This is an optimization exercise on Yosys and OpenROAD, whose aim is small area, a short achievable clock period and few clock cycles, not a production implementation. Only simulation tests tie the RTL to the original design; equivalence was not proved. The series may have gaps, and a smaller design here may also do less where the tests do not look. No activity file was given, so power comes from the tool's default toggle rates.

## design/flow/config.mk

```make
export PLATFORM = sky130hd
export DESIGN_NAME = six_stage_pipeline
export DESIGN_NICKNAME = six_stage_pipeline
export VERILOG_FILES = /design/flow/design.v
export SDC_FILE = /design/flow/constraint.sdc
export NUM_CORES = 4
export LEC_CHECK = 0
export CAP_MARGIN = 20
export CORE_MARGIN = 2
export CORE_UTILIZATION = 40
export SLEW_MARGIN = 20
```

## design/flow/constraint.sdc

```tcl
create_clock -name core_clock -period 12.0 [get_ports {clk}]
set_input_delay 2.4000 -clock core_clock [delete_from_list [all_inputs] [get_ports {clk}]]
set_output_delay 2.4000 -clock core_clock [all_outputs]
set_load 0.01 [all_outputs]
```

## design/flow/design.v

```verilog
typedef struct packed {
	logic [2:0] funct3;
	logic [2:0] alu_operation;
	logic	valid;
	logic		instruction_length;
	logic [4:0] rs1_index;
	logic [4:0] rs2_index;
	logic [4:0] rd_index;
	logic [1:0] alu_op1_src;	 
	logic alu_op2_src;	 
	logic [1:0] rd_select;	 
	logic sign;	 
	logic branch;		 
	logic branch_if_zero;	 
	logic jump;		 
	logic jalr;		 
	logic lui;	 
	logic auipc;	 
	logic u_type;	 
	logic rf_write_en;
	logic mem_write_en;
	logic [1:0] instruction_type;
	logic alloc_rob_entry;
	logic alloc_ldq_entry;
	logic alloc_stq_entry;
	logic fold;
	logic [1:0] op1_src;
	logic [1:0] op2_src;
} control_signal_bus;
module alu #(parameter XLEN=32) (
	input logic [XLEN-1:0] a,
	input logic [XLEN-1:0] b,	 
	input logic [2:0] funct3,
	input logic sign,	 
	output logic [XLEN-1:0] result,	 
	output logic zero		 
	);
	logic [XLEN-1:0] sum;	 
	logic [XLEN-1:0] right_shift;	 
	logic [XLEN-1:0] _xor;
	logic [XLEN-1:0] _or;
	logic [XLEN-1:0] _and;
	assign sum = a + (sign ? -b : b);
	assign right_shift = sign
			? $signed($signed(a) >>> b[4:0])	 
			: (a >> b[4:0]);			 
	assign _xor = a ^ b;
	assign _or = a | b;
	assign _and = a & b;
	always_comb
		case (funct3)
			3'b000:	result = sum;			 
			3'b001: result = a << b[4:0];		 
			3'b010: result = ($signed(a) < $signed(b)) ? 1 : 0;	 
			3'b011: result = (a < b) ? 1 : 0;	 
			3'b100: result = _xor;			 
			3'b101: result = right_shift;		 
			3'b110: result = _or;			 
			3'b111: result = _and;			 
		endcase
	assign zero = (result == 0);
endmodule
module alu_operand_select #(parameter XLEN=32) (
	input logic [XLEN-1:0] rs1,
	input logic [XLEN-1:0] rs2,
	input logic [XLEN-1:0] immediate,
	input logic [XLEN-1:0] pc,
	input logic [1:0] alu_op1_src,
	input logic alu_op2_src,
	output logic [XLEN-1:0] alu_op1,
	output logic [XLEN-1:0] alu_op2);
	always_comb
		case (alu_op1_src)
			0:		alu_op1 = rs1;
			1:		alu_op1 = pc;	 
			2:		alu_op1 = 0;	 
			default:	alu_op1 = 0;	 
		endcase
	always_comb
		case (alu_op2_src)
			0:		alu_op2 = rs2;
			1:		alu_op2 = immediate;
			default:	alu_op2 = 0;	 
		endcase
endmodule
module branch_evaluator #(parameter XLEN=32) (
	input logic [XLEN-1:0] pc_plus_four,
	input logic [XLEN-1:0] predicted_next_instruction,
	input logic [XLEN-1:0] evaluated_branch_target,	 
	input logic jump,	 
	input logic branch,
	input logic branch_if_zero,
	input logic zero,
	input logic branch_prediction,
	output logic [XLEN-1:0] next_instruction,
	output logic branch_mispredicted
	);
	logic branch_taken;
	assign branch_taken = jump || (branch && (branch_if_zero == zero));
	always_comb
		if (branch_taken)
			next_instruction = evaluated_branch_target;
		else
			next_instruction = pc_plus_four;
	assign branch_mispredicted = (branch_taken != branch_prediction)
			|| (jump && (next_instruction != predicted_next_instruction));
endmodule
module branch_predictor #(parameter XLEN=32) (
	input logic [XLEN-1:0]	pc,	 
	input logic [XLEN-1:0]	branch_target,
	input logic		jump,
	input logic 		branch,
	output logic		branch_predicted_taken
	);
	always_comb begin
		if (jump)
			branch_predicted_taken = 1;
		else if (branch)
			if (branch_target < pc)
				branch_predicted_taken = 1;
			else
				branch_predicted_taken = 0;
		else
			branch_predicted_taken = 0;
	end
endmodule
module branch_target #(parameter XLEN=32) (
	input logic [XLEN-1:0]	pc,
	input logic [XLEN-1:0]	rs1,
	input logic [XLEN-1:0]	immediate,
	input logic		jalr,
	output logic [XLEN-1:0]	branch_target
);
	assign branch_target = (jalr ? rs1 : pc) + immediate;
endmodule
module data_forwarding_unit #(parameter XLEN=32) (
	input logic [XLEN-1:0] EX_alu_result,
	input logic [1:0] EX_rd_select,
	input logic [4:0] EX_rd_index,
	input logic EX_rf_write_en,
	input logic [XLEN-1:0] DM_alu_result,
	input logic [XLEN-1:0] DM_memory_data_out,
	input logic [1:0] DM_rd_select,
	input logic [4:0] DM_rd_index,
	input logic DM_rf_write_en,
	input logic [XLEN-1:0] WB_rd,
	input logic [4:0] WB_rd_index,
	input logic WB_rf_write_en,
	input logic [XLEN-1:0] register_file_rs,
	input logic [4:0] register_file_rs_index,
	output logic [XLEN-1:0] rs
	);
	always_comb begin
		if (register_file_rs_index == 0)
			rs = register_file_rs;
		else if (register_file_rs_index == EX_rd_index && EX_rf_write_en && EX_rd_select == 0)
			rs = EX_alu_result;
		else if (register_file_rs_index == DM_rd_index && DM_rf_write_en && DM_rd_select == 0)
				rs = DM_alu_result;
		else if (register_file_rs_index == DM_rd_index && DM_rf_write_en && DM_rd_select == 1)
				rs = DM_memory_data_out;
		else if (register_file_rs_index == WB_rd_index && WB_rf_write_en)
			rs = WB_rd;
		else
			rs = register_file_rs;
	end
endmodule
module immediate_decode #(parameter XLEN=32) (
	input logic [31:0] instruction,
	output logic [XLEN-1:0] immediate
	);
	logic [6:0] opcode;
	assign opcode = instruction[6:0];
	always_comb
		case (opcode)
			'b0010011, 'b0000011, 'b1100111:	 
				immediate = {
					{XLEN{instruction[31]}}, instruction[31:20]
				};
			'b1100011:	 
				immediate = {
					{XLEN{instruction[31]}},
					instruction[7],
					instruction[30:25],
					instruction[11:8],
					1'b0
				};
			'b0100011:	 
				immediate = {
					{XLEN{instruction[31]}},
					instruction[31:25],
					instruction[11:7]
				};
			'b1101111:	 
				immediate = {
					{XLEN{instruction[31]}},
					instruction[19:12],
					instruction[20],
					instruction[30:21],
					1'b0
				};
			'b0110111, 'b0010111:	 
				immediate = {
					instruction[31:12],
					{12{1'b0}}
				};
			default:
				immediate = 0;
		endcase
endmodule
module branch_decode (
	input logic [6:0] opcode,
	input logic [2:0] funct3,
	output logic jump,
	output logic jalr,
	output logic branch,
	output logic branch_if_zero
	);
	assign jump = (opcode == 'b1101111 || opcode == 'b1100111) ? 1 : 0;
	assign jalr = opcode == 'b1100111;
	assign branch = (opcode == 'b1100011) ? 1 : 0;	 
	always_comb
		case (funct3)
			'b000,	 
			'b101,	 
			'b111:	 
				branch_if_zero = 1;
			default:
				branch_if_zero = 0;
		endcase
endmodule
module alu_decode (
	input logic [31:0] instruction,
	output logic [2:0] alu_operation,
	output logic sign,
	output logic [1:0] op1_src,
	output logic op2_src
	);
	logic [6:0] opcode;
	logic [2:0] funct3;
	assign opcode = instruction[6:0];
	assign funct3 = instruction[14:12];
	always_comb
		if (opcode == 'b1100011)	 
			unique case (funct3)
				'b000, 'b001:	 
				begin
					alu_operation = 'b000;
					sign = 1;
				end
				'b100, 'b101:	 
				begin
					alu_operation = 'b010;
					sign = 0;
				end
				'b110, 'b111:	 
				begin
					alu_operation = 'b011;
					sign = 0;
				end
				default:	 
				begin
					alu_operation = 'b000;
					sign = 0;
				end
			endcase
		else if (opcode == 'b0110111		 
				|| opcode == 'b0010111	 
				|| opcode == 'b0000011	 
				|| opcode == 'b0100011)	 
		begin
			alu_operation = 'b000;
			sign = 0;
		end
		else	 
		begin
			alu_operation = funct3;
			sign = (opcode == 'b0110011 || (opcode == 'b0010011 && funct3 == 'b101)) ? instruction[30] : 0;
		end
	always_comb
		case (opcode)
			'b0110111:	 
				op1_src = 2;
			'b0010111:	 
				op1_src = 1;
			default:
				op1_src = 0;
		endcase
	always_comb
		case (opcode)
			'b0110011,	 
			'b1100011:	 
				op2_src = 0;
			'b0010011,	 
			'b0000011,	 
			'b1100111,	 
			'b0100011,	 
			'b0110111,	 
			'b0010111:	 
				op2_src = 1;
			default:	 
				op2_src = 0;
		endcase
endmodule
module out_of_order_decode (
	input logic [6:0] opcode,
	output logic [1:0] instruction_type,
	output logic alloc_rob_entry,
	output logic alloc_ldq_entry,
	output logic alloc_stq_entry,
	output logic [1:0]	op1_src,
	output logic [1:0]	op2_src
	);
	always_comb begin
		case (opcode)
			'b0110011,	 
			'b0010011,	 
			'b0110111,	 
			'b0010111:	 
				instruction_type = 'b00;	 
			'b1100111,	 
			'b1100011,	 
			'b1101111:	 
				instruction_type = 'b01;	 
			'b0000011:	 
				instruction_type = 'b10;	 
			'b0100011:	 
				instruction_type = 'b11;	 
			default:
				instruction_type = 'b00;
		endcase
	end
	assign alloc_rob_entry = 1'b1;
	assign alloc_ldq_entry = (opcode == 'b0000011);	 
	assign alloc_stq_entry = (opcode == 'b0100011);	 
	always_comb begin
		unique case (opcode)
			'b0110111,	 
			'b0000000:	 
				op1_src = 2'b00;
			'b1101111,	 
			'b0010111:	 
				op1_src = 2'b01;
			'b0110011,	 
			'b0010011,	 
			'b0000011,	 
			'b1100111,	 
			'b1100011,	 
			'b0100011:	 
				op1_src = 2'b10;
			default:
				op1_src = 2'b00;
		endcase
	end
	always_comb begin
		unique case (opcode)
			'b0000000:
				op2_src = 2'b00;
			'b0010011,	 
			'b0000011,	 
			'b1100111,	 
			'b1101111,	 
			'b0110111,	 
			'b0010111:	 
				op2_src = 2'b01;
			'b0110011,	 
			'b1100011,	 
			'b0100011:	 
				op2_src = 2'b10;
			default:
				op2_src = 2'b00;
		endcase
	end
endmodule
module instruction_decode #(parameter XLEN=32) (
	input logic [31:0] instruction,
	output logic [XLEN-1:0] immediate,
	output control_signal_bus control_signals
	);
	logic [6:0] opcode;
	logic [2:0] funct3;
	assign opcode = instruction[6:0];
	assign funct3 = instruction[14:12];
	assign control_signals.funct3 = funct3;
	assign control_signals.valid =
		opcode == 'b0110011 ||	 
		opcode == 'b0010011 ||	 
		opcode == 'b0000011 ||	 
		opcode == 'b1100111 ||	 
		opcode == 'b1100011 ||	 
		opcode == 'b0100011 ||	 
		opcode == 'b1101111 ||	 
		opcode == 'b0110111 ||	 
		opcode == 'b0010111;	 
	assign control_signals.fold = 0;	 
	assign control_signals.instruction_length = 1;
	assign control_signals.rs1_index = instruction[19:15];
	assign control_signals.rs2_index = instruction[24:20];
	assign control_signals.rd_index = instruction[11:7];
	branch_decode branch_decode(
		.opcode(opcode),
		.funct3(funct3),
		.jump(control_signals.jump),
		.branch(control_signals.branch),
		.branch_if_zero(control_signals.branch_if_zero),
		.jalr(control_signals.jalr));
	immediate_decode #(.XLEN(32)) immediate_decode(
		.instruction(instruction),
		.immediate(immediate));
	alu_decode alu_decode(
		.instruction(instruction),
		.alu_operation(control_signals.alu_operation),
		.sign(control_signals.sign),
		.op1_src(control_signals.alu_op1_src),
		.op2_src(control_signals.alu_op2_src));
	always_comb
		case (opcode)
			'b0110011,	 
			'b0010011,	 
			'b0110111,	 
			'b0010111:	 
				control_signals.rd_select = 0;
			'b0000011:	 
				control_signals.rd_select = 1;
			'b1101111,	 
			'b1100111:	 
				control_signals.rd_select = 2;
			default:
				control_signals.rd_select = 0;
		endcase
	always_comb
		case (opcode)
			'b0110111,	 
			'b0010111,	 
			'b0110011,	 
			'b1101111,	 
			'b0010011,	 
			'b0000011,	 
			'b1100111:	 
				control_signals.rf_write_en = 1;
			default:
				control_signals.rf_write_en = 0;
		endcase
	assign control_signals.mem_write_en = (opcode == 'b0100011) ? 1 : 0;	 
	out_of_order_decode ooo_decode (
		.opcode(opcode),
		.instruction_type(control_signals.instruction_type),
		.alloc_rob_entry(control_signals.alloc_rob_entry),
		.alloc_ldq_entry(control_signals.alloc_ldq_entry),
		.alloc_stq_entry(control_signals.alloc_stq_entry),
		.op1_src(control_signals.op1_src),
		.op2_src(control_signals.op2_src)
	);
	logic lui;
	logic auipc;
	assign lui = (opcode == 'b0110111);
	assign auipc = (opcode == 'b0010111);
	assign control_signals.lui = lui;
	assign control_signals.auipc = auipc;
	assign control_signals.u_type = (lui || auipc);
endmodule
module pc_select #(parameter XLEN=32) (
	input logic [XLEN-1:0] pc_plus_four,
	input logic [XLEN-1:0] evaluated_next_instruction,
	input logic [XLEN-1:0] predicted_next_instruction,
	input logic evaluated_branch_mispredicted,
	input logic predicted_branch_predicted_taken,
	output logic [XLEN-1:0] pc_next
	);
	always_comb
		if (evaluated_branch_mispredicted)
			pc_next = evaluated_next_instruction;
		else if (predicted_branch_predicted_taken)
			pc_next = predicted_next_instruction;
		else
			pc_next = pc_plus_four;
endmodule
module register_file #(parameter XLEN=32) (
	input logic clk,
	input logic reset,
	input logic [4:0]	rs1_index,
	input logic [4:0]	rs2_index,
	input logic [4:0]	rd_index,
	input logic [XLEN-1:0]	rd,
	input logic		write_en,
	output logic [XLEN-1:0]	rs1,
	output logic [XLEN-1:0]	rs2
);
	reg [31:0][XLEN-1:0]	registers;
	always_ff @(posedge clk) begin
		registers[0] <= 0;
		for (int i = 1; i < 32; i = i + 1) begin
			if (!reset)
				registers[i] <= 0;
			else
				if (i[4:0] == rd_index && write_en)
					registers[i] <= rd;
		end
	end
	assign rs1 = registers[rs1_index];
	assign rs2 = registers[rs2_index];
endmodule
module rf_wb_select #(parameter XLEN=32) (
	input logic [XLEN-1:0] alu_result,
	input logic [XLEN-1:0] memory_data_out,
	input logic [XLEN-1:0] pc_plus_four,
	input logic [1:0] select,
	output logic [XLEN-1:0] rd
);
	always_comb
		case (select)
			0:		rd = alu_result;
			1:		rd = memory_data_out;
			2:		rd = pc_plus_four;
			default:	rd = 0;	 
		endcase
endmodule
module stall_generator #(parameter XLEN=32) (
	input logic [4:0] ID_rs1_index,
	input logic [4:0] ID_rs2_index,
	input logic [4:0] RF_rd_index,
	input logic [1:0] RF_rd_select,	 
	input logic RF_rf_write_en,	 
	output logic stall
	);
	assign stall = (RF_rd_select == 1)	 
		&& RF_rf_write_en		 
		&& ((RF_rd_index == ID_rs1_index) || (RF_rd_index == ID_rs2_index));	 
endmodule
module six_stage_pipeline #(parameter XLEN=32) (
	input logic clk,
	input logic reset,	 
	output logic [XLEN-1:0] imem_addr,
	input logic [31:0] imem_rdata,
	output logic [XLEN-1:0] dmem_addr,
	output logic [XLEN-1:0] dmem_wdata,
	output logic dmem_we,
	input logic [XLEN-1:0] dmem_rdata
);
	logic [XLEN-1:0] IF_pc;
	logic [XLEN-1:0] WB_rd;	 
	logic [XLEN-1:0] ID_pc;
	logic [XLEN-1:0] RF_pc;
	logic [XLEN-1:0] EX_pc;
	logic [31:0] IF_instruction;
	logic [31:0] ID_instruction;
	control_signal_bus ID_control_signals;
	control_signal_bus RF_control_signals;
	control_signal_bus EX_control_signals;
	control_signal_bus DM_control_signals;
	control_signal_bus WB_control_signals;
	logic [XLEN-1:0] RF_register_file_rs1;	 
	logic [XLEN-1:0] RF_rs1;	 
	logic [XLEN-1:0] EX_rs1;
	logic [XLEN-1:0] RF_register_file_rs2;	 
	logic [XLEN-1:0] RF_rs2;	 
	logic [XLEN-1:0] EX_rs2;
	logic [XLEN-1:0] DM_rs2;	 
	logic [XLEN-1:0] ID_immediate;
	logic [XLEN-1:0] RF_immediate;
	logic [XLEN-1:0] EX_immediate;
	logic [XLEN-1:0] EX_alu_op1;
	logic [XLEN-1:0] EX_alu_op2;
	logic [XLEN-1:0] EX_alu_result;
	logic [XLEN-1:0] DM_alu_result;
	logic [XLEN-1:0] WB_alu_result;
	logic EX_alu_zero;
	logic DM_alu_zero;
	logic RF_branch_predicted_taken;
	logic EX_branch_predicted_taken;
	logic DM_branch_predicted_taken;
	logic DM_branch_mispredicted;
	logic [XLEN-1:0] RF_predicted_next_instruction;
	logic [XLEN-1:0] EX_predicted_next_instruction;
	logic [XLEN-1:0] DM_predicted_next_instruction;
	logic [XLEN-1:0] DM_memory_data_out;
	logic [XLEN-1:0] WB_memory_data_out;
	logic [XLEN-1:0] IF_pc_plus_four;
	logic [XLEN-1:0] ID_pc_plus_four;
	logic [XLEN-1:0] RF_pc_plus_four;
	logic [XLEN-1:0] EX_pc_plus_four;
	logic [XLEN-1:0] DM_pc_plus_four;
	logic [XLEN-1:0] WB_pc_plus_four;
	logic [XLEN-1:0] RF_branch_target;	 
	logic [XLEN-1:0] EX_branch_target;
	logic [XLEN-1:0] DM_branch_target;	 
	logic [XLEN-1:0] DM_evaluated_next_instruction;
	logic [XLEN-1:0] pc_next;
	logic stall;
	always_ff @(posedge clk) begin: pc_register
		if (!reset)
			IF_pc <= 0;
		else if (!stall || DM_branch_mispredicted)
			IF_pc <= pc_next;
	end: pc_register
	always_ff @(posedge clk) begin: IF_ID_pipeline_register
		if (!reset || RF_branch_predicted_taken || DM_branch_mispredicted) begin
			ID_pc <= 0;
			ID_pc_plus_four <= 0;
			ID_instruction <= 0;
		end else if (!stall) begin
			ID_pc <= IF_pc;
			ID_pc_plus_four <= IF_pc_plus_four;
			ID_instruction <= IF_instruction;
		end
	end: IF_ID_pipeline_register
	always_ff @(posedge clk) begin: ID_RF_pipeline_register
		if (!reset || stall || RF_branch_predicted_taken || DM_branch_mispredicted) begin
			RF_pc <= 0;
			RF_pc_plus_four <= 0;
			RF_control_signals <= 0;
			RF_immediate <= 0;
		end else begin
			RF_pc <= ID_pc;
			RF_pc_plus_four <= ID_pc_plus_four;
			RF_control_signals <= ID_control_signals;
			RF_immediate <= ID_immediate;
		end
	end: ID_RF_pipeline_register
	always_ff @(posedge clk) begin: RF_EX_pipeline_register
		if (!reset || DM_branch_mispredicted) begin
			EX_pc <= 0;
			EX_pc_plus_four <= 0;
			EX_control_signals <= 0;
			EX_branch_predicted_taken <= 0;
			EX_branch_target <= 0;
			EX_predicted_next_instruction <= 0;
			EX_rs1 <= 0;
			EX_rs2 <= 0;
			EX_immediate <= 0;
		end else begin
			EX_pc <= RF_pc;
			EX_pc_plus_four <= RF_pc_plus_four;
			EX_control_signals <= RF_control_signals;
			EX_branch_predicted_taken <= RF_branch_predicted_taken;
			EX_branch_target <= RF_branch_target;
			EX_predicted_next_instruction <= RF_predicted_next_instruction;
			EX_rs1 <= RF_rs1;
			EX_rs2 <= RF_rs2;
			EX_immediate <= RF_immediate;
		end
	end: RF_EX_pipeline_register
	always_ff @(posedge clk) begin: EX_DM_pipeline_register
		if (!reset || DM_branch_mispredicted) begin
			DM_pc_plus_four <= 0;
			DM_control_signals <= 0;
			DM_branch_predicted_taken <= 0;
			DM_branch_target <= 0;
			DM_predicted_next_instruction <= 0;
			DM_rs2 <= 0;
			DM_alu_result <= 0;
			DM_alu_zero <= 0;
		end else begin
			DM_pc_plus_four <= EX_pc_plus_four;
			DM_control_signals <= EX_control_signals;
			DM_branch_predicted_taken <= EX_branch_predicted_taken;
			DM_branch_target <= EX_branch_target;
			DM_predicted_next_instruction <= EX_predicted_next_instruction;
			DM_rs2 <= EX_rs2;
			DM_alu_result <= EX_alu_result;
			DM_alu_zero <= EX_alu_zero;
		end
	end: EX_DM_pipeline_register
	always_ff @(posedge clk) begin: DM_WB_pipeline_register
		if (!reset) begin
			WB_pc_plus_four <= 0;
			WB_control_signals <= 0;
			WB_alu_result <= 0;
			WB_memory_data_out <= 0;
		end else begin
			WB_pc_plus_four <= DM_pc_plus_four;
			WB_control_signals <= DM_control_signals;
			WB_alu_result <= DM_alu_result;
			WB_memory_data_out <= DM_memory_data_out;
		end
	end: DM_WB_pipeline_register
	assign imem_addr = IF_pc;
	assign IF_instruction = imem_rdata;
	instruction_decode #(.XLEN(XLEN)) instruction_decode(
		.instruction(ID_instruction),
		.immediate(ID_immediate),
		.control_signals(ID_control_signals));
	stall_generator #(.XLEN(XLEN)) stall_generator(
		.ID_rs1_index(ID_control_signals.rs1_index),
		.ID_rs2_index(ID_control_signals.rs2_index),
		.RF_rd_index(RF_control_signals.rd_index),
		.RF_rd_select(RF_control_signals.rd_select),
		.RF_rf_write_en(RF_control_signals.rf_write_en),
		.stall(stall));
	rf_wb_select #(.XLEN(XLEN)) rf_wb_select(
		.alu_result(WB_alu_result),
		.memory_data_out(WB_memory_data_out),
		.pc_plus_four(WB_pc_plus_four),
		.select(WB_control_signals.rd_select),
		.rd(WB_rd));
	register_file #(.XLEN(XLEN)) rf(
		.clk(clk),
		.reset(reset),
		.rs1_index(RF_control_signals.rs1_index),
		.rs2_index(RF_control_signals.rs2_index),
		.rd_index(WB_control_signals.rd_index),
		.rd(WB_rd),
		.write_en(WB_control_signals.rf_write_en),
		.rs1(RF_register_file_rs1),
		.rs2(RF_register_file_rs2));
	data_forwarding_unit #(.XLEN(XLEN)) rs1_data_forwarding_unit(
		.EX_alu_result(EX_alu_result),
		.EX_rd_select(EX_control_signals.rd_select),
		.EX_rd_index(EX_control_signals.rd_index),
		.EX_rf_write_en(EX_control_signals.rf_write_en),
		.DM_alu_result(DM_alu_result),
		.DM_memory_data_out(DM_memory_data_out),
		.DM_rd_select(DM_control_signals.rd_select),
		.DM_rd_index(DM_control_signals.rd_index),
		.DM_rf_write_en(DM_control_signals.rf_write_en),
		.WB_rd(WB_rd),
		.WB_rd_index(WB_control_signals.rd_index),
		.WB_rf_write_en(WB_control_signals.rf_write_en),
		.register_file_rs(RF_register_file_rs1),
		.register_file_rs_index(RF_control_signals.rs1_index),
		.rs(RF_rs1));
	data_forwarding_unit #(.XLEN(XLEN)) rs2_data_forwarding_unit(
		.EX_alu_result(EX_alu_result),
		.EX_rd_select(EX_control_signals.rd_select),
		.EX_rd_index(EX_control_signals.rd_index),
		.EX_rf_write_en(EX_control_signals.rf_write_en),
		.DM_alu_result(DM_alu_result),
		.DM_memory_data_out(DM_memory_data_out),
		.DM_rd_select(DM_control_signals.rd_select),
		.DM_rd_index(DM_control_signals.rd_index),
		.DM_rf_write_en(DM_control_signals.rf_write_en),
		.WB_rd(WB_rd),
		.WB_rd_index(WB_control_signals.rd_index),
		.WB_rf_write_en(WB_control_signals.rf_write_en),
		.register_file_rs(RF_register_file_rs2),
		.register_file_rs_index(RF_control_signals.rs2_index),
		.rs(RF_rs2));
	assign IF_pc_plus_four = IF_pc + 4;
	alu_operand_select #(.XLEN(XLEN)) alu_operand_select(
		.rs1(EX_rs1),
		.rs2(EX_rs2),
		.immediate(EX_immediate),
		.pc(EX_pc),
		.alu_op1_src(EX_control_signals.alu_op1_src),
		.alu_op2_src(EX_control_signals.alu_op2_src),
		.alu_op1(EX_alu_op1),
		.alu_op2(EX_alu_op2));
	alu #(.XLEN(XLEN)) alu(
		.a(EX_alu_op1),
		.b(EX_alu_op2),
		.funct3(EX_control_signals.alu_operation),
		.sign(EX_control_signals.sign),
		.result(EX_alu_result),
		.zero(EX_alu_zero));
	assign dmem_addr = DM_alu_result;
	assign dmem_wdata = DM_rs2;
	assign dmem_we = DM_control_signals.mem_write_en;
	assign DM_memory_data_out = dmem_rdata;
	branch_target #(.XLEN(XLEN)) branch_target_calculator (
		.pc(RF_pc),
		.rs1(RF_rs1),
		.immediate(RF_immediate),
		.jalr(RF_control_signals.jalr),
		.branch_target(RF_branch_target)
	);
	branch_predictor #(.XLEN(XLEN)) branch_predictor(
		.pc(RF_pc),
		.branch_target(RF_branch_target),
		.jump(RF_control_signals.jump),
		.branch(RF_control_signals.branch),
		.branch_predicted_taken(RF_branch_predicted_taken));
	assign RF_predicted_next_instruction = RF_branch_predicted_taken ? RF_branch_target : RF_pc_plus_four;
	branch_evaluator #(.XLEN(XLEN)) branch_evaluator(
		.pc_plus_four(DM_pc_plus_four),
		.predicted_next_instruction(DM_predicted_next_instruction),
		.evaluated_branch_target(DM_branch_target),
		.jump(DM_control_signals.jump),
		.branch(DM_control_signals.branch),
		.branch_if_zero(DM_control_signals.branch_if_zero),
		.zero(DM_alu_zero),
		.branch_prediction(DM_branch_predicted_taken),
		.next_instruction(DM_evaluated_next_instruction),
		.branch_mispredicted(DM_branch_mispredicted));
	pc_select #(.XLEN(XLEN)) pc_select(
		.pc_plus_four(IF_pc_plus_four),
		.evaluated_next_instruction(DM_evaluated_next_instruction),
		.predicted_next_instruction(RF_predicted_next_instruction),
		.evaluated_branch_mispredicted(DM_branch_mispredicted),
		.predicted_branch_predicted_taken(RF_branch_predicted_taken),
		.pc_next(pc_next));
endmodule
```

## design/flow/run.sh

```bash
#!/bin/bash
# synth_recipe.tcl (not shown) runs the flow's synth.tcl, then flattens the netlist and writes it again
# the make line also repeats each setting of config.mk as NAME=value (left out here)
make -C /OpenROAD-flow-scripts/flow DESIGN_CONFIG=/design/flow/config.mk WORK_HOME=/design/flow/orfs CLKGATE_MAP_FILE= SYNTH_SCRIPT=/design/flow/synth_recipe.tcl finish
```

### Close-up of the layout, run 1

Window x 343 to 368, y 106 to 131 um. Cells in grey, sequential cells in the stronger grey; small squares are vias.
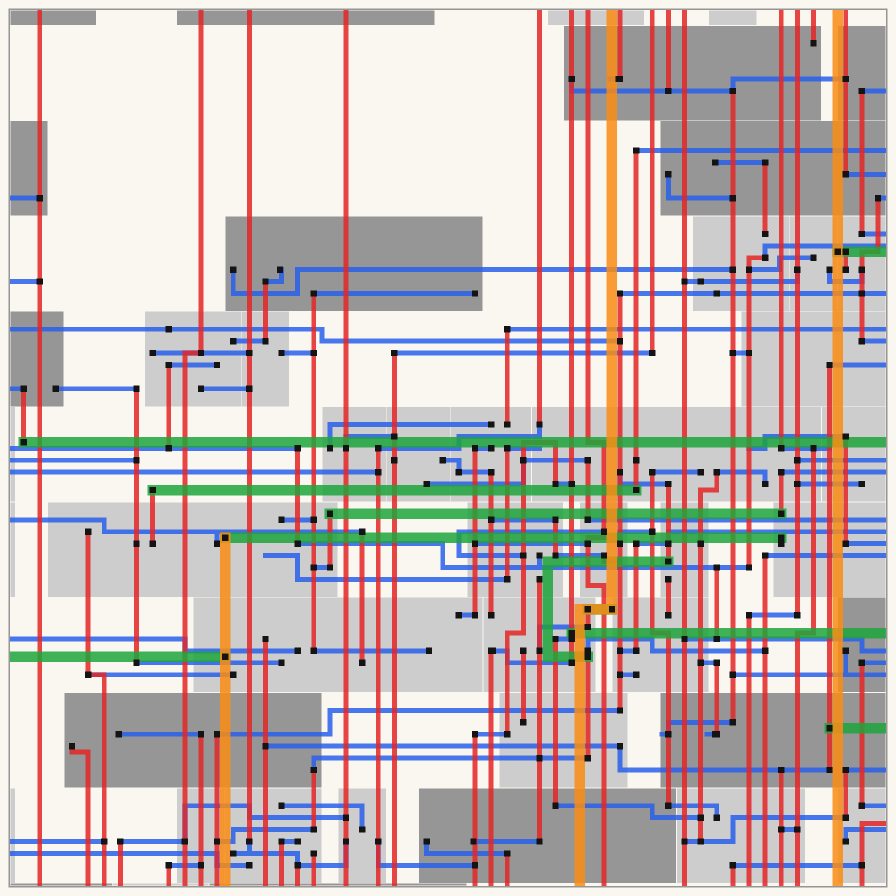
Orange marks met4. Red marks met2. Blue marks met1. Green marks met3.
27 logic cells have their middle in the window. Netlist names of flops here include `rf.registers` (6). Most frequent: nor2_1 (6), dfxtp_1 (6), a211oi_1 (5). Sequential cells in the window: 6.

### Sequential cells grouped by signal name, run 1

Drawn at 1 px/um.
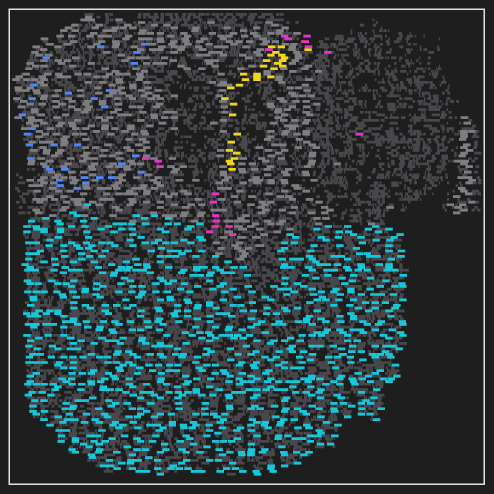
Magenta marks `EX_control_signals`, placed flops 19. Blue marks `EX_pc_plus_four`, placed flops 30. Cyan marks `rf.registers`, placed flops 992. Yellow marks `RF_immediate`, placed flops 32, where north.

==> impl_results.md, run 1 <==
- Result of the run: finished clean
- End of the worst hold path: DM_predicted_next_instruction[17]
- Number of combinational gates with multiple inputs: 6515
- Xor-xnor portion of the synthesized cell area: 0.01905
- Number of setup buffers added after CTS: 0
- Vias in the first global route: 71200
- Antenna violations before repair: 23
- Kind of end point of the critical path: flop
- Port bufs: 162
- Yosys warnings: 18
- Number of max-cap violations: 0
- Cell type contributing the most total cell area after synthesis: sky130_fd_sc_hd__dfxtp_1
- Max Clock Skew: 88.24 ps
- Least setup slack across all paths after layout: 1079 ps
- Post-route fraction of the period consumed by the critical path: 0.9101
- Worst-Skew Late Latency: 880 ps
- Area occupied by registers: 0.03532 mm2
- Sequential cell fraction of total power: 0.463
- Pre-CTS setup slack: 1502 ps
- Total CTS buffers: 188
- Path type of the worst setup path: flop to flop
- Inverters, non-clock: 150
- DR iter-0 viols: 8801
- Unrepaired setup endpoints after global routing: false
- Highest-delay cell along the critical path: sky130_fd_sc_hd__dfxtp_2
- Met3 routed WL: 32.27 mm
- Share of total power in combinational logic: 0.061
- Delay of the slowest cell on the worst path: 900 ps
- Metal2 WL: 152.7 mm
- Nets: 9308
- Tap cell count: 2871
- Number of synthesized flops with an enable pin: 0
- Hold path startpoint: EX_predicted_next_instruction[17]
- Critical path launch point type: flop
- Die area: 0.2242 mm2
- Pins over their slew limit: 0
- Worst setup path endpoint: RF_immediate[14]
- Worst slew pin tran: 1200 ps
- Worst hold slack: 421.1 ps
- Post-Syn Area per Cell: 9.458 um2
- Sequential cells: 1762
- Commonest register cell after synthesis: sky130_fd_sc_hd__dfxtp_1
- Number of flip-flops under the largest register name: 992
- Netlist cell types: 93
- Met2 global-route usage: 0.4561
- Total placed instance area: 0.09280 mm2
- Congestion Overflow GR: 0
- Power group with the largest share: clock
- Busiest metal layer after global routing: met2
- Number of vias per cell after detailed routing: 6.224
- Dominant combinational cell family by area after synthesis: compound AO/OA/AOI/OAI gates
- Adder-Cell Fraction of Synth Area: 0.02755
- Area of all placed cells without fillers: 0.09943 mm2
- Seq/total area: 0.3552
- Final weighted congestion in routability-driven placement: 1.041
- Data arrival at the endpoint of the critical path: 11730 ps
- Cell depth of the worst hold path: 1
- Area growth from synthesis to layout: 12.75%
- Global-route wire length before repair: 510.2 mm
- H-tree Lvls: 4
- Final critical-path required period: 10920 ps
- Compound-gate portion of the synthesized area: 0.1859
- Critical path buffer and inverter count: 3
- Remaining max-slew budget at the tightest pin: 0.1999
- Synth async-reset ratio: 0
- Global routing met3 resource utilization: 0.05802
- Pin count of the biggest net entering global routing: 206
- Row count: 172
- Start of the worst register-to-register path: EX_control_signals[22]
- Filler cell count: 20790
- Maximum clock frequency: 91.56 MHz
- Cell Pwr Density: 129.3 mW/mm2
- Mux cell area share after synthesis: 0.1841
- Hold Vio Cnt, Final: 0
- Clock network area share: 0.06613
- Initial cell density of the core: 0.4018
- Leak: 33.93 nW
- Cell depth of the worst flop-to-flop path: 40
- Non-clock buffers, area share: 0.03918
- Remaining number of nets flagged by the antenna check after routing: 0
- Net Sw Frac: 0.2477
- Number of placed instances with taps included: 11730
- Met1 track utilization from global routing: 0.4175
- Share of synthesized area occupied by flip-flops and latches: 0.4000
- Top cell type's share of synthesized area: 0.4000
- Internal reg-to-reg setup slack: 1080 ps
- Clock buffer count: 278
- Critical path data required time: 12810 ps
- Int Power: 9.673 mW
- Critical path origin: EX_control_signals[22]
- Uppermost layer routed: met5
- Share of final-layout standard cells stronger than drive strength 1: 0.1484
- CTS tree: done
- P_clk: 6.12 mW
- Maximum root-to-sink buffer count: 3
- Plain + repair buffers: 432
- Worst R2R End: RF_immediate[14]
Testbench counts for the RTL of run 1, summed over its fixed seeds: cycles 123,233.
### The routed nets, run 1

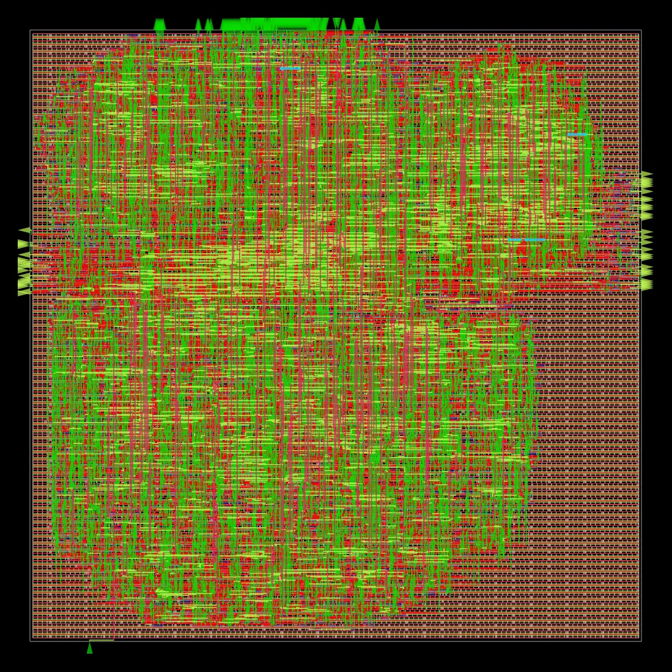
All-Layer GR Usage: 0.3082
average wire per cell in the routed design: 29.46 um
detailed-routing wirelength on met1: 147.1 mm

### Top view of the die, run 1

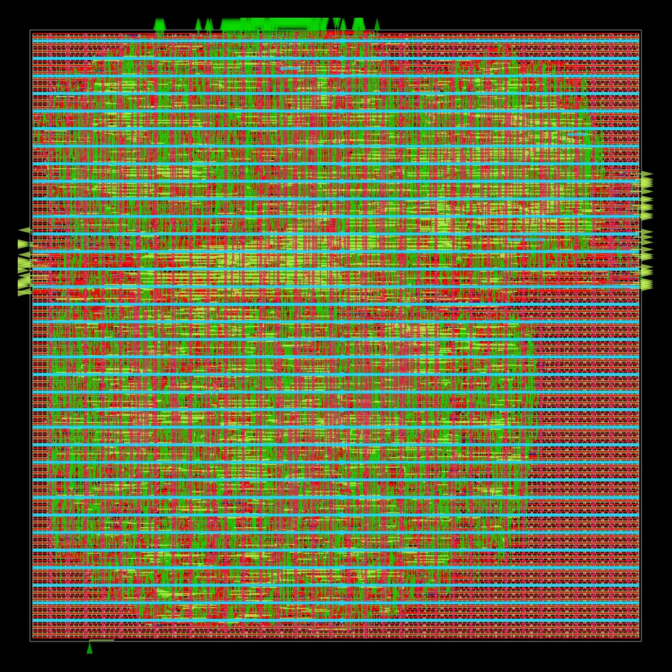
non-filler cells, final: 12100
Top-Level Pins: 163
die boundary width: 473.5 um

## Run 2: files that changed since run 1, shown whole
==> design/flow/design.v <==
module alu (
	input logic [31:0] a,
	input logic [31:0] b,
	input logic sub,	 
	input logic arith,	 
	input logic op_add,
	input logic op_sll,
	input logic op_srl,	 
	input logic op_slt,
	input logic op_sltu,
	input logic op_xor,
	input logic op_or,
	input logic op_and,
	output logic [31:0] result,
	output logic [31:0] sum,
	output logic eq,
	output logic lt,
	output logic ltu
);
	assign sum = a + (sub ? ~b : b) + {31'b0, sub};
	assign eq = (a == b);
	assign ltu = (a < b);
	assign lt = ($signed(a) < $signed(b));
	logic [31:0] sh_in, sh_out, a_rev, sh_rev;
	always_comb
		for (int i = 0; i < 32; i++) begin
			a_rev[i] = a[31 - i];
			sh_rev[i] = sh_out[31 - i];
		end
	assign sh_in = op_sll ? a_rev : a;
	assign sh_out = 32'($signed({arith & a[31], sh_in}) >>> b[4:0]);
	assign result = ({32{op_add}} & sum)
		| ({32{op_sll}} & sh_rev)
		| ({32{op_srl}} & sh_out)
		| {31'b0, (op_slt & lt) | (op_sltu & ltu)}
		| ({32{op_xor}} & (a ^ b))
		| ({32{op_or}} & (a | b))
		| ({32{op_and}} & (a & b));
endmodule
module register_file (
	input logic clk,
	input logic reset,	 
	input logic [4:0] rs1_index,
	input logic [4:0] rs2_index,
	input logic [4:0] rd_index,
	input logic [31:0] rd,
	input logic write_en,
	output logic [31:0] rs1,
	output logic [31:0] rs2
);
	logic [31:0] registers [1:31];
	logic [31:1] written;
	always_ff @(posedge clk)
		for (int i = 1; i < 32; i++)
			if (write_en && rd_index == i[4:0])
				registers[i] <= rd;
	always_ff @(posedge clk)
		if (!reset)
			written <= '0;
		else
			for (int i = 1; i < 32; i++)
				if (write_en && rd_index == i[4:0])
					written[i] <= 1'b1;
	always_comb begin
		rs1 = '0;
		rs2 = '0;
		for (int i = 1; i < 32; i++) begin
			if (rs1_index == i[4:0] && written[i])
				rs1 = registers[i];
			if (rs2_index == i[4:0] && written[i])
				rs2 = registers[i];
		end
	end
endmodule
module six_stage_pipeline #(parameter XLEN=32) (
	input logic clk,
	input logic reset,	 
	output logic [XLEN-1:0] imem_addr,
	input logic [31:0] imem_rdata,
	output logic [XLEN-1:0] dmem_addr,
	output logic [XLEN-1:0] dmem_wdata,
	output logic dmem_we,
	input logic [XLEN-1:0] dmem_rdata
);
	localparam logic [6:0] OP_R = 7'b0110011, OP_I = 7'b0010011,
		OP_LOAD = 7'b0000011, OP_STORE = 7'b0100011, OP_BRANCH = 7'b1100011,
		OP_JAL = 7'b1101111, OP_JALR = 7'b1100111, OP_LUI = 7'b0110111,
		OP_AUIPC = 7'b0010111;
	logic [11:2] f_pc;
	logic d_valid;
	logic [31:0] d_instr;
	logic [11:2] d_pc;
	logic [31:0] e_a, e_b, e_s;	 
	logic e_fa, e_fb, e_fs;		 
	logic e_rf_we, e_load, e_store, e_branch, e_jalr, e_jump, e_pred;
	logic [2:0] e_f3;
	logic [4:0] e_rd;
	logic e_sub, e_arith, e_add, e_sll, e_srl, e_slt, e_sltu, e_xor, e_or, e_and;
	logic m_rf_we, m_load, m_store;
	logic [4:0] m_rd;
	logic [31:0] m_result, m_sdata;
	logic [31:0] wb_data;
	assign wb_data = m_load ? dmem_rdata : m_result;
	assign dmem_addr = m_result;
	assign dmem_wdata = m_sdata;
	assign dmem_we = m_store;
	logic [6:0] opcode;
	logic [2:0] f3;
	logic [4:0] rs1, rs2, rd;
	assign opcode = d_instr[6:0];
	assign f3 = d_instr[14:12];
	assign rs1 = d_instr[19:15];
	assign rs2 = d_instr[24:20];
	assign rd = d_instr[11:7];
	logic is_r, is_i, is_load, is_store, is_branch, is_jal, is_jalr, is_lui, is_auipc;
	assign is_r = opcode == OP_R;
	assign is_i = opcode == OP_I;
	assign is_load = opcode == OP_LOAD;
	assign is_store = opcode == OP_STORE;
	assign is_branch = opcode == OP_BRANCH;
	assign is_jal = opcode == OP_JAL;
	assign is_jalr = opcode == OP_JALR;
	assign is_lui = opcode == OP_LUI;
	assign is_auipc = opcode == OP_AUIPC;
	logic writes_rd, uses_rs1, uses_rs2;
	assign writes_rd = (is_r | is_i | is_load | is_jal | is_jalr | is_lui | is_auipc) && rd != 0;
	assign uses_rs1 = is_r | is_i | is_load | is_store | is_branch | is_jalr;
	assign uses_rs2 = is_r | is_store | is_branch;
	logic [31:0] imm_i, imm_s, imm_u;
	logic [11:2] imm_bw, imm_jw;
	assign imm_i = {{20{d_instr[31]}}, d_instr[31:20]};
	assign imm_s = {{20{d_instr[31]}}, d_instr[31:25], d_instr[11:7]};
	assign imm_u = {d_instr[31:12], 12'b0};
	assign imm_bw = {d_instr[7], d_instr[30:25], d_instr[11:9]};
	assign imm_jw = {d_instr[20], d_instr[30:22]};
	logic [31:0] rf_rs1, rf_rs2, rs1_val, rs2_val;
	register_file rf(
		.clk(clk), .reset(reset),
		.rs1_index(rs1), .rs2_index(rs2),
		.rd_index(m_rd), .rd(wb_data), .write_en(m_rf_we),
		.rs1(rf_rs1), .rs2(rf_rs2));
	assign rs1_val = (m_rf_we && m_rd == rs1) ? wb_data : rf_rs1;
	assign rs2_val = (m_rf_we && m_rd == rs2) ? wb_data : rf_rs2;
	logic stall;
	assign stall = d_valid && e_load
		&& ((uses_rs1 && e_rd == rs1) || (uses_rs2 && e_rd == rs2));
	logic [11:2] d_target, d_pc_plus1;
	logic d_pred, d_redirect;
	assign d_pc_plus1 = d_pc + 1'b1;
	assign d_target = d_pc + (is_jal ? imm_jw : imm_bw);
	assign d_pred = is_branch && d_instr[31];
	assign d_redirect = d_valid && !stall && (is_jal || d_pred);
	logic [12:0] d_link;
	assign d_link = {{1'b0, d_pc} + 11'd1, 2'b00};
	logic e_fwd_ok;
	assign e_fwd_ok = e_rf_we && !e_load;
	logic [31:0] a, b, s, sum, alu_result;
	logic eq, lt, ltu;
	assign a = e_fa ? m_result : e_a;
	assign b = e_fb ? m_result : e_b;
	assign s = e_fs ? m_result : e_s;
	alu alu(
		.a(a), .b(b),
		.sub(e_sub), .arith(e_arith),
		.op_add(e_add), .op_sll(e_sll), .op_srl(e_srl), .op_slt(e_slt),
		.op_sltu(e_sltu), .op_xor(e_xor), .op_or(e_or), .op_and(e_and),
		.result(alu_result), .sum(sum), .eq(eq), .lt(lt), .ltu(ltu));
	logic taken, e_redirect;
	logic [11:2] e_target;
	assign taken = (e_f3[2] ? (e_f3[1] ? ltu : lt) : eq) ^ e_f3[0];
	assign e_redirect = e_jalr || (e_branch && (taken != e_pred));
	assign e_target = e_jalr ? sum[11:2] : e_s[11:2];
	always_ff @(posedge clk) begin: fetch
		if (!reset)
			f_pc <= 0;
		else if (e_redirect)
			f_pc <= e_target;
		else if (stall)
			f_pc <= f_pc;
		else if (d_redirect)
			f_pc <= d_target;
		else
			f_pc <= f_pc + 1'b1;
	end
	always_ff @(posedge clk) begin: f_to_d
		if (!reset || e_redirect || d_redirect)
			d_valid <= 0;
		else if (!stall)
			d_valid <= 1;
		if (!stall) begin
			d_instr <= imem_rdata;
			d_pc <= f_pc;
		end
	end
	logic go;
	assign go = reset && d_valid && !stall && !e_redirect;
	always_ff @(posedge clk) begin: d_to_e
		e_rf_we <= go && writes_rd;
		e_load <= go && is_load && rd != 0;
		e_store <= go && is_store;
		e_branch <= go && is_branch;
		e_jalr <= go && is_jalr;
		e_jump <= is_jal || is_jalr;
		e_pred <= d_pred;
		e_f3 <= f3;
		e_rd <= rd;
		e_a <= is_lui ? 32'b0 : is_auipc ? {20'b0, d_pc, 2'b00} : rs1_val;
		e_b <= (is_r || is_branch) ? rs2_val
			: is_store ? imm_s
			: (is_lui || is_auipc) ? imm_u
			: imm_i;
		e_s <= is_store ? rs2_val
			: is_branch ? {20'b0, d_pred ? d_pc_plus1 : d_target, 2'b00}
			: {19'b0, d_link};
		e_fa <= e_fwd_ok && uses_rs1 && e_rd == rs1;
		e_fb <= e_fwd_ok && (is_r || is_branch) && e_rd == rs2;
		e_fs <= e_fwd_ok && is_store && e_rd == rs2;
		e_sub <= is_r && f3 == 3'b000 && d_instr[30];
		e_arith <= (is_r || is_i) && f3 == 3'b101 && d_instr[30];
		e_add <= ((is_r || is_i) && f3 == 3'b000) || is_load || is_store
			|| is_jalr || is_lui || is_auipc;
		e_sll <= (is_r || is_i) && f3 == 3'b001;
		e_slt <= (is_r || is_i) && f3 == 3'b010;
		e_sltu <= (is_r || is_i) && f3 == 3'b011;
		e_xor <= (is_r || is_i) && f3 == 3'b100;
		e_srl <= (is_r || is_i) && f3 == 3'b101;
		e_or <= (is_r || is_i) && f3 == 3'b110;
		e_and <= (is_r || is_i) && f3 == 3'b111;
	end
	always_ff @(posedge clk) begin: e_to_m
		if (!reset) begin
			m_rf_we <= 0;
			m_load <= 0;
			m_store <= 0;
		end else begin
			m_rf_we <= e_rf_we;
			m_load <= e_load;
			m_store <= e_store;
		end
		m_rd <= e_rd;
		m_result <= e_jump ? e_s : alu_result;
		m_sdata <= s;
	end
	assign imem_addr = {20'b0, f_pc, 2'b00};
endmodule
### The routed nets, run 2

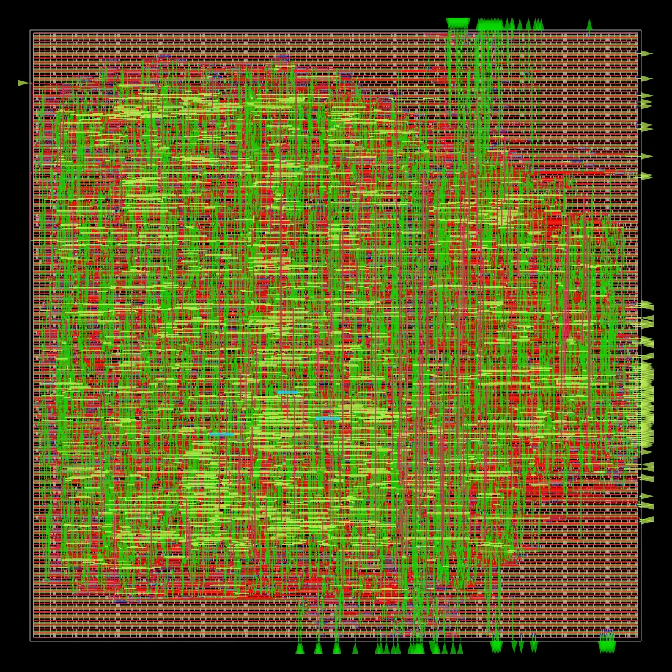
met3 routed WL: 23.00 mm
All-Layer GR Usage: 0.2951
metal2 WL: 110.4 mm

### Sequential cells grouped by signal name, run 2

Drawn at 1 px/um.
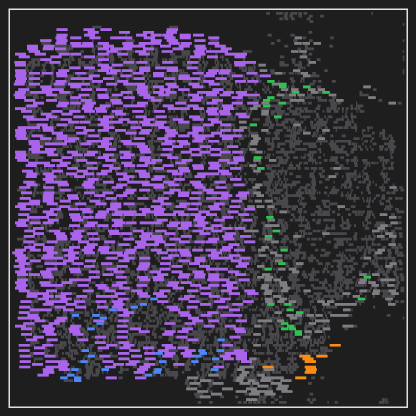
Green marks `e_s`, placed flops 32. Blue marks `rf.written`, placed flops 31. Orange marks `d_pc`, placed flops 10, where south-east. Purple marks `rf.registers`, placed flops 992.

==> run 2 against run 1 <==
Effect of this change:
- count of clock-buffer cells in the layout is 97 lower
- clock power decreased by 26%
- via count is 35% lower
- final cell count shrank 38%
- power fell by 25%
- critical path depth fell by 27
- largest cell class is now sequential cells
- largest power group is now registers
==> impl_results.md, run 2 <==
- Result of the run: finished clean
- P_clk: 4.50 mW
- Path type of the worst setup path: flop to flop
- Busiest metal layer after global routing: met2
- Final critical-path required period: 5474 ps
- Clock network area share: 0.06818
- Most frequent cell after synthesis: sky130_fd_sc_hd__edfxtp_1
- Clock buffer count: 181
- Adder-Cell Fraction of Synth Area: 0.02847
- Xor-xnor portion of the synthesized cell area: 0.01422
- Area growth from synthesis to layout: 13.94%
- Commonest register cell after synthesis: sky130_fd_sc_hd__edfxtp_1
- Met1 track utilization from global routing: 0.4028
- CTS tree: done
- Worst setup path endpoint: f_pc[5]
- Max Clock Skew: 47.71 ps
- Worst-Skew Late Latency: 800 ps
- Mux cell area share after synthesis: 0.04017
- Number of synthesized flops with an enable pin: 1034
- Number of vias per cell after detailed routing: 6.540
- Dominant combinational cell family by area after synthesis: compound AO/OA/AOI/OAI gates
- Share of final-layout standard cells stronger than drive strength 1: 0.1085
- Pin count of the biggest net entering global routing: 53
- Post-Syn Area per Cell: 11.65 um2
- Synth async-reset ratio: 0
- Plain + repair buffers: 300
- Maximum clock frequency: 182.7 MHz
- H-tree Lvls: 4
- Net Sw Frac: 0.2258
- Met2 global-route usage: 0.4707
- Nets: 5537
- Worst vdd rail ir drop: 0.1980 mV
- Congestion Overflow GR: 0
- Maximum root-to-sink buffer count: 3
- Start of the worst register-to-register path: e_fb
- Internal reg-to-reg setup slack: 6530 ps
- Sequential cell fraction of total power: 0.498
- Unrepaired setup endpoints after global routing: false
- Netlist cell types: 92
- Power group with the largest share: registers
- Number of combinational gates with multiple inputs: 3493
- Global routing met3 resource utilization: 0.05130
- Cell depth of the worst hold path: 0
- Drt drc: 0
- Number of synthesized register bits: 1272
- Total CTS buffers: 140
- Inverters, non-clock: 125
- Number of placed instances with taps included: 7230
- Cell type contributing the most total cell area after synthesis: sky130_fd_sc_hd__edfxtp_1
- Leak: 25.60 nW
- Share of synthesized area occupied by flip-flops and latches: 0.5813
- Average wire per cell in the routed design: 31.86 um
- Global-route wire length before repair: 341.2 mm
- Antenna violations before repair: 5
- Critical path origin: e_fb
- Non-filler cells, final: 7491
- Uppermost layer routed: met5
- Post-route fraction of the period consumed by the critical path: 0.4561
- Switching pwr: 2.180 mW
- Number of max-cap violations: 0
- Initial cell density of the core: 0.4013
- Compound-gate portion of the synthesized area: 0.2006
- Vias in the first global route: 46160
- Pre-CTS setup slack: 6641 ps
- Top cell type's share of synthesized area: 0.5040
- DR iter-0 viols: 8137
- Kind of end point of the critical path: flop
- Remaining max-slew budget at the tightest pin: 0.2327
- Share of total power in combinational logic: 0.037
- Port bufs: 140
- Number of flip-flops under the largest register name: 992
- Yosys warnings: 4
- Area of all placed cells without fillers: 0.07019 mm2
- Top-Level Pins: 163
- Delay of the slowest cell on the worst path: 800 ps
- Worst R2R End: f_pc[5]
- Filler cell count: 13940
- End of the worst hold path: m_rd[0]
- Number of setup buffers added after CTS: 0
- Die area: 0.1572 mm2
- Seq/total area: 0.5104
- Most common cell after layout, fill and taps aside: sky130_fd_sc_hd__edfxtp_1
- Critical path data required time: 12680 ps
- Hold Vio Cnt, Final: 0
- Worst hold slack: 409.1 ps
- Die boundary width: 396.5 um
- Least setup slack across all paths after layout: 6526 ps
- Post-synthesis share of cell area spent on and, or, nand and nor gates: 0.09761
- Data arrival at the endpoint of the critical path: 6160 ps
- Critical path launch point type: flop
- Clk network pwr share: 0.466
- Tap cell count: 2044
- Highest-delay cell along the critical path: sky130_fd_sc_hd__nor2_1
- Pins over their slew limit: 0
- Hold path startpoint: e_rd[0]
- Cell Pwr Density: 137.5 mW/mm2
- Detailed-routing wirelength on met1: 95.80 mm
- Total placed instance area: 0.06532 mm2
- Area occupied by registers: 0.03582 mm2
- Non-clock buffers, area share: 0.03797
- Row count: 144
- Cell depth of the worst flop-to-flop path: 13
- Critical path buffer and inverter count: 1
- Worst slew pin tran: 1122 ps
- Remaining number of nets flagged by the antenna check after routing: 0
- Int Power: 7.474 mW
Testbench counts for the RTL of run 2, summed over its fixed seeds: cycles 107,691.
==> run 3, diff against run 2 <==
--- a/design/flow/design.v
+++ b/design/flow/design.v
@@ -36,6 +36,37 @@
 		| ({32{op_xor}} & (a ^ b))
 		| ({32{op_or}} & (a | b))
 		| ({32{op_and}} & (a & b));
+endmodule
+module prefix_add #(parameter W = 10) (
+	input logic [W-1:0] a,
+	input logic [W-1:0] b,
+	input logic ci,
+	output logic [W-1:0] sum,
+	output logic co
+);
+	localparam int L = (W > 32) ? 6 : (W > 16) ? 5 : (W > 8) ? 4 : (W > 4) ? 3 : (W > 2) ? 2 : 1;
+	logic [W-1:0] g [0:L];
+	logic [W-1:0] p [0:L];
+	logic [W-1:0] c;
+	assign g[0] = a & b;
+	assign p[0] = a ^ b;
+	for (genvar k = 0; k < L; k++) begin: level
+		for (genvar i = 0; i < W; i++) begin: bit_
+			if (i >= (1 << k)) begin: merge
+				assign g[k+1][i] = g[k][i] | (p[k][i] & g[k][i - (1 << k)]);
+				assign p[k+1][i] = p[k][i] & p[k][i - (1 << k)];
+			end else begin: pass
+				assign g[k+1][i] = g[k][i];
+				assign p[k+1][i] = p[k][i];
+			end
+		end
+	end
+	assign c[0] = ci;
+	for (genvar i = 1; i < W; i++) begin: carry
+		assign c[i] = g[L][i-1] | (p[L][i-1] & ci);
+	end
+	assign sum = p[0] ^ c;
+	assign co = g[L][W-1] | (p[L][W-1] & ci);
 endmodule
 module register_file (
 	input logic clk,
@@ -92,7 +123,8 @@
 	logic [11:2] d_pc;
 	logic [31:0] e_a, e_b, e_s;	 
 	logic e_fa, e_fb, e_fs;		 
-	logic e_rf_we, e_load, e_store, e_branch, e_jalr, e_jump, e_pred;
+	logic e_rf_we, e_load, e_store, e_branch, e_jalr, e_jmis, e_jump, e_pred;
+	logic [11:2] e_alt;	 
 	logic [2:0] e_f3;
 	logic [4:0] e_rd;
 	logic e_sub, e_arith, e_add, e_sll, e_srl, e_slt, e_sltu, e_xor, e_or, e_and;
@@ -145,11 +177,14 @@
 	assign stall = d_valid && e_load
 		&& ((uses_rs1 && e_rd == rs1) || (uses_rs2 && e_rd == rs2));
 	logic [11:2] d_target, d_pc_plus1;
-	logic d_pred, d_redirect;
+	logic d_pred;
 	assign d_pc_plus1 = d_pc + 1'b1;
-	assign d_target = d_pc + (is_jal ? imm_jw : imm_bw);
-	assign d_pred = is_branch && d_instr[31];
-	assign d_redirect = d_valid && !stall && (is_jal || d_pred);
+	assign d_target = d_pc + imm_bw;
+	assign d_pred = is_branch && (d_instr[31] || f3 == 3'b001);
+	logic jalr_in_d;
+	logic [11:0] d_jalr_sum;
+	assign jalr_in_d = !(e_rf_we && e_rd == rs1);
+	assign d_jalr_sum = rs1_val[11:0] + imm_i[11:0];
 	logic [12:0] d_link;
 	assign d_link = {{1'b0, d_pc} + 11'd1, 2'b00};
 	logic e_fwd_ok;
@@ -168,8 +203,26 @@
 	logic taken, e_redirect;
 	logic [11:2] e_target;
 	assign taken = (e_f3[2] ? (e_f3[1] ? ltu : lt) : eq) ^ e_f3[0];
-	assign e_redirect = e_jalr || (e_branch && (taken != e_pred));
-	assign e_target = e_jalr ? sum[11:2] : e_s[11:2];
+	assign e_redirect = e_jalr || e_jmis || (e_branch && (taken != e_pred));
+	assign e_target = e_jalr ? sum[11:2] : e_alt;
+	logic f_jal, f_br, f_jalr, f_pred;
+	logic [11:2] f_target, f_tgt_j, f_tgt_b, f_tgt_r, ras;
+	assign f_jal = imem_rdata[6:0] == OP_JAL;
+	assign f_br = imem_rdata[6:0] == OP_BRANCH;
+	assign f_jalr = imem_rdata[6:0] == OP_JALR;
+	assign f_pred = f_jal || f_jalr || (f_br && (imem_rdata[31] || imem_rdata[14:12] == 3'b001));
+	prefix_add #(.W(10)) f_add_j(.a(f_pc), .b({imem_rdata[20], imem_rdata[30:22]}),
+		.ci(1'b0), .sum(f_tgt_j), .co());
+	prefix_add #(.W(10)) f_add_b(.a(f_pc), .b({imem_rdata[7], imem_rdata[30:25], imem_rdata[11:9]}),
+		.ci(1'b0), .sum(f_tgt_b), .co());
+	prefix_add #(.W(10)) f_add_r(.a(ras), .b(imem_rdata[31:22]),
+		.ci(1'b0), .sum(f_tgt_r), .co());
+	assign f_target = imem_rdata[3] ? f_tgt_j : imem_rdata[2] ? f_tgt_r : f_tgt_b;
+	always_ff @(posedge clk)
+		if (!reset)
+			ras <= 0;
+		else if (f_jal && imem_rdata[11:7] == 5'd1)
+			ras <= f_pc + 1'b1;
 	always_ff @(posedge clk) begin: fetch
 		if (!reset)
 			f_pc <= 0;
@@ -177,13 +230,13 @@
 			f_pc <= e_target;
 		else if (stall)
 			f_pc <= f_pc;
-		else if (d_redirect)
-			f_pc <= d_target;
+		else if (f_pred)
+			f_pc <= f_target;
 		else
 			f_pc <= f_pc + 1'b1;
 	end
 	always_ff @(posedge clk) begin: f_to_d
-		if (!reset || e_redirect || d_redirect)
+		if (!reset || e_redirect)
 			d_valid <= 0;
 		else if (!stall)
 			d_valid <= 1;
@@ -199,7 +252,9 @@
 		e_load <= go && is_load && rd != 0;
 		e_store <= go && is_store;
 		e_branch <= go && is_branch;
-		e_jalr <= go && is_jalr;
+		e_jalr <= go && is_jalr && !jalr_in_d;
+		e_jmis <= go && is_jalr && jalr_in_d && d_jalr_sum[11:2] != f_pc;
+		e_alt <= is_jalr ? d_jalr_sum[11:2] : d_pred ? d_pc_plus1 : d_target;
 		e_jump <= is_jal || is_jalr;
 		e_pred <= d_pred;
 		e_f3 <= f3;
@@ -209,9 +264,7 @@
 			: is_store ? imm_s
 			: (is_lui || is_auipc) ? imm_u
 			: imm_i;
-		e_s <= is_store ? rs2_val
-			: is_branch ? {20'b0, d_pred ? d_pc_plus1 : d_target, 2'b00}
-			: {19'b0, d_link};
+		e_s <= is_store ? rs2_val : {19'b0, d_link};
 		e_fa <= e_fwd_ok && uses_rs1 && e_rd == rs1;
 		e_fb <= e_fwd_ok && (is_r || is_branch) && e_rd == rs2;
 		e_fs <= e_fwd_ok && is_store && e_rd == rs2;
==> design/flow/flow/run.sh (new file) <==
#!/bin/bash
# Layout flow: the standard ORFS flow (standard.sh, unchanged synthesis),
# with timing repair aimed below the clock period (setup margin), sizing not
# restricted to same-footprint cells, and ordinary buffers on the ports.
set -uo pipefail
MARGIN=${MARGIN:-8}
bash standard.sh SETUP_SLACK_MARGIN=$MARGIN MATCH_CELL_FOOTPRINT=0 \
	"BUFFER_PORTS_ARGS=-buffer_cell sky130_fd_sc_hd__buf_4" finish > standard.log 2>&1
==> design/flow/standard.sh (new file) <==
#!/bin/bash
# synth_recipe.tcl (not shown) runs the flow's synth.tcl, then flattens the netlist and writes it again
# the make line also repeats each setting of config.mk as NAME=value (left out here)
make -C /OpenROAD-flow-scripts/flow DESIGN_CONFIG=/design/flow/config.mk WORK_HOME=/design/flow/orfs CLKGATE_MAP_FILE= SYNTH_SCRIPT=/design/flow/synth_recipe.tcl "${@:-finish}"
removed: design/flow/run.sh
==> run 3 against run 2 <==
Effect of this change:
- global-route usage increased by 3.9 points
- synthesized area up 3.4%
- sequential share of layout area down 2.9 points
- maximum frequency is 3.2% higher
- sequential power increased by 2%
- power grew 0.82%
- clock skew grew 13 ps
- wire length is 18% higher
- non-clock buffer count increased by 114
- clock power decreased by 2%
- critical path type unchanged
- highest routed layer unchanged
==> impl_results.md, run 3 <==
- Int Power: 7.445 mW
- Post-route fraction of the period consumed by the critical path: 0.4422
- Cell depth of the worst flop-to-flop path: 20
- Final weighted congestion in routability-driven placement: 1.005
- Unrepaired setup endpoints after global routing: true
- Adder-Cell Fraction of Synth Area: 0.03457
- Seq/total area: 0.4811
- Maximum clock frequency: 188.5 MHz
- Non-filler cells, final: 7940
- CTS tree: done
- Maximum root-to-sink buffer count: 3
- Critical path launch point type: flop
- Net Sw Frac: 0.2351
- Critical path origin: d_instr[16]
- Global routing met3 resource utilization: 0.09135
- Pin count of the biggest net entering global routing: 65
- Clock buffer count: 178
- Number of flip-flops under the largest register name: 992
- Compound-gate portion of the synthesized area: 0.2044
- Cell depth of the worst hold path: 2
- Data arrival at the endpoint of the critical path: 5970 ps
- Path type of the worst setup path: flop to flop
- P_clk: 4.41 mW
- Result of the run: finished clean
- Highest-delay cell along the critical path: sky130_fd_sc_hd__edfxtp_1
- Non-clock buffers, area share: 0.04922
- Final critical-path required period: 5306 ps
- Number of combinational gates with multiple inputs: 3747
- Initial cell density of the core: 0.4027
- Congestion Overflow GR: 0
- Number of synthesized register bits: 1293
- Global-route wire length before repair: 388.9 mm
- Die area: 0.1625 mm2
- Share of total power in combinational logic: 0.045
- Sequential cells: 1293
- Top cell type's share of synthesized area: 0.4874
- Nets: 5989
- End of the worst hold path: m_result[21]
- Synth async-reset ratio: 0
- Area growth from synthesis to layout: 18.40%
- Antenna violations before repair: 9
- Commonest register cell after synthesis: sky130_fd_sc_hd__edfxtp_1
- Critical path buffer and inverter count: 2
- Tap cell count: 2072
- Post-synthesis share of cell area spent on and, or, nand and nor gates: 0.1014
- Mux cell area share after synthesis: 0.03500
- Dominant combinational cell family by area after synthesis: compound AO/OA/AOI/OAI gates
- Inverters, non-clock: 153
- Detailed-routing wirelength on met1: 106.0 mm
- Max Clock Skew: 60.64 ps
- Hold Vio Cnt, Final: 0
- Most frequent cell after synthesis: sky130_fd_sc_hd__edfxtp_1
- Busiest metal layer after global routing: met2
- Remaining max-slew budget at the tightest pin: 0.2536
- Start of the worst register-to-register path: d_instr[16]
- Area of all placed cells without fillers: 0.07542 mm2
- Pins over their slew limit: 0
- Critical path data required time: 12660 ps
- Total placed instance area: 0.06755 mm2
- Die boundary width: 403.1 um
- Most common cell after layout, fill and taps aside: sky130_fd_sc_hd__edfxtp_1
- Switching pwr: 2.288 mW
Testbench counts for the RTL of run 3, summed over its fixed seeds: cycles 94,669.
### Sequential cells grouped by signal name, run 3

Drawn at 1 px/um.
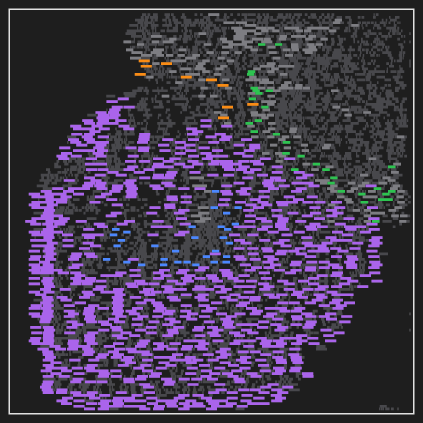
Purple marks `rf.registers`, placed flops 992. Blue marks `rf.written`, placed flops 31, where centre. Green marks `e_s`, placed flops 32. Orange marks `d_pc`, placed flops 10, where north.
Another 228 sequential cells are not coloured.

### The routed nets, run 3

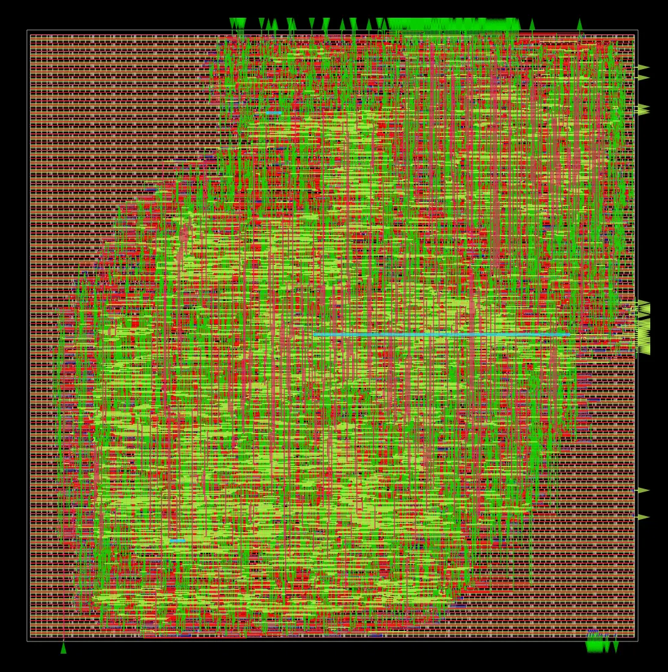
metal2 WL: 118.4 mm
vias after detailed routing: 54740
uppermost layer routed: met5
met3 routed WL: 38.24 mm
average wire per cell in the routed design: 35.42 um

==> run 4, diff against run 3 <==
--- a/design/flow/design.v
+++ b/design/flow/design.v
@@ -17,10 +17,13 @@
 	output logic lt,
 	output logic ltu
 );
-	assign sum = a + (sub ? ~b : b) + {31'b0, sub};
+	prefix_add #(.W(32)) adder(.a(a), .b(sub ? ~b : b), .ci(sub), .sum(sum), .co());
+	logic [31:0] diff_unused;
+	logic no_borrow;
+	prefix_add #(.W(32)) comparator(.a(a), .b(~b), .ci(1'b1), .sum(diff_unused), .co(no_borrow));
 	assign eq = (a == b);
-	assign ltu = (a < b);
-	assign lt = ($signed(a) < $signed(b));
+	assign ltu = !no_borrow;
+	assign lt = (a[31] != b[31]) ? a[31] : ltu;
 	logic [31:0] sh_in, sh_out, a_rev, sh_rev;
 	always_comb
 		for (int i = 0; i < 32; i++) begin
@@ -123,17 +126,19 @@
 	logic [11:2] d_pc;
 	logic [31:0] e_a, e_b, e_s;	 
 	logic e_fa, e_fb, e_fs;		 
-	logic e_rf_we, e_load, e_store, e_branch, e_jalr, e_jmis, e_jump, e_pred;
+	logic e_rf_we, e_load, e_store, e_branch, e_jalr, e_jump, e_pred;
 	logic [11:2] e_alt;	 
 	logic [2:0] e_f3;
 	logic [4:0] e_rd;
 	logic e_sub, e_arith, e_add, e_sll, e_srl, e_slt, e_sltu, e_xor, e_or, e_and;
+	logic e_kill;	 
 	logic m_rf_we, m_load, m_store;
 	logic [4:0] m_rd;
 	logic [31:0] m_result, m_sdata;
+	logic [31:0] m_addr;	 
 	logic [31:0] wb_data;
 	assign wb_data = m_load ? dmem_rdata : m_result;
-	assign dmem_addr = m_result;
+	assign dmem_addr = m_addr;
 	assign dmem_wdata = m_sdata;
 	assign dmem_we = m_store;
 	logic [6:0] opcode;
@@ -181,10 +186,11 @@
 	assign d_pc_plus1 = d_pc + 1'b1;
 	assign d_target = d_pc + imm_bw;
 	assign d_pred = is_branch && (d_instr[31] || f3 == 3'b001);
-	logic jalr_in_d;
-	logic [11:0] d_jalr_sum;
+	logic jalr_in_d, jalr_ok;
+	logic [11:0] d_jalr_base;
 	assign jalr_in_d = !(e_rf_we && e_rd == rs1);
-	assign d_jalr_sum = rs1_val[11:0] + imm_i[11:0];
+	assign d_jalr_base = {f_pc, 2'b00} - imm_i[11:0];
+	assign jalr_ok = jalr_in_d && !(m_rf_we && m_rd == rs1) && rf_rs1[11:0] == d_jalr_base;
 	logic [12:0] d_link;
 	assign d_link = {{1'b0, d_pc} + 11'd1, 2'b00};
 	logic e_fwd_ok;
@@ -203,7 +209,7 @@
 	logic taken, e_redirect;
 	logic [11:2] e_target;
 	assign taken = (e_f3[2] ? (e_f3[1] ? ltu : lt) : eq) ^ e_f3[0];
-	assign e_redirect = e_jalr || e_jmis || (e_branch && (taken != e_pred));
+	assign e_redirect = !e_kill && (e_jalr || (e_branch && (taken != e_pred)));
 	assign e_target = e_jalr ? sum[11:2] : e_alt;
 	logic f_jal, f_br, f_jalr, f_pred;
 	logic [11:2] f_target, f_tgt_j, f_tgt_b, f_tgt_r, ras;
@@ -246,15 +252,14 @@
 		end
 	end
 	logic go;
-	assign go = reset && d_valid && !stall && !e_redirect;
+	assign go = reset && d_valid && !stall;
 	always_ff @(posedge clk) begin: d_to_e
 		e_rf_we <= go && writes_rd;
 		e_load <= go && is_load && rd != 0;
 		e_store <= go && is_store;
 		e_branch <= go && is_branch;
-		e_jalr <= go && is_jalr && !jalr_in_d;
-		e_jmis <= go && is_jalr && jalr_in_d && d_jalr_sum[11:2] != f_pc;
-		e_alt <= is_jalr ? d_jalr_sum[11:2] : d_pred ? d_pc_plus1 : d_target;
+		e_jalr <= go && is_jalr && !jalr_ok;
+		e_alt <= d_pred ? d_pc_plus1 : d_target;
 		e_jump <= is_jal || is_jalr;
 		e_pred <= d_pred;
 		e_f3 <= f3;
@@ -286,13 +291,15 @@
 			m_load <= 0;
 			m_store <= 0;
 		end else begin
-			m_rf_we <= e_rf_we;
-			m_load <= e_load;
-			m_store <= e_store;
+			m_rf_we <= e_rf_we && !e_kill;
+			m_load <= e_load && !e_kill;
+			m_store <= e_store && !e_kill;
 		end
 		m_rd <= e_rd;
 		m_result <= e_jump ? e_s : alu_result;
 		m_sdata <= s;
+		m_addr <= sum;
+		e_kill <= e_redirect;
 	end
 	assign imem_addr = {20'b0, f_pc, 2'b00};
 endmodule
--- a/design/flow/config.mk
+++ b/design/flow/config.mk
@@ -7,5 +7,5 @@
 export LEC_CHECK = 0
 export CAP_MARGIN = 20
 export CORE_MARGIN = 2
-export CORE_UTILIZATION = 40
+export CORE_UTILIZATION = 60
 export SLEW_MARGIN = 20
### Top view of the die, run 4

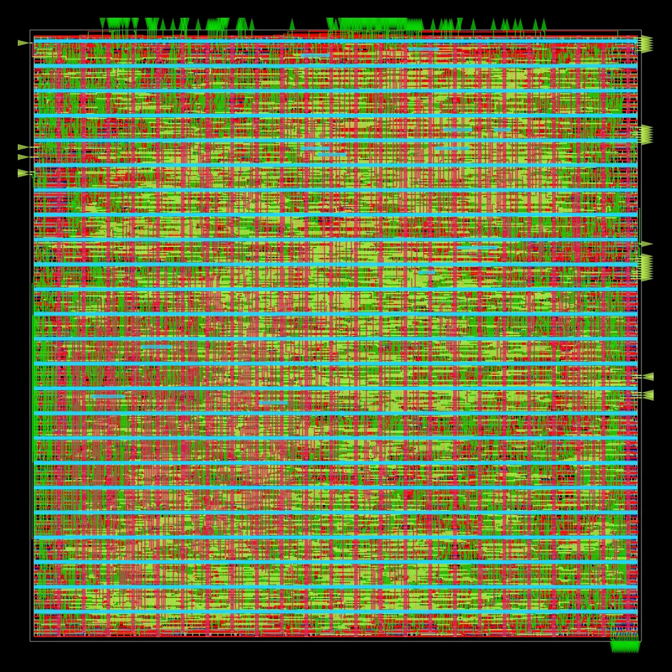
WL final: 279.6 mm
die area: 0.1124 mm2
non-filler cells, final: 7620
die boundary width: 335.2 um

### Close-up of the layout, run 4

Window x 239 to 264, y 71 to 96 um. Cells in grey, sequential cells in the stronger grey; small squares are vias.
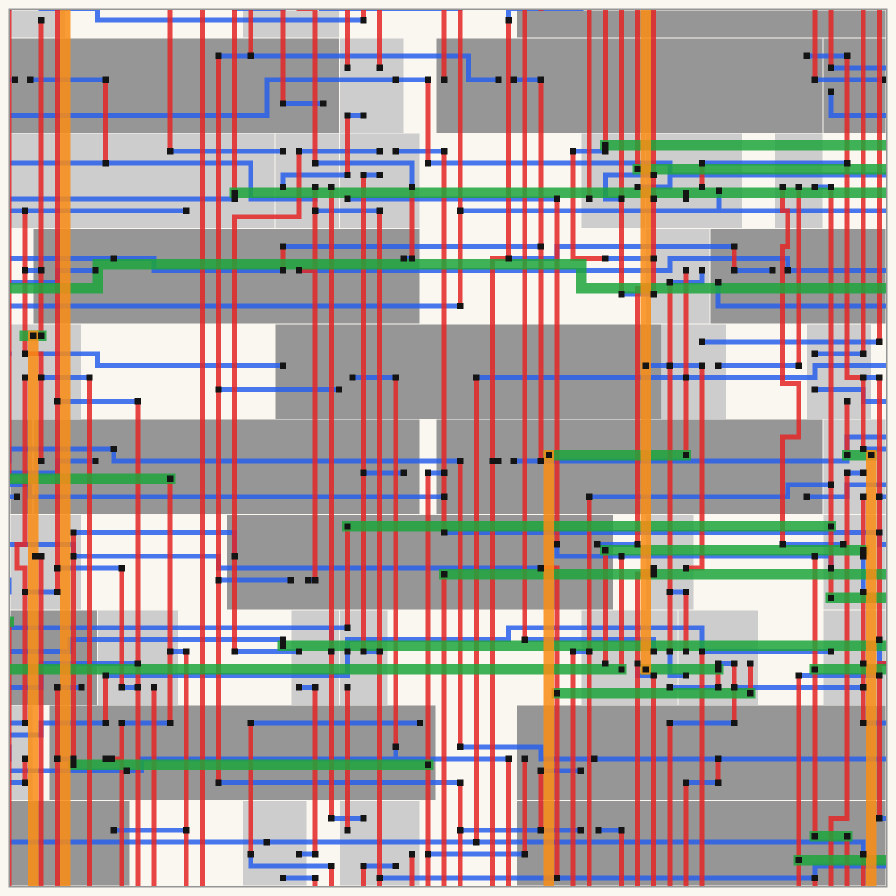
Orange marks met4. Blue marks met1. Green marks met3. Red marks met2.
Most frequent: edfxtp_1 (10), o22ai_1 (5), nor2_1 (4). 33 logic cells have their middle in the window. Netlist names of flops here include `rf.registers` (10). Sequential cells in the window: 10.

==> run 4 against run 3 <==
Effect of this change:
- sequential share of layout area is 0.067 points higher
- utilization is 23 points higher
- global-route usage is 15 points higher
- clock skew is 20 ps lower
- power is 2.0% higher
- first-iteration DRC count is 21% higher
- hold slack worse by 27 ps
- critical endpoint is now e_jalr
==> impl_results.md, run 4 <==
- Result of the run: finished clean
- Worst setup path endpoint: e_jalr
- Initial cell density of the core: 0.6047
- Number of synthesized register bits: 1325
- Post-Syn Area per Cell: 11.16 um2
- Port bufs: 140
- Least setup slack across all paths after layout: 7728 ps
- Number of vias per cell after detailed routing: 7.735
- Non-clock buffers, area share: 0.05309
- Most common cell after layout, fill and taps aside: sky130_fd_sc_hd__edfxtp_1
- Yosys warnings: 10
- Critical path launch point type: flop
- Vias in the first global route: 54560
- Sequential cells: 1325
- Final critical-path required period: 4272 ps
- Remaining max-slew budget at the tightest pin: 0.2523
- Compound-gate portion of the synthesized area: 0.1992
- Tap cell count: 1414
- All-Layer GR Usage: 0.4840
- Sequential cell fraction of total power: 0.504
- Maximum root-to-sink buffer count: 3
- Area growth from synthesis to layout: 16.37%
- Pin count of the biggest net entering global routing: 65
- Pins over their slew limit: 0
- Netlist cell types: 86
- Busiest metal layer after global routing: met2
- Post-route fraction of the period consumed by the critical path: 0.3560
- Total CTS buffers: 140
- Hold path startpoint: e_rd[1]
- Leak: 28.20 nW
- Metal2 WL: 114.5 mm
- Critical path buffer and inverter count: 2
- Post-synthesis share of cell area spent on and, or, nand and nor gates: 0.1133
- Clock network area share: 0.05987
- Inverters, non-clock: 169
- Number of max-cap violations: 0
- Cell type contributing the most total cell area after synthesis: sky130_fd_sc_hd__edfxtp_1
- Area of all placed cells without fillers: 0.07660 mm2
- Worst R2R End: e_jalr
- Seq/total area: 0.4817
- Share of final-layout standard cells stronger than drive strength 1: 0.1744
- DR iter-0 viols: 12450
- Global routing met3 resource utilization: 0.1645
- Number of flip-flops under the largest register name: 992
- CTS tree: done
- Cell depth of the worst flop-to-flop path: 12
- Met2 global-route usage: 0.6776
- Cell depth of the worst hold path: 0
- Critical path data required time: 12640 ps
- Mux cell area share after synthesis: 0.03727
- Start of the worst register-to-register path: d_instr[15]
- Max Clock Skew: 40.58 ps
- Unrepaired setup endpoints after global routing: true
- Xor-xnor portion of the synthesized cell area: 0.01876
- Number of placed instances with taps included: 7199
- Worst slew pin tran: 1117 ps
- Path type of the worst setup path: flop to flop
- Congestion Overflow GR: 0
- Resize count post-CTS: 227
- Drt drc: 0
- Top cell type's share of synthesized area: 0.4717
- Met1 track utilization from global routing: 0.6507
- P_clk: 4.39 mW
- Number of combinational gates with multiple inputs: 3985
- Clk network pwr share: 0.443
- Hold Vio Cnt, Final: 0
- Worst vdd rail ir drop: 0.1569 mV
- Most frequent cell after synthesis: sky130_fd_sc_hd__edfxtp_1
- Number of setup buffers added after CTS: 57
- Number of synthesized flops with an enable pin: 1034
- Worst hold slack: 411.9 ps
- Cell Pwr Density: 129.6 mW/mm2
- Total placed instance area: 0.06859 mm2
- Internal reg-to-reg setup slack: 7730 ps
- Int Power: 7.603 mW
- Maximum clock frequency: 234.1 MHz
- Nets: 6327
- Antenna violations before repair: 13
- Commonest register cell after synthesis: sky130_fd_sc_hd__edfxtp_1
- Met3 routed WL: 45.99 mm
- Uppermost layer routed: met5
- Delay of the slowest cell on the worst path: 520 ps
- Plain + repair buffers: 464
- H-tree Lvls: 4
- Vias after detailed routing: 58940
- Data arrival at the endpoint of the critical path: 4910 ps
Testbench counts for the RTL of run 4, summed over its fixed seeds: cycles 94,889.
==> run 5, diff against run 4 <==
--- a/design/flow/design.v
+++ b/design/flow/design.v
@@ -17,10 +17,8 @@
 	output logic lt,
 	output logic ltu
 );
-	prefix_add #(.W(32)) adder(.a(a), .b(sub ? ~b : b), .ci(sub), .sum(sum), .co());
-	logic [31:0] diff_unused;
 	logic no_borrow;
-	prefix_add #(.W(32)) comparator(.a(a), .b(~b), .ci(1'b1), .sum(diff_unused), .co(no_borrow));
+	prefix_add #(.W(32)) adder(.a(a), .b(sub ? ~b : b), .ci(sub), .sum(sum), .co(no_borrow));
 	assign eq = (a == b);
 	assign ltu = !no_borrow;
 	assign lt = (a[31] != b[31]) ? a[31] : ltu;
@@ -95,14 +93,15 @@
 			for (int i = 1; i < 32; i++)
 				if (write_en && rd_index == i[4:0])
 					written[i] <= 1'b1;
+	logic [31:1] sel1, sel2;
 	always_comb begin
 		rs1 = '0;
 		rs2 = '0;
 		for (int i = 1; i < 32; i++) begin
-			if (rs1_index == i[4:0] && written[i])
-				rs1 = registers[i];
-			if (rs2_index == i[4:0] && written[i])
-				rs2 = registers[i];
+			sel1[i] = rs1_index == i[4:0] && written[i];
+			sel2[i] = rs2_index == i[4:0] && written[i];
+			rs1 = rs1 | ({32{sel1[i]}} & registers[i]);
+			rs2 = rs2 | ({32{sel2[i]}} & registers[i]);
 		end
 	end
 endmodule
@@ -120,15 +119,17 @@
 		OP_LOAD = 7'b0000011, OP_STORE = 7'b0100011, OP_BRANCH = 7'b1100011,
 		OP_JAL = 7'b1101111, OP_JALR = 7'b1100111, OP_LUI = 7'b0110111,
 		OP_AUIPC = 7'b0010111;
-	logic [11:2] f_pc;
+	logic [11:2] f_pc_out, f_pc_n, f_pc, pc_next;
+	assign f_pc = ~f_pc_n;
 	logic d_valid;
 	logic [31:0] d_instr;
 	logic [11:2] d_pc;
 	logic [31:0] e_a, e_b, e_s;	 
 	logic e_fa, e_fb, e_fs;		 
-	logic e_rf_we, e_load, e_store, e_branch, e_jalr, e_jump, e_pred;
+	logic e_rf_we, e_load, e_store, e_jalr, e_jump;
+	logic e_c_eq, e_c_lt, e_c_ltu, e_c_k;	 
 	logic [11:2] e_alt;	 
-	logic [2:0] e_f3;
+	logic [1:0] e_jbase;	 
 	logic [4:0] e_rd;
 	logic e_sub, e_arith, e_add, e_sll, e_srl, e_slt, e_sltu, e_xor, e_or, e_and;
 	logic e_kill;	 
@@ -186,11 +187,8 @@
 	assign d_pc_plus1 = d_pc + 1'b1;
 	assign d_target = d_pc + imm_bw;
 	assign d_pred = is_branch && (d_instr[31] || f3 == 3'b001);
-	logic jalr_in_d, jalr_ok;
 	logic [11:0] d_jalr_base;
-	assign jalr_in_d = !(e_rf_we && e_rd == rs1);
 	assign d_jalr_base = {f_pc, 2'b00} - imm_i[11:0];
-	assign jalr_ok = jalr_in_d && !(m_rf_we && m_rd == rs1) && rf_rs1[11:0] == d_jalr_base;
 	logic [12:0] d_link;
 	assign d_link = {{1'b0, d_pc} + 11'd1, 2'b00};
 	logic e_fwd_ok;
@@ -206,10 +204,11 @@
 		.op_add(e_add), .op_sll(e_sll), .op_srl(e_srl), .op_slt(e_slt),
 		.op_sltu(e_sltu), .op_xor(e_xor), .op_or(e_or), .op_and(e_and),
 		.result(alu_result), .sum(sum), .eq(eq), .lt(lt), .ltu(ltu));
-	logic taken, e_redirect;
+	logic e_redirect;
 	logic [11:2] e_target;
-	assign taken = (e_f3[2] ? (e_f3[1] ? ltu : lt) : eq) ^ e_f3[0];
-	assign e_redirect = !e_kill && (e_jalr || (e_branch && (taken != e_pred)));
+	assign e_redirect = !e_kill && ((e_jalr && a[11:0] != {e_alt, e_jbase})
+		|| (e_c_eq && (eq != e_c_k)) || (e_c_lt && (lt != e_c_k))
+		|| (e_c_ltu && (ltu != e_c_k)));
 	assign e_target = e_jalr ? sum[11:2] : e_alt;
 	logic f_jal, f_br, f_jalr, f_pred;
 	logic [11:2] f_target, f_tgt_j, f_tgt_b, f_tgt_r, ras;
@@ -223,23 +222,23 @@
 		.ci(1'b0), .sum(f_tgt_b), .co());
 	prefix_add #(.W(10)) f_add_r(.a(ras), .b(imem_rdata[31:22]),
 		.ci(1'b0), .sum(f_tgt_r), .co());
-	assign f_target = imem_rdata[3] ? f_tgt_j : imem_rdata[2] ? f_tgt_r : f_tgt_b;
+	assign f_target = ({10{f_jal}} & f_tgt_j) | ({10{f_jalr}} & f_tgt_r)
+		| ({10{f_br}} & f_tgt_b);
 	always_ff @(posedge clk)
 		if (!reset)
 			ras <= 0;
 		else if (f_jal && imem_rdata[11:7] == 5'd1)
 			ras <= f_pc + 1'b1;
+	logic [11:2] pc_seq, pc_f;
+	logic e_sel, f_take;
+	assign pc_seq = stall ? f_pc : f_pc + 1'b1;
+	assign f_take = f_pred && !stall;
+	assign pc_f = f_take ? f_target : pc_seq;
+	assign e_sel = e_redirect || !reset;
+	assign pc_next = e_sel ? (e_target & {10{reset}}) : pc_f;
 	always_ff @(posedge clk) begin: fetch
-		if (!reset)
-			f_pc <= 0;
-		else if (e_redirect)
-			f_pc <= e_target;
-		else if (stall)
-			f_pc <= f_pc;
-		else if (f_pred)
-			f_pc <= f_target;
-		else
-			f_pc <= f_pc + 1'b1;
+		f_pc_out <= pc_next;
+		f_pc_n <= ~pc_next;
 	end
 	always_ff @(posedge clk) begin: f_to_d
 		if (!reset || e_redirect)
@@ -257,12 +256,14 @@
 		e_rf_we <= go && writes_rd;
 		e_load <= go && is_load && rd != 0;
 		e_store <= go && is_store;
-		e_branch <= go && is_branch;
-		e_jalr <= go && is_jalr && !jalr_ok;
-		e_alt <= d_pred ? d_pc_plus1 : d_target;
+		e_c_eq <= go && is_branch && f3[2] == 1'b0;
+		e_c_lt <= go && is_branch && f3[2:1] == 2'b10;
+		e_c_ltu <= go && is_branch && f3[2:1] == 2'b11;
+		e_c_k <= d_pred ^ f3[0];
+		e_jalr <= go && is_jalr;
+		e_alt <= is_jalr ? d_jalr_base[11:2] : d_pred ? d_pc_plus1 : d_target;
+		e_jbase <= d_jalr_base[1:0];
 		e_jump <= is_jal || is_jalr;
-		e_pred <= d_pred;
-		e_f3 <= f3;
 		e_rd <= rd;
 		e_a <= is_lui ? 32'b0 : is_auipc ? {20'b0, d_pc, 2'b00} : rs1_val;
 		e_b <= (is_r || is_branch) ? rs2_val
@@ -273,7 +274,8 @@
 		e_fa <= e_fwd_ok && uses_rs1 && e_rd == rs1;
 		e_fb <= e_fwd_ok && (is_r || is_branch) && e_rd == rs2;
 		e_fs <= e_fwd_ok && is_store && e_rd == rs2;
-		e_sub <= is_r && f3 == 3'b000 && d_instr[30];
+		e_sub <= (is_r && f3 == 3'b000 && d_instr[30]) || ((is_r || is_i) && f3[2:1] == 2'b01)
+			|| is_branch;
 		e_arith <= (is_r || is_i) && f3 == 3'b101 && d_instr[30];
 		e_add <= ((is_r || is_i) && f3 == 3'b000) || is_load || is_store
 			|| is_jalr || is_lui || is_auipc;
@@ -301,5 +303,5 @@
 		m_addr <= sum;
 		e_kill <= e_redirect;
 	end
-	assign imem_addr = {20'b0, f_pc, 2'b00};
+	assign imem_addr = {20'b0, f_pc_out, 2'b00};
 endmodule
==> design/flow/flow/run.sh (replaced) <==
#!/bin/bash
# Layout flow: the standard ORFS flow (standard.sh, unchanged synthesis),
# with timing repair aimed below the clock period (setup margin, repairing
# the worst 20% of the violating endpoints), sizing not restricted to
# same-footprint cells, ordinary buffers on the ports and larger clock-tree
# sink clusters (fewer clock buffers).
set -uo pipefail
MARGIN=${MARGIN:-8.3}
bash standard.sh SETUP_SLACK_MARGIN=$MARGIN TNS_END_PERCENT=20 MATCH_CELL_FOOTPRINT=0 \
	"BUFFER_PORTS_ARGS=-buffer_cell sky130_fd_sc_hd__buf_4" \
	CTS_CLUSTER_SIZE=25 CTS_CLUSTER_DIAMETER=70 finish > standard.log 2>&1
### Close-up of the layout, run 5

Window x 232 to 257, y 69 to 94 um. Cells in grey, sequential cells in the stronger grey; small squares are vias.
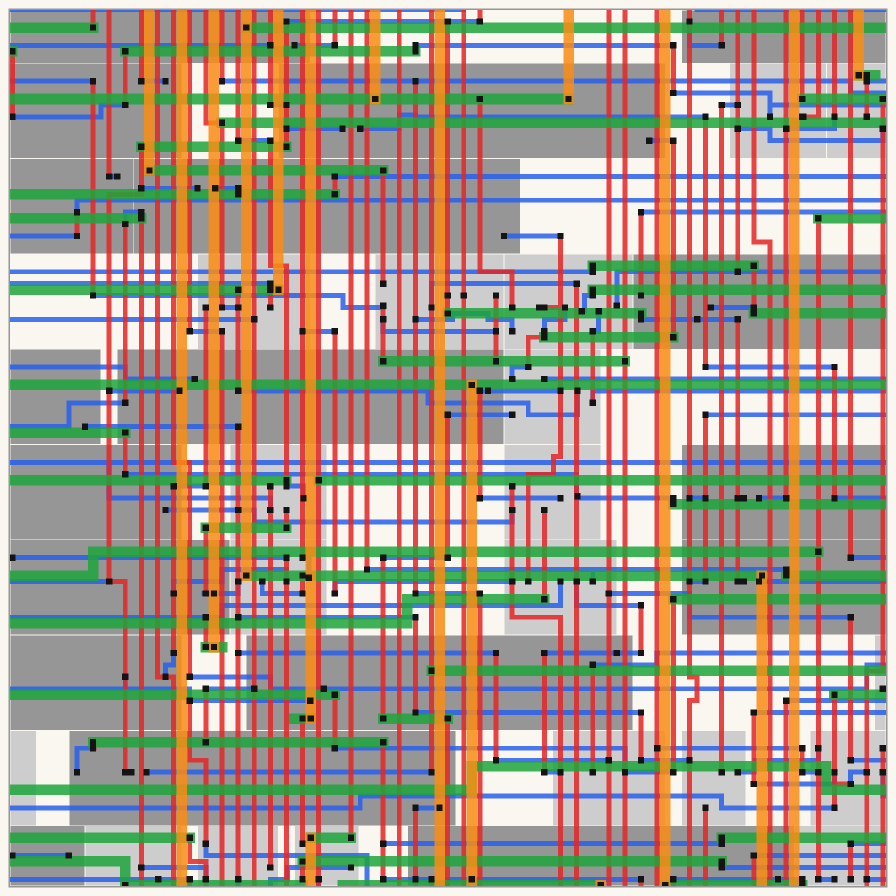
Orange marks met4. Red marks met2. Green marks met3. Blue marks met1.
Netlist names of flops here include `rf.registers` (12). 30 logic cells have their middle in the window. Most frequent: edfxtp_1 (12), a22oi_1 (6), a22o_1 (4). Sequential cells in the window: 12.

### Routed metal, one colour a layer, run 5

Drawn at 2 px/um. Two of the layers only.
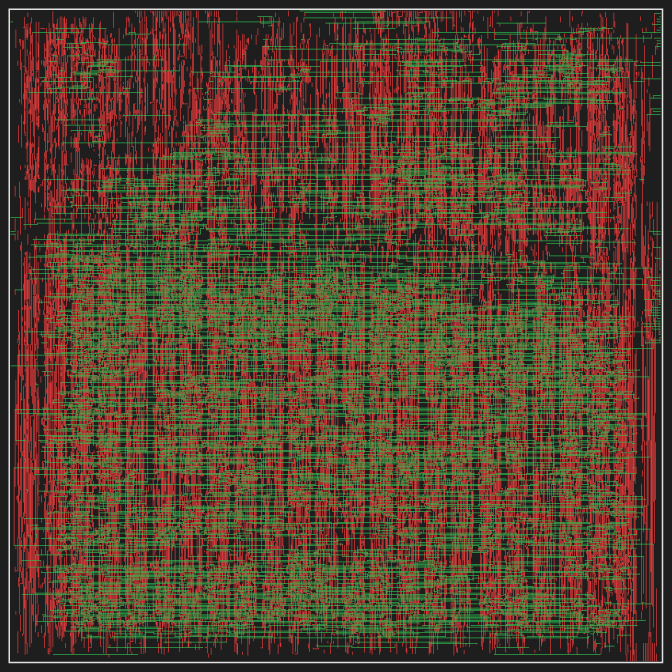
Green marks met3, wire length 58.0 mm. Red marks met2, wire length 112 mm.

==> run 5 against run 4 <==
Effect of this change:
- hold slack got worse by 11 ps
- clock skew increased by 8.7 ps
- non-clock buffer count decreased by 60
- utilization decreased by 2.6 points
- first-iteration DRC count increased by 18%
- critical path type unchanged
- highest routed layer unchanged
==> impl_results.md, run 5 <==
- Result of the run: finished clean
- Number of setup buffers added after CTS: 72
- Number of placed instances with taps included: 6259
- Max Clock Skew: 49.30 ps
- Maximum root-to-sink buffer count: 3
- Share of total power in combinational logic: 0.053
- Plain + repair buffers: 404
- Non-filler cells, final: 6540
- Number of max-cap violations: 0
- Share of final-layout standard cells stronger than drive strength 1: 0.1754
- Post-Syn Area per Cell: 12.42 um2
- Number of combinational gates with multiple inputs: 3125
- Leak: 26.37 nW
- Most frequent cell after synthesis: sky130_fd_sc_hd__edfxtp_1
- Share of synthesized area occupied by flip-flops and latches: 0.5968
- Global-route wire length before repair: 397.4 mm
- Sequential cells: 1336
- Busiest metal layer after global routing: met2
- Drt drc: 0
- Resize count post-CTS: 175
- Unrepaired setup endpoints after global routing: true
- Met2 global-route usage: 0.7102
- Seq/total area: 0.5307
- Uppermost layer routed: met5
- Antenna violations before repair: 16
- Vias after detailed routing: 54470
- All-Layer GR Usage: 0.5414
- Average wire per cell in the routed design: 45.10 um
- Clock buffer count: 87
- Cell depth of the worst hold path: 0
- Worst R2R End: e_b[22]
- Kind of end point of the critical path: flop
- Most common cell after layout, fill and taps aside: sky130_fd_sc_hd__edfxtp_1
- Yosys warnings: 10
- Delay of the slowest cell on the worst path: 590 ps
- Top-Level Pins: 163
- Pin count of the biggest net entering global routing: 65
- Worst setup path endpoint: e_b[22]
- P_clk: 3.16 mW
- Area growth from synthesis to layout: 12.50%
- Post-synthesis share of cell area spent on and, or, nand and nor gates: 0.08106
- Number of vias per cell after detailed routing: 8.328
- Hold Vio Cnt, Final: 0
- Number of synthesized flops with an enable pin: 1034
- Clk network pwr share: 0.365
- Inverters, non-clock: 141
- End of the worst hold path: m_rd[0]
- Area of all placed cells without fillers: 0.06993 mm2
- Global routing met3 resource utilization: 0.2567
- Post-route fraction of the period consumed by the critical path: 0.3365
- Sequential cell fraction of total power: 0.582
- Critical path data required time: 12600 ps
- Power group with the largest share: registers
- Maximum clock frequency: 247.7 MHz
- Critical path launch point type: flop
- Cell depth of the worst flop-to-flop path: 11
- Highest-delay cell along the critical path: sky130_fd_sc_hd__and3_2
- Vias in the first global route: 49700
- Adder-Cell Fraction of Synth Area: 0.02967
- Synth async-reset ratio: 0
- Final critical-path required period: 4038 ps
- Non-clock buffers, area share: 0.04899
- Commonest register cell after synthesis: sky130_fd_sc_hd__edfxtp_1
- Top cell type's share of synthesized area: 0.4995
- Clock network area share: 0.03969
- Pre-CTS setup slack: 6855 ps
- Switching pwr: 2.120 mW
- Final weighted congestion in routability-driven placement: 1.029
- Dominant combinational cell family by area after synthesis: compound AO/OA/AOI/OAI gates
- Critical path buffer and inverter count: 3
- Row count: 118
- Net Sw Frac: 0.2450
Testbench counts for the RTL of run 5, summed over its fixed seeds: cycles 94,669.
==> run 6, diff against run 5 <==
==> design/flow/flow/run.sh (replaced) <==
#!/bin/bash
# Layout flow: the standard ORFS flow (standard.sh, unchanged synthesis),
# with timing repair aimed below the clock period (setup margin), sizing not
# restricted to same-footprint cells, ordinary buffers on the ports and larger clock-tree
# sink clusters (fewer clock buffers).
set -uo pipefail
MARGIN=${MARGIN:-8.3}
bash standard.sh SETUP_SLACK_MARGIN=$MARGIN MATCH_CELL_FOOTPRINT=0 \
	"BUFFER_PORTS_ARGS=-buffer_cell sky130_fd_sc_hd__buf_4" \
	CTS_CLUSTER_SIZE=25 CTS_CLUSTER_DIAMETER=70 finish > standard.log 2>&1
### Gate families picked out, run 6

Drawn at 1.5 px/um.
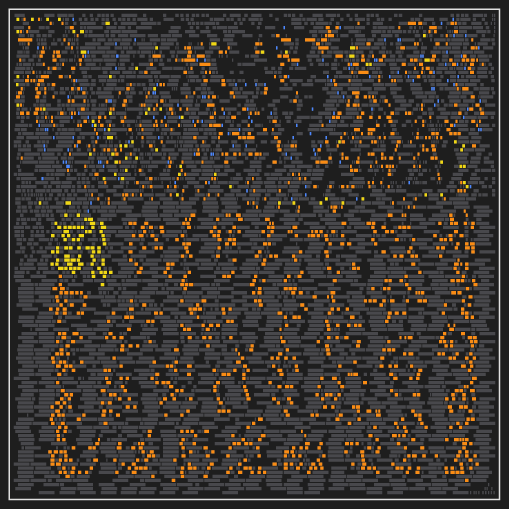
Yellow marks AND and OR gates, cells 141. Orange marks inverting AOI/OAI gates, cells 1301, where all over the die. Blue marks inverters, cells 142, where a horizontal strip, top.

### Sequential cells grouped by signal name, run 6

Drawn at 1.5 px/um.
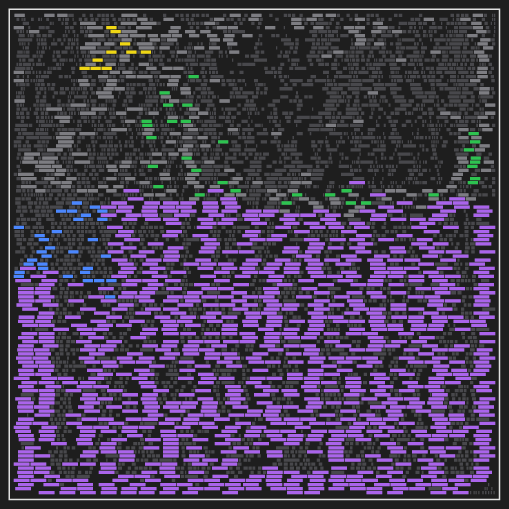
Yellow marks `f_pc_out`, placed flops 10, where north-west. Green marks `e_s`, placed flops 32. Purple marks `rf.registers`, placed flops 992. Blue marks `rf.written`, placed flops 31, where west.
Another 271 sequential cells are not coloured.

==> run 6 against run 5 <==
Effect of this change:
- final cell count up 0.34%
- maximum frequency up 3.5%
- synthesized area unchanged
- sequential share of layout area down 0.65 points
- sequential power about the same
- largest power group unchanged
==> impl_results.md, run 6 <==
- Maximum root-to-sink buffer count: 3
- Share of final-layout standard cells stronger than drive strength 1: 0.1933
- Clk network pwr share: 0.360
- Global routing met3 resource utilization: 0.2570
- Yosys warnings: 10
- Sequential cells: 1336
- Drt drc: 0
- Filler cell count: 7391
- Remaining max-slew budget at the tightest pin: 0.1704
- Cell depth of the worst hold path: 0
- Pins over their slew limit: 0
- Die area: 0.1062 mm2
- Xor-xnor portion of the synthesized cell area: 0.02043
- Global-route wire length before repair: 393.3 mm
- Result of the run: finished clean
- Uppermost layer routed: met5
- Most frequent cell after synthesis: sky130_fd_sc_hd__edfxtp_1
- Number of combinational gates with multiple inputs: 3126
- Clock buffer count: 90
- Vias in the first global route: 50230
- Critical path buffer and inverter count: 7
- Metal2 WL: 111.7 mm
- Tap cell count: 1380
- Highest-delay cell along the critical path: sky130_fd_sc_hd__dfxtp_4
- Post-route fraction of the period consumed by the critical path: 0.3251
- Mux cell area share after synthesis: 0.04131
- Max Clock Skew: 53.03 ps
- Unrepaired setup endpoints after global routing: true
- CTS tree: done
- Cell Pwr Density: 121.5 mW/mm2
- Number of max-cap violations: 0
- Maximum clock frequency: 256.4 MHz
- Congestion Overflow GR: 0
- Total placed instance area: 0.06478 mm2
- Inverters, non-clock: 142
- Hold Vio Cnt, Final: 0
- Critical path data required time: 12600 ps
- Area occupied by registers: 0.03711 mm2
- Detailed-routing wirelength on met1: 95.88 mm
- Met1 track utilization from global routing: 0.7015
- H-tree Lvls: 3
- Average wire per cell in the routed design: 44.56 um
- Cell depth of the worst flop-to-flop path: 18
- Busiest metal layer after global routing: met2
- Number of setup buffers added after CTS: 104
- Kind of end point of the critical path: flop
- Net Sw Frac: 0.2421
- Row count: 118
- Pre-CTS setup slack: 6949 ps
- Port bufs: 140
- Nets: 5323
- Remaining number of nets flagged by the antenna check after routing: 0
- Most common cell after layout, fill and taps aside: sky130_fd_sc_hd__edfxtp_1
- Top-Level Pins: 163
- Worst hold slack: 401.6 ps
- Delay of the slowest cell on the worst path: 460 ps
- Sequential cell fraction of total power: 0.585
- Power group with the largest share: registers
- Seq/total area: 0.5242
- Post-Syn Area per Cell: 12.42 um2
- DR iter-0 viols: 14140
- Least setup slack across all paths after layout: 8099 ps
- Number of flip-flops under the largest register name: 992
- Worst setup path endpoint: f_pc_out[6]
- Critical path origin: e_fb
- Plain + repair buffers: 428
- Number of synthesized register bits: 1336
- Resize count post-CTS: 243
- Share of total power in combinational logic: 0.055
- WL final: 292.4 mm
- Worst vdd rail ir drop: 0.1600 mV
- Area growth from synthesis to layout: 13.89%
- Clock network area share: 0.03773
- Non-filler cells, final: 6562
- Synth async-reset ratio: 0
- Commonest register cell after synthesis: sky130_fd_sc_hd__edfxtp_1
==> run 7, diff against run 6 <==
--- a/design/flow/config.mk
+++ b/design/flow/config.mk
@@ -7,5 +7,5 @@
 export LEC_CHECK = 0
 export CAP_MARGIN = 20
 export CORE_MARGIN = 2
-export CORE_UTILIZATION = 60
+export CORE_UTILIZATION = 55
 export SLEW_MARGIN = 20
### Close-up of the layout, run 7

Window x 243 to 268, y 73 to 98 um. Cells in grey, sequential cells in the stronger grey; small squares are vias.
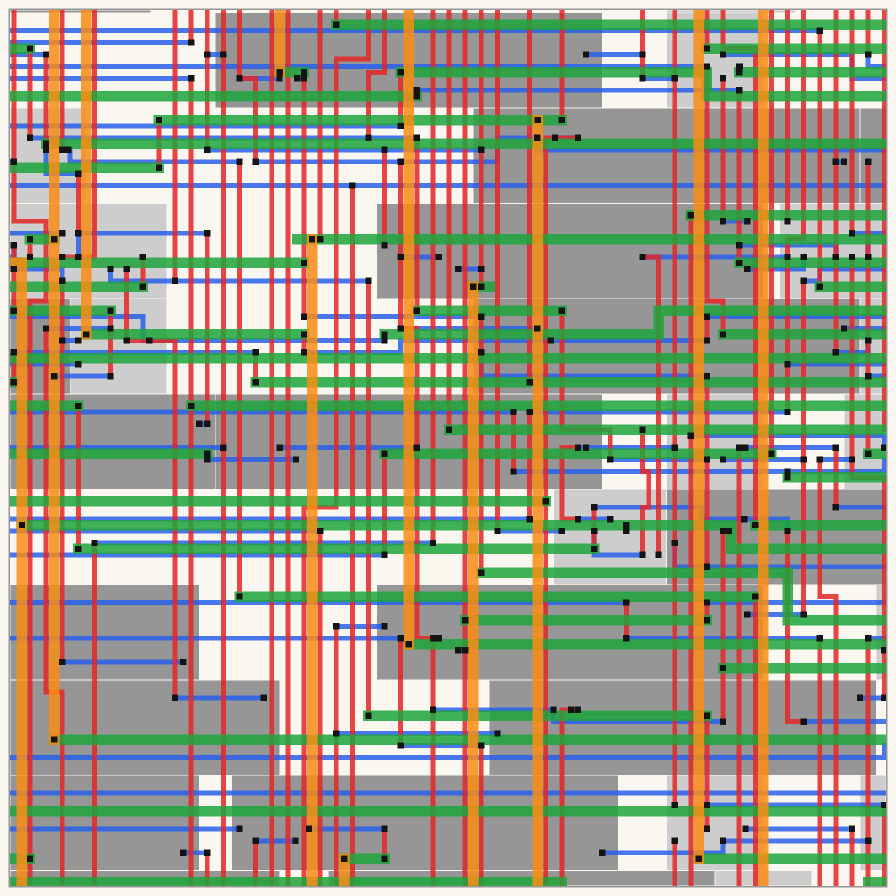
Orange marks met4. Green marks met3. Blue marks met1. Red marks met2.
20 logic cells have their middle in the window. Most frequent: edfxtp_1 (11), a22oi_1 (5), a221oi_1 (2). Sequential cells in the window: 11. Netlist names of flops here include `rf.registers` (11).

==> run 7 against run 6 <==
Effect of this change:
- first-iteration DRC count decreased by 0.69%
- global-route usage decreased by 2.2 points
- register-to-register slack got worse by 30 ps
- flip-flop and latch count is the same
- count of clock-buffer cells in the layout rose by 7
- critical endpoint is now e_a[21]
- design area grew 1.6%
- hold slack improved by 31 ps
- critical path type unchanged
- wire length increased by 4.5%
- via count is essentially flat
==> impl_results.md, run 7 <==
- Result of the run: finished clean
- Critical path data required time: 12550 ps
- Delay of the slowest cell on the worst path: 700 ps
- Highest-delay cell along the critical path: sky130_fd_sc_hd__and3_2
- Met2 global-route usage: 0.6820
- Plain + repair buffers: 420
- Compound-gate portion of the synthesized area: 0.1936
- H-tree Lvls: 3
- Net Sw Frac: 0.2509
- Vias after detailed routing: 54320
- Power group with the largest share: registers
- Cell depth of the worst hold path: 0
- Number of flip-flops under the largest register name: 992
- Unrepaired setup endpoints after global routing: true
- Detailed-routing wirelength on met1: 103.8 mm
- Least setup slack across all paths after layout: 8073 ps
- Antenna violations before repair: 17
- Uppermost layer routed: met5
- Worst slew pin tran: 1200 ps
- Final weighted congestion in routability-driven placement: 0.9912
- Clock network area share: 0.04659
- Area growth from synthesis to layout: 15.74%
- Initial cell density of the core: 0.5533
- Met3 routed WL: 58.06 mm
- Adder-Cell Fraction of Synth Area: 0.02967
- End of the worst hold path: e_rd[0]
- Netlist cell types: 89
- Number of synthesized flops with an enable pin: 1034
- Critical path origin: d_instr[18]
- Cell depth of the worst flop-to-flop path: 9
- Internal reg-to-reg setup slack: 8070 ps
- Number of vias per cell after detailed routing: 8.124
- Pins over their slew limit: 0
- Row count: 123
- Filler cell count: 8593
- Sequential cells: 1336
- Critical path launch point type: flop
- Cell type contributing the most total cell area after synthesis: sky130_fd_sc_hd__edfxtp_1
- Remaining max-slew budget at the tightest pin: 0.1973
- Post-Syn Area per Cell: 12.42 um2
- Dominant combinational cell family by area after synthesis: compound AO/OA/AOI/OAI gates
- Drt drc: 0
- Worst hold slack: 432.3 ps
- Metal2 WL: 116.7 mm
- Remaining number of nets flagged by the antenna check after routing: 0
- Seq/total area: 0.5162
- DR iter-0 viols: 14040
- Clk network pwr share: 0.393
- Maximum root-to-sink buffer count: 3
- Total placed instance area: 0.06496 mm2
- Resize count post-CTS: 249
### Sequential cells grouped by signal name, run 7

Drawn at 1.5 px/um.
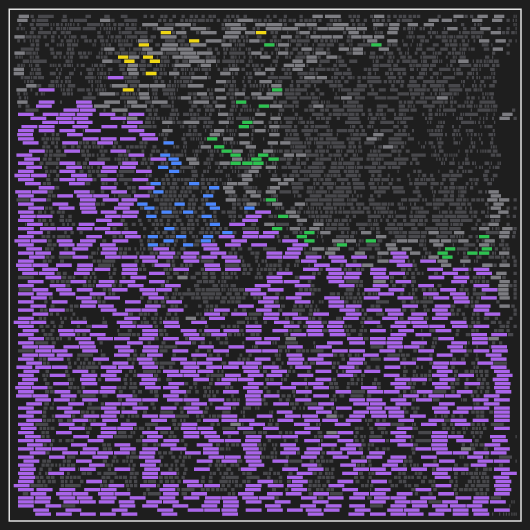
Purple marks `rf.registers`, placed flops 992. Yellow marks `f_pc_out`, placed flops 10, where north-west. Blue marks `rf.written`, placed flops 31. Green marks `e_s`, placed flops 32.
Another 271 sequential cells are not coloured.

### The routed nets, run 7

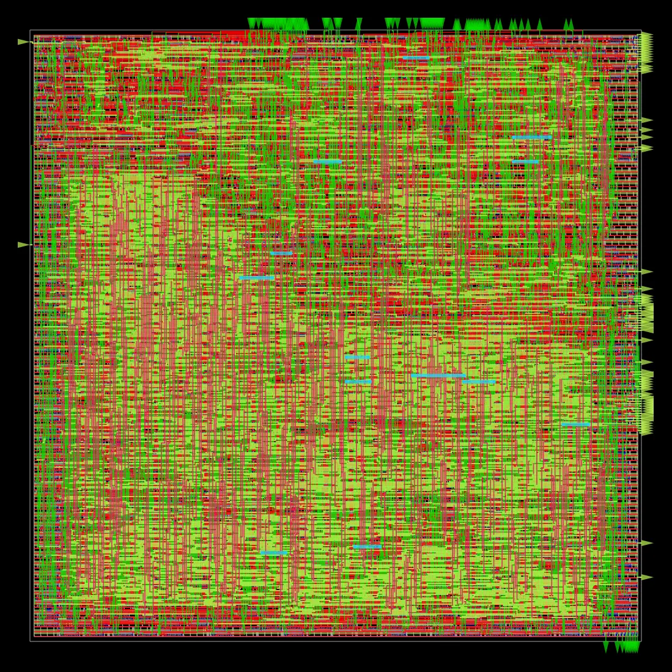

==> run 8, diff against run 7 <==
--- a/design/flow/design.v
+++ b/design/flow/design.v
@@ -69,6 +69,23 @@
 	assign sum = p[0] ^ c;
 	assign co = g[L][W-1] | (p[L][W-1] & ci);
 endmodule
+module pc_select (
+	input logic [11:2] tgt_j,	 
+	input logic [11:2] tgt_b,
+	input logic [11:2] tgt_r,
+	input logic take_j,		 
+	input logic take_b,
+	input logic take_r,
+	input logic [11:2] pc_seq,	 
+	input logic e_sel,		 
+	input logic [11:2] e_pc,
+	output logic [11:2] pc_next
+);
+	logic [11:2] pc_f;
+	assign pc_f = ({10{take_j}} & tgt_j) | ({10{take_b}} & tgt_b)
+		| ({10{take_r}} & tgt_r) | ({10{!(take_j | take_b | take_r)}} & pc_seq);
+	assign pc_next = e_sel ? e_pc : pc_f;
+endmodule
 module register_file (
 	input logic clk,
 	input logic reset,	 
@@ -210,32 +227,32 @@
 		|| (e_c_eq && (eq != e_c_k)) || (e_c_lt && (lt != e_c_k))
 		|| (e_c_ltu && (ltu != e_c_k)));
 	assign e_target = e_jalr ? sum[11:2] : e_alt;
-	logic f_jal, f_br, f_jalr, f_pred;
-	logic [11:2] f_target, f_tgt_j, f_tgt_b, f_tgt_r, ras;
+	logic f_jal, f_br, f_jalr, f_pred_b;
+	logic [11:2] f_tgt_j, f_tgt_b, f_tgt_r, ras;
 	assign f_jal = imem_rdata[6:0] == OP_JAL;
 	assign f_br = imem_rdata[6:0] == OP_BRANCH;
 	assign f_jalr = imem_rdata[6:0] == OP_JALR;
-	assign f_pred = f_jal || f_jalr || (f_br && (imem_rdata[31] || imem_rdata[14:12] == 3'b001));
+	assign f_pred_b = f_br && (imem_rdata[31] || imem_rdata[14:12] == 3'b001);
 	prefix_add #(.W(10)) f_add_j(.a(f_pc), .b({imem_rdata[20], imem_rdata[30:22]}),
 		.ci(1'b0), .sum(f_tgt_j), .co());
 	prefix_add #(.W(10)) f_add_b(.a(f_pc), .b({imem_rdata[7], imem_rdata[30:25], imem_rdata[11:9]}),
 		.ci(1'b0), .sum(f_tgt_b), .co());
 	prefix_add #(.W(10)) f_add_r(.a(ras), .b(imem_rdata[31:22]),
 		.ci(1'b0), .sum(f_tgt_r), .co());
-	assign f_target = ({10{f_jal}} & f_tgt_j) | ({10{f_jalr}} & f_tgt_r)
-		| ({10{f_br}} & f_tgt_b);
 	always_ff @(posedge clk)
 		if (!reset)
 			ras <= 0;
 		else if (f_jal && imem_rdata[11:7] == 5'd1)
 			ras <= f_pc + 1'b1;
-	logic [11:2] pc_seq, pc_f;
-	logic e_sel, f_take;
+	logic [11:2] pc_seq;
 	assign pc_seq = stall ? f_pc : f_pc + 1'b1;
-	assign f_take = f_pred && !stall;
-	assign pc_f = f_take ? f_target : pc_seq;
-	assign e_sel = e_redirect || !reset;
-	assign pc_next = e_sel ? (e_target & {10{reset}}) : pc_f;
+	pc_select pc_select(
+		.tgt_j(f_tgt_j), .tgt_b(f_tgt_b), .tgt_r(f_tgt_r),
+		.take_j(f_jal && !stall), .take_b(f_pred_b && !stall),
+		.take_r(f_jalr && !stall),
+		.pc_seq(pc_seq),
+		.e_sel(e_redirect || !reset), .e_pc(e_target & {10{reset}}),
+		.pc_next(pc_next));
 	always_ff @(posedge clk) begin: fetch
 		f_pc_out <= pc_next;
 		f_pc_n <= ~pc_next;
==> design/flow/flow/run.sh (replaced) <==
#!/bin/bash
# Layout flow: the standard ORFS flow (standard.sh, unchanged synthesis),
# with timing repair aimed below the clock period (setup margin, repairing
# the worst 20% of the violating endpoints), sizing not restricted to
# same-footprint cells and ordinary buffers on the ports.
set -uo pipefail
MARGIN=${MARGIN:-8.3}
bash standard.sh SETUP_SLACK_MARGIN=$MARGIN TNS_END_PERCENT=20 MATCH_CELL_FOOTPRINT=0 \
	"BUFFER_PORTS_ARGS=-buffer_cell sky130_fd_sc_hd__buf_4" finish > standard.log 2>&1
--- a/design/flow/config.mk
+++ b/design/flow/config.mk
@@ -7,5 +7,5 @@
 export LEC_CHECK = 0
 export CAP_MARGIN = 20
 export CORE_MARGIN = 2
-export CORE_UTILIZATION = 55
+export CORE_UTILIZATION = 60
 export SLEW_MARGIN = 20
### The routed nets, run 8

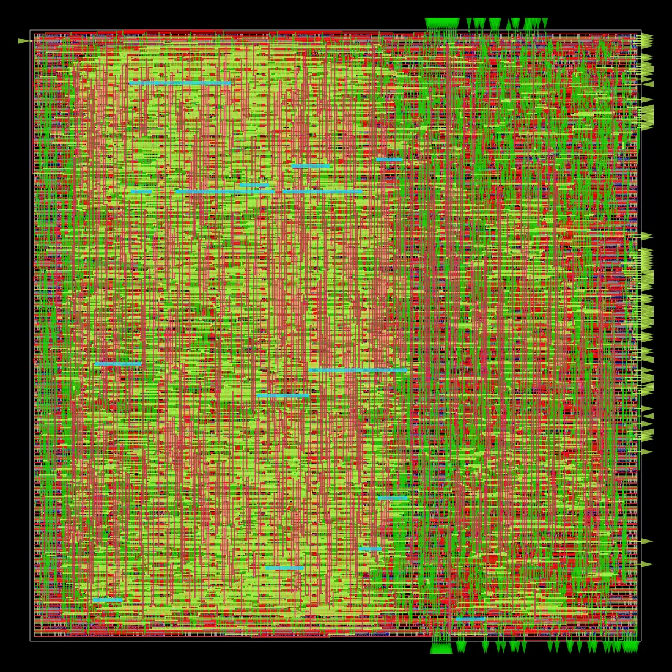
detailed-routing wirelength on met1: 91.19 mm
met3 routed WL: 53.55 mm
vias after detailed routing: 54900
All-Layer GR Usage: 0.5364
WL final: 292.1 mm

==> run 8 against run 7 <==
Effect of this change:
- still clean on timing, DRC and antenna
- power is 11% higher
- critical path type unchanged
- first-iteration DRC count is 0.26% higher
- final cell count is 0.27% lower
==> impl_results.md, run 8 <==
- Result of the run: finished clean
- Filler cell count: 7257
- Pin count of the biggest net entering global routing: 65
- Number of max-cap violations: 0
- Sequential cell fraction of total power: 0.503
- Nets: 5370
- Uppermost layer routed: met5
- CTS tree: done
- Cell type contributing the most total cell area after synthesis: sky130_fd_sc_hd__edfxtp_1
- Share of total power in combinational logic: 0.052
- Worst setup path endpoint: e_a[11]
- Hold_buf cts: 0
- End of the worst hold path: m_rd[4]
- Met1 track utilization from global routing: 0.6400
- Port bufs: 140
- Compound-gate portion of the synthesized area: 0.1897
- Global routing met3 resource utilization: 0.2699
- Clk network pwr share: 0.445
- Final critical-path required period: 4210 ps
- Max Clock Skew: 35.66 ps
- Cell depth of the worst hold path: 0
- Top cell type's share of synthesized area: 0.4998
- Total CTS buffers: 140
- Final weighted congestion in routability-driven placement: 1.027
- Hold path startpoint: e_rd[4]
- Cell depth of the worst flop-to-flop path: 9
- Initial cell density of the core: 0.6028
- Number of synthesized flops with an enable pin: 1034
- Number of setup buffers added after CTS: 87
- Vias in the first global route: 50430
- Leak: 27.04 nW
- Adder-Cell Fraction of Synth Area: 0.02969
- Met2 global-route usage: 0.7340
- Worst hold slack: 395.3 ps
- Highest-delay cell along the critical path: sky130_fd_sc_hd__and3_2
- Share of synthesized area occupied by flip-flops and latches: 0.5971
- Area of all placed cells without fillers: 0.07234 mm2
- Delay of the slowest cell on the worst path: 840 ps
- Critical path origin: d_instr[18]
- Synth async-reset ratio: 0
- Share of final-layout standard cells stronger than drive strength 1: 0.1898
- Clock network area share: 0.06482
- Remaining number of nets flagged by the antenna check after routing: 0
- Most frequent cell after synthesis: sky130_fd_sc_hd__edfxtp_1
- Start of the worst register-to-register path: d_instr[18]
- Net Sw Frac: 0.2288
- Worst-Skew Late Latency: 790 ps
- Seq/total area: 0.5130
- Resize count post-CTS: 220
- Critical path data required time: 12630 ps
- Cell Pwr Density: 139.3 mW/mm2
- Critical path launch point type: flop
- Die area: 0.1061 mm2
- Average wire per cell in the routed design: 43.81 um
- Post-route fraction of the period consumed by the critical path: 0.3508
- Int Power: 7.774 mW
- Pre-CTS setup slack: 6812 ps
- Non-filler cells, final: 6668
- Sequential cells: 1336
- Area growth from synthesis to layout: 16.45%
- P_clk: 4.49 mW
- Global-route wire length before repair: 394.8 mm
- Core ar.: 0.1031 mm2
- DR iter-0 viols: 14080
- Drt drc: 0
- Most common cell after layout, fill and taps aside: sky130_fd_sc_hd__edfxtp_1
- Metal2 WL: 116.0 mm
- Maximum root-to-sink buffer count: 3
- Antenna violations before repair: 23
- Maximum clock frequency: 237.6 MHz
- Worst vdd rail ir drop: 0.1257 mV
- Critical path buffer and inverter count: 1
- Tap cell count: 1380
- Busiest metal layer after global routing: met2
- Worst R2R End: e_a[11]
- Least setup slack across all paths after layout: 7790 ps
- Top-Level Pins: 163
- Kind of end point of the critical path: flop
- Mux cell area share after synthesis: 0.04181
- Internal reg-to-reg setup slack: 7790 ps
- Congestion Overflow GR: 0
- Total placed instance area: 0.06481 mm2
- Data arrival at the endpoint of the critical path: 4840 ps
- Clock buffer count: 177
- Yosys warnings: 10
- Number of synthesized register bits: 1336
Testbench counts for the RTL of run 8, summed over its fixed seeds: cycles 94,669.
### Sequential cells grouped by signal name, run 8

Drawn at 1.5 px/um.
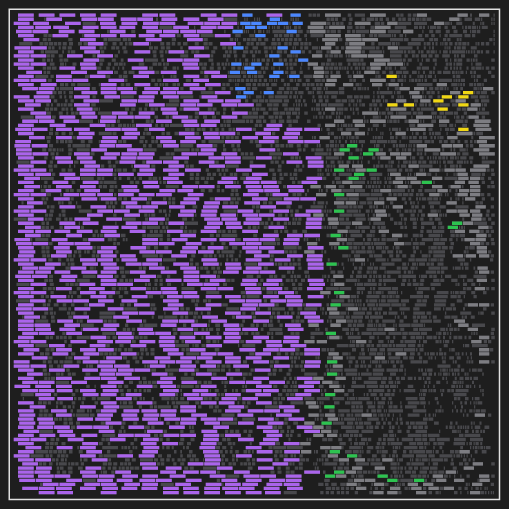
Blue marks `rf.written`, placed flops 31, where north. Yellow marks `f_pc_out`, placed flops 10, where north-east. Purple marks `rf.registers`, placed flops 992. Green marks `e_s`, placed flops 32.

==> separate check: timing with driven ports <==
No port has a modelled driver above. Below, the same layouts with a new extraction and two added sets of constraints. Step 1 sets driving cells, clkbuf_16 on the clock port and buf_2 on the other inputs (assumed; they add their load-dependent delay and slew). Step 2, shift: input delay + t, output delay - t, t = (earliest + latest rising clock arrival at the registers) / 2. This alone moves slack from input paths to output paths. Slacks: ideal ports / drivers / drivers and shift; pairs: ideal ports / drivers.
| run | shift t [ns] | setup WS [ns] | clock arrival spread, ns |
|---|---|---|---|
| run 1 | 0.932 | 1.079 / 1.079 / 1.079 | 0.089 / 0.089 |
| run 2 | 0.852 | 6.526 / 6.526 / 6.526 | 0.049 / 0.050 |
| run 3 | 0.881 | 6.694 / 6.694 / 6.108 | 0.077 / 0.077 |
| run 4 | 0.873 | 7.728 / 7.728 / 7.222 | 0.042 / 0.042 |
| run 5 | 0.790 | 7.962 / 7.962 / 7.248 | 0.049 / 0.050 |
| run 6 | 0.798 | 8.099 / 8.099 / 7.374 | 0.065 / 0.065 |
| run 7 | 0.830 | 8.073 / 8.073 / 7.321 | 0.078 / 0.077 |
| run 8 | 0.860 | 7.790 / 7.790 / 7.353 | 0.040 / 0.040 |
After both steps setup and hold are still met in every run listed. The setup slack of run 7, which loses most, moves by 0.000 ns with the drivers and by -0.752 ns with both steps.
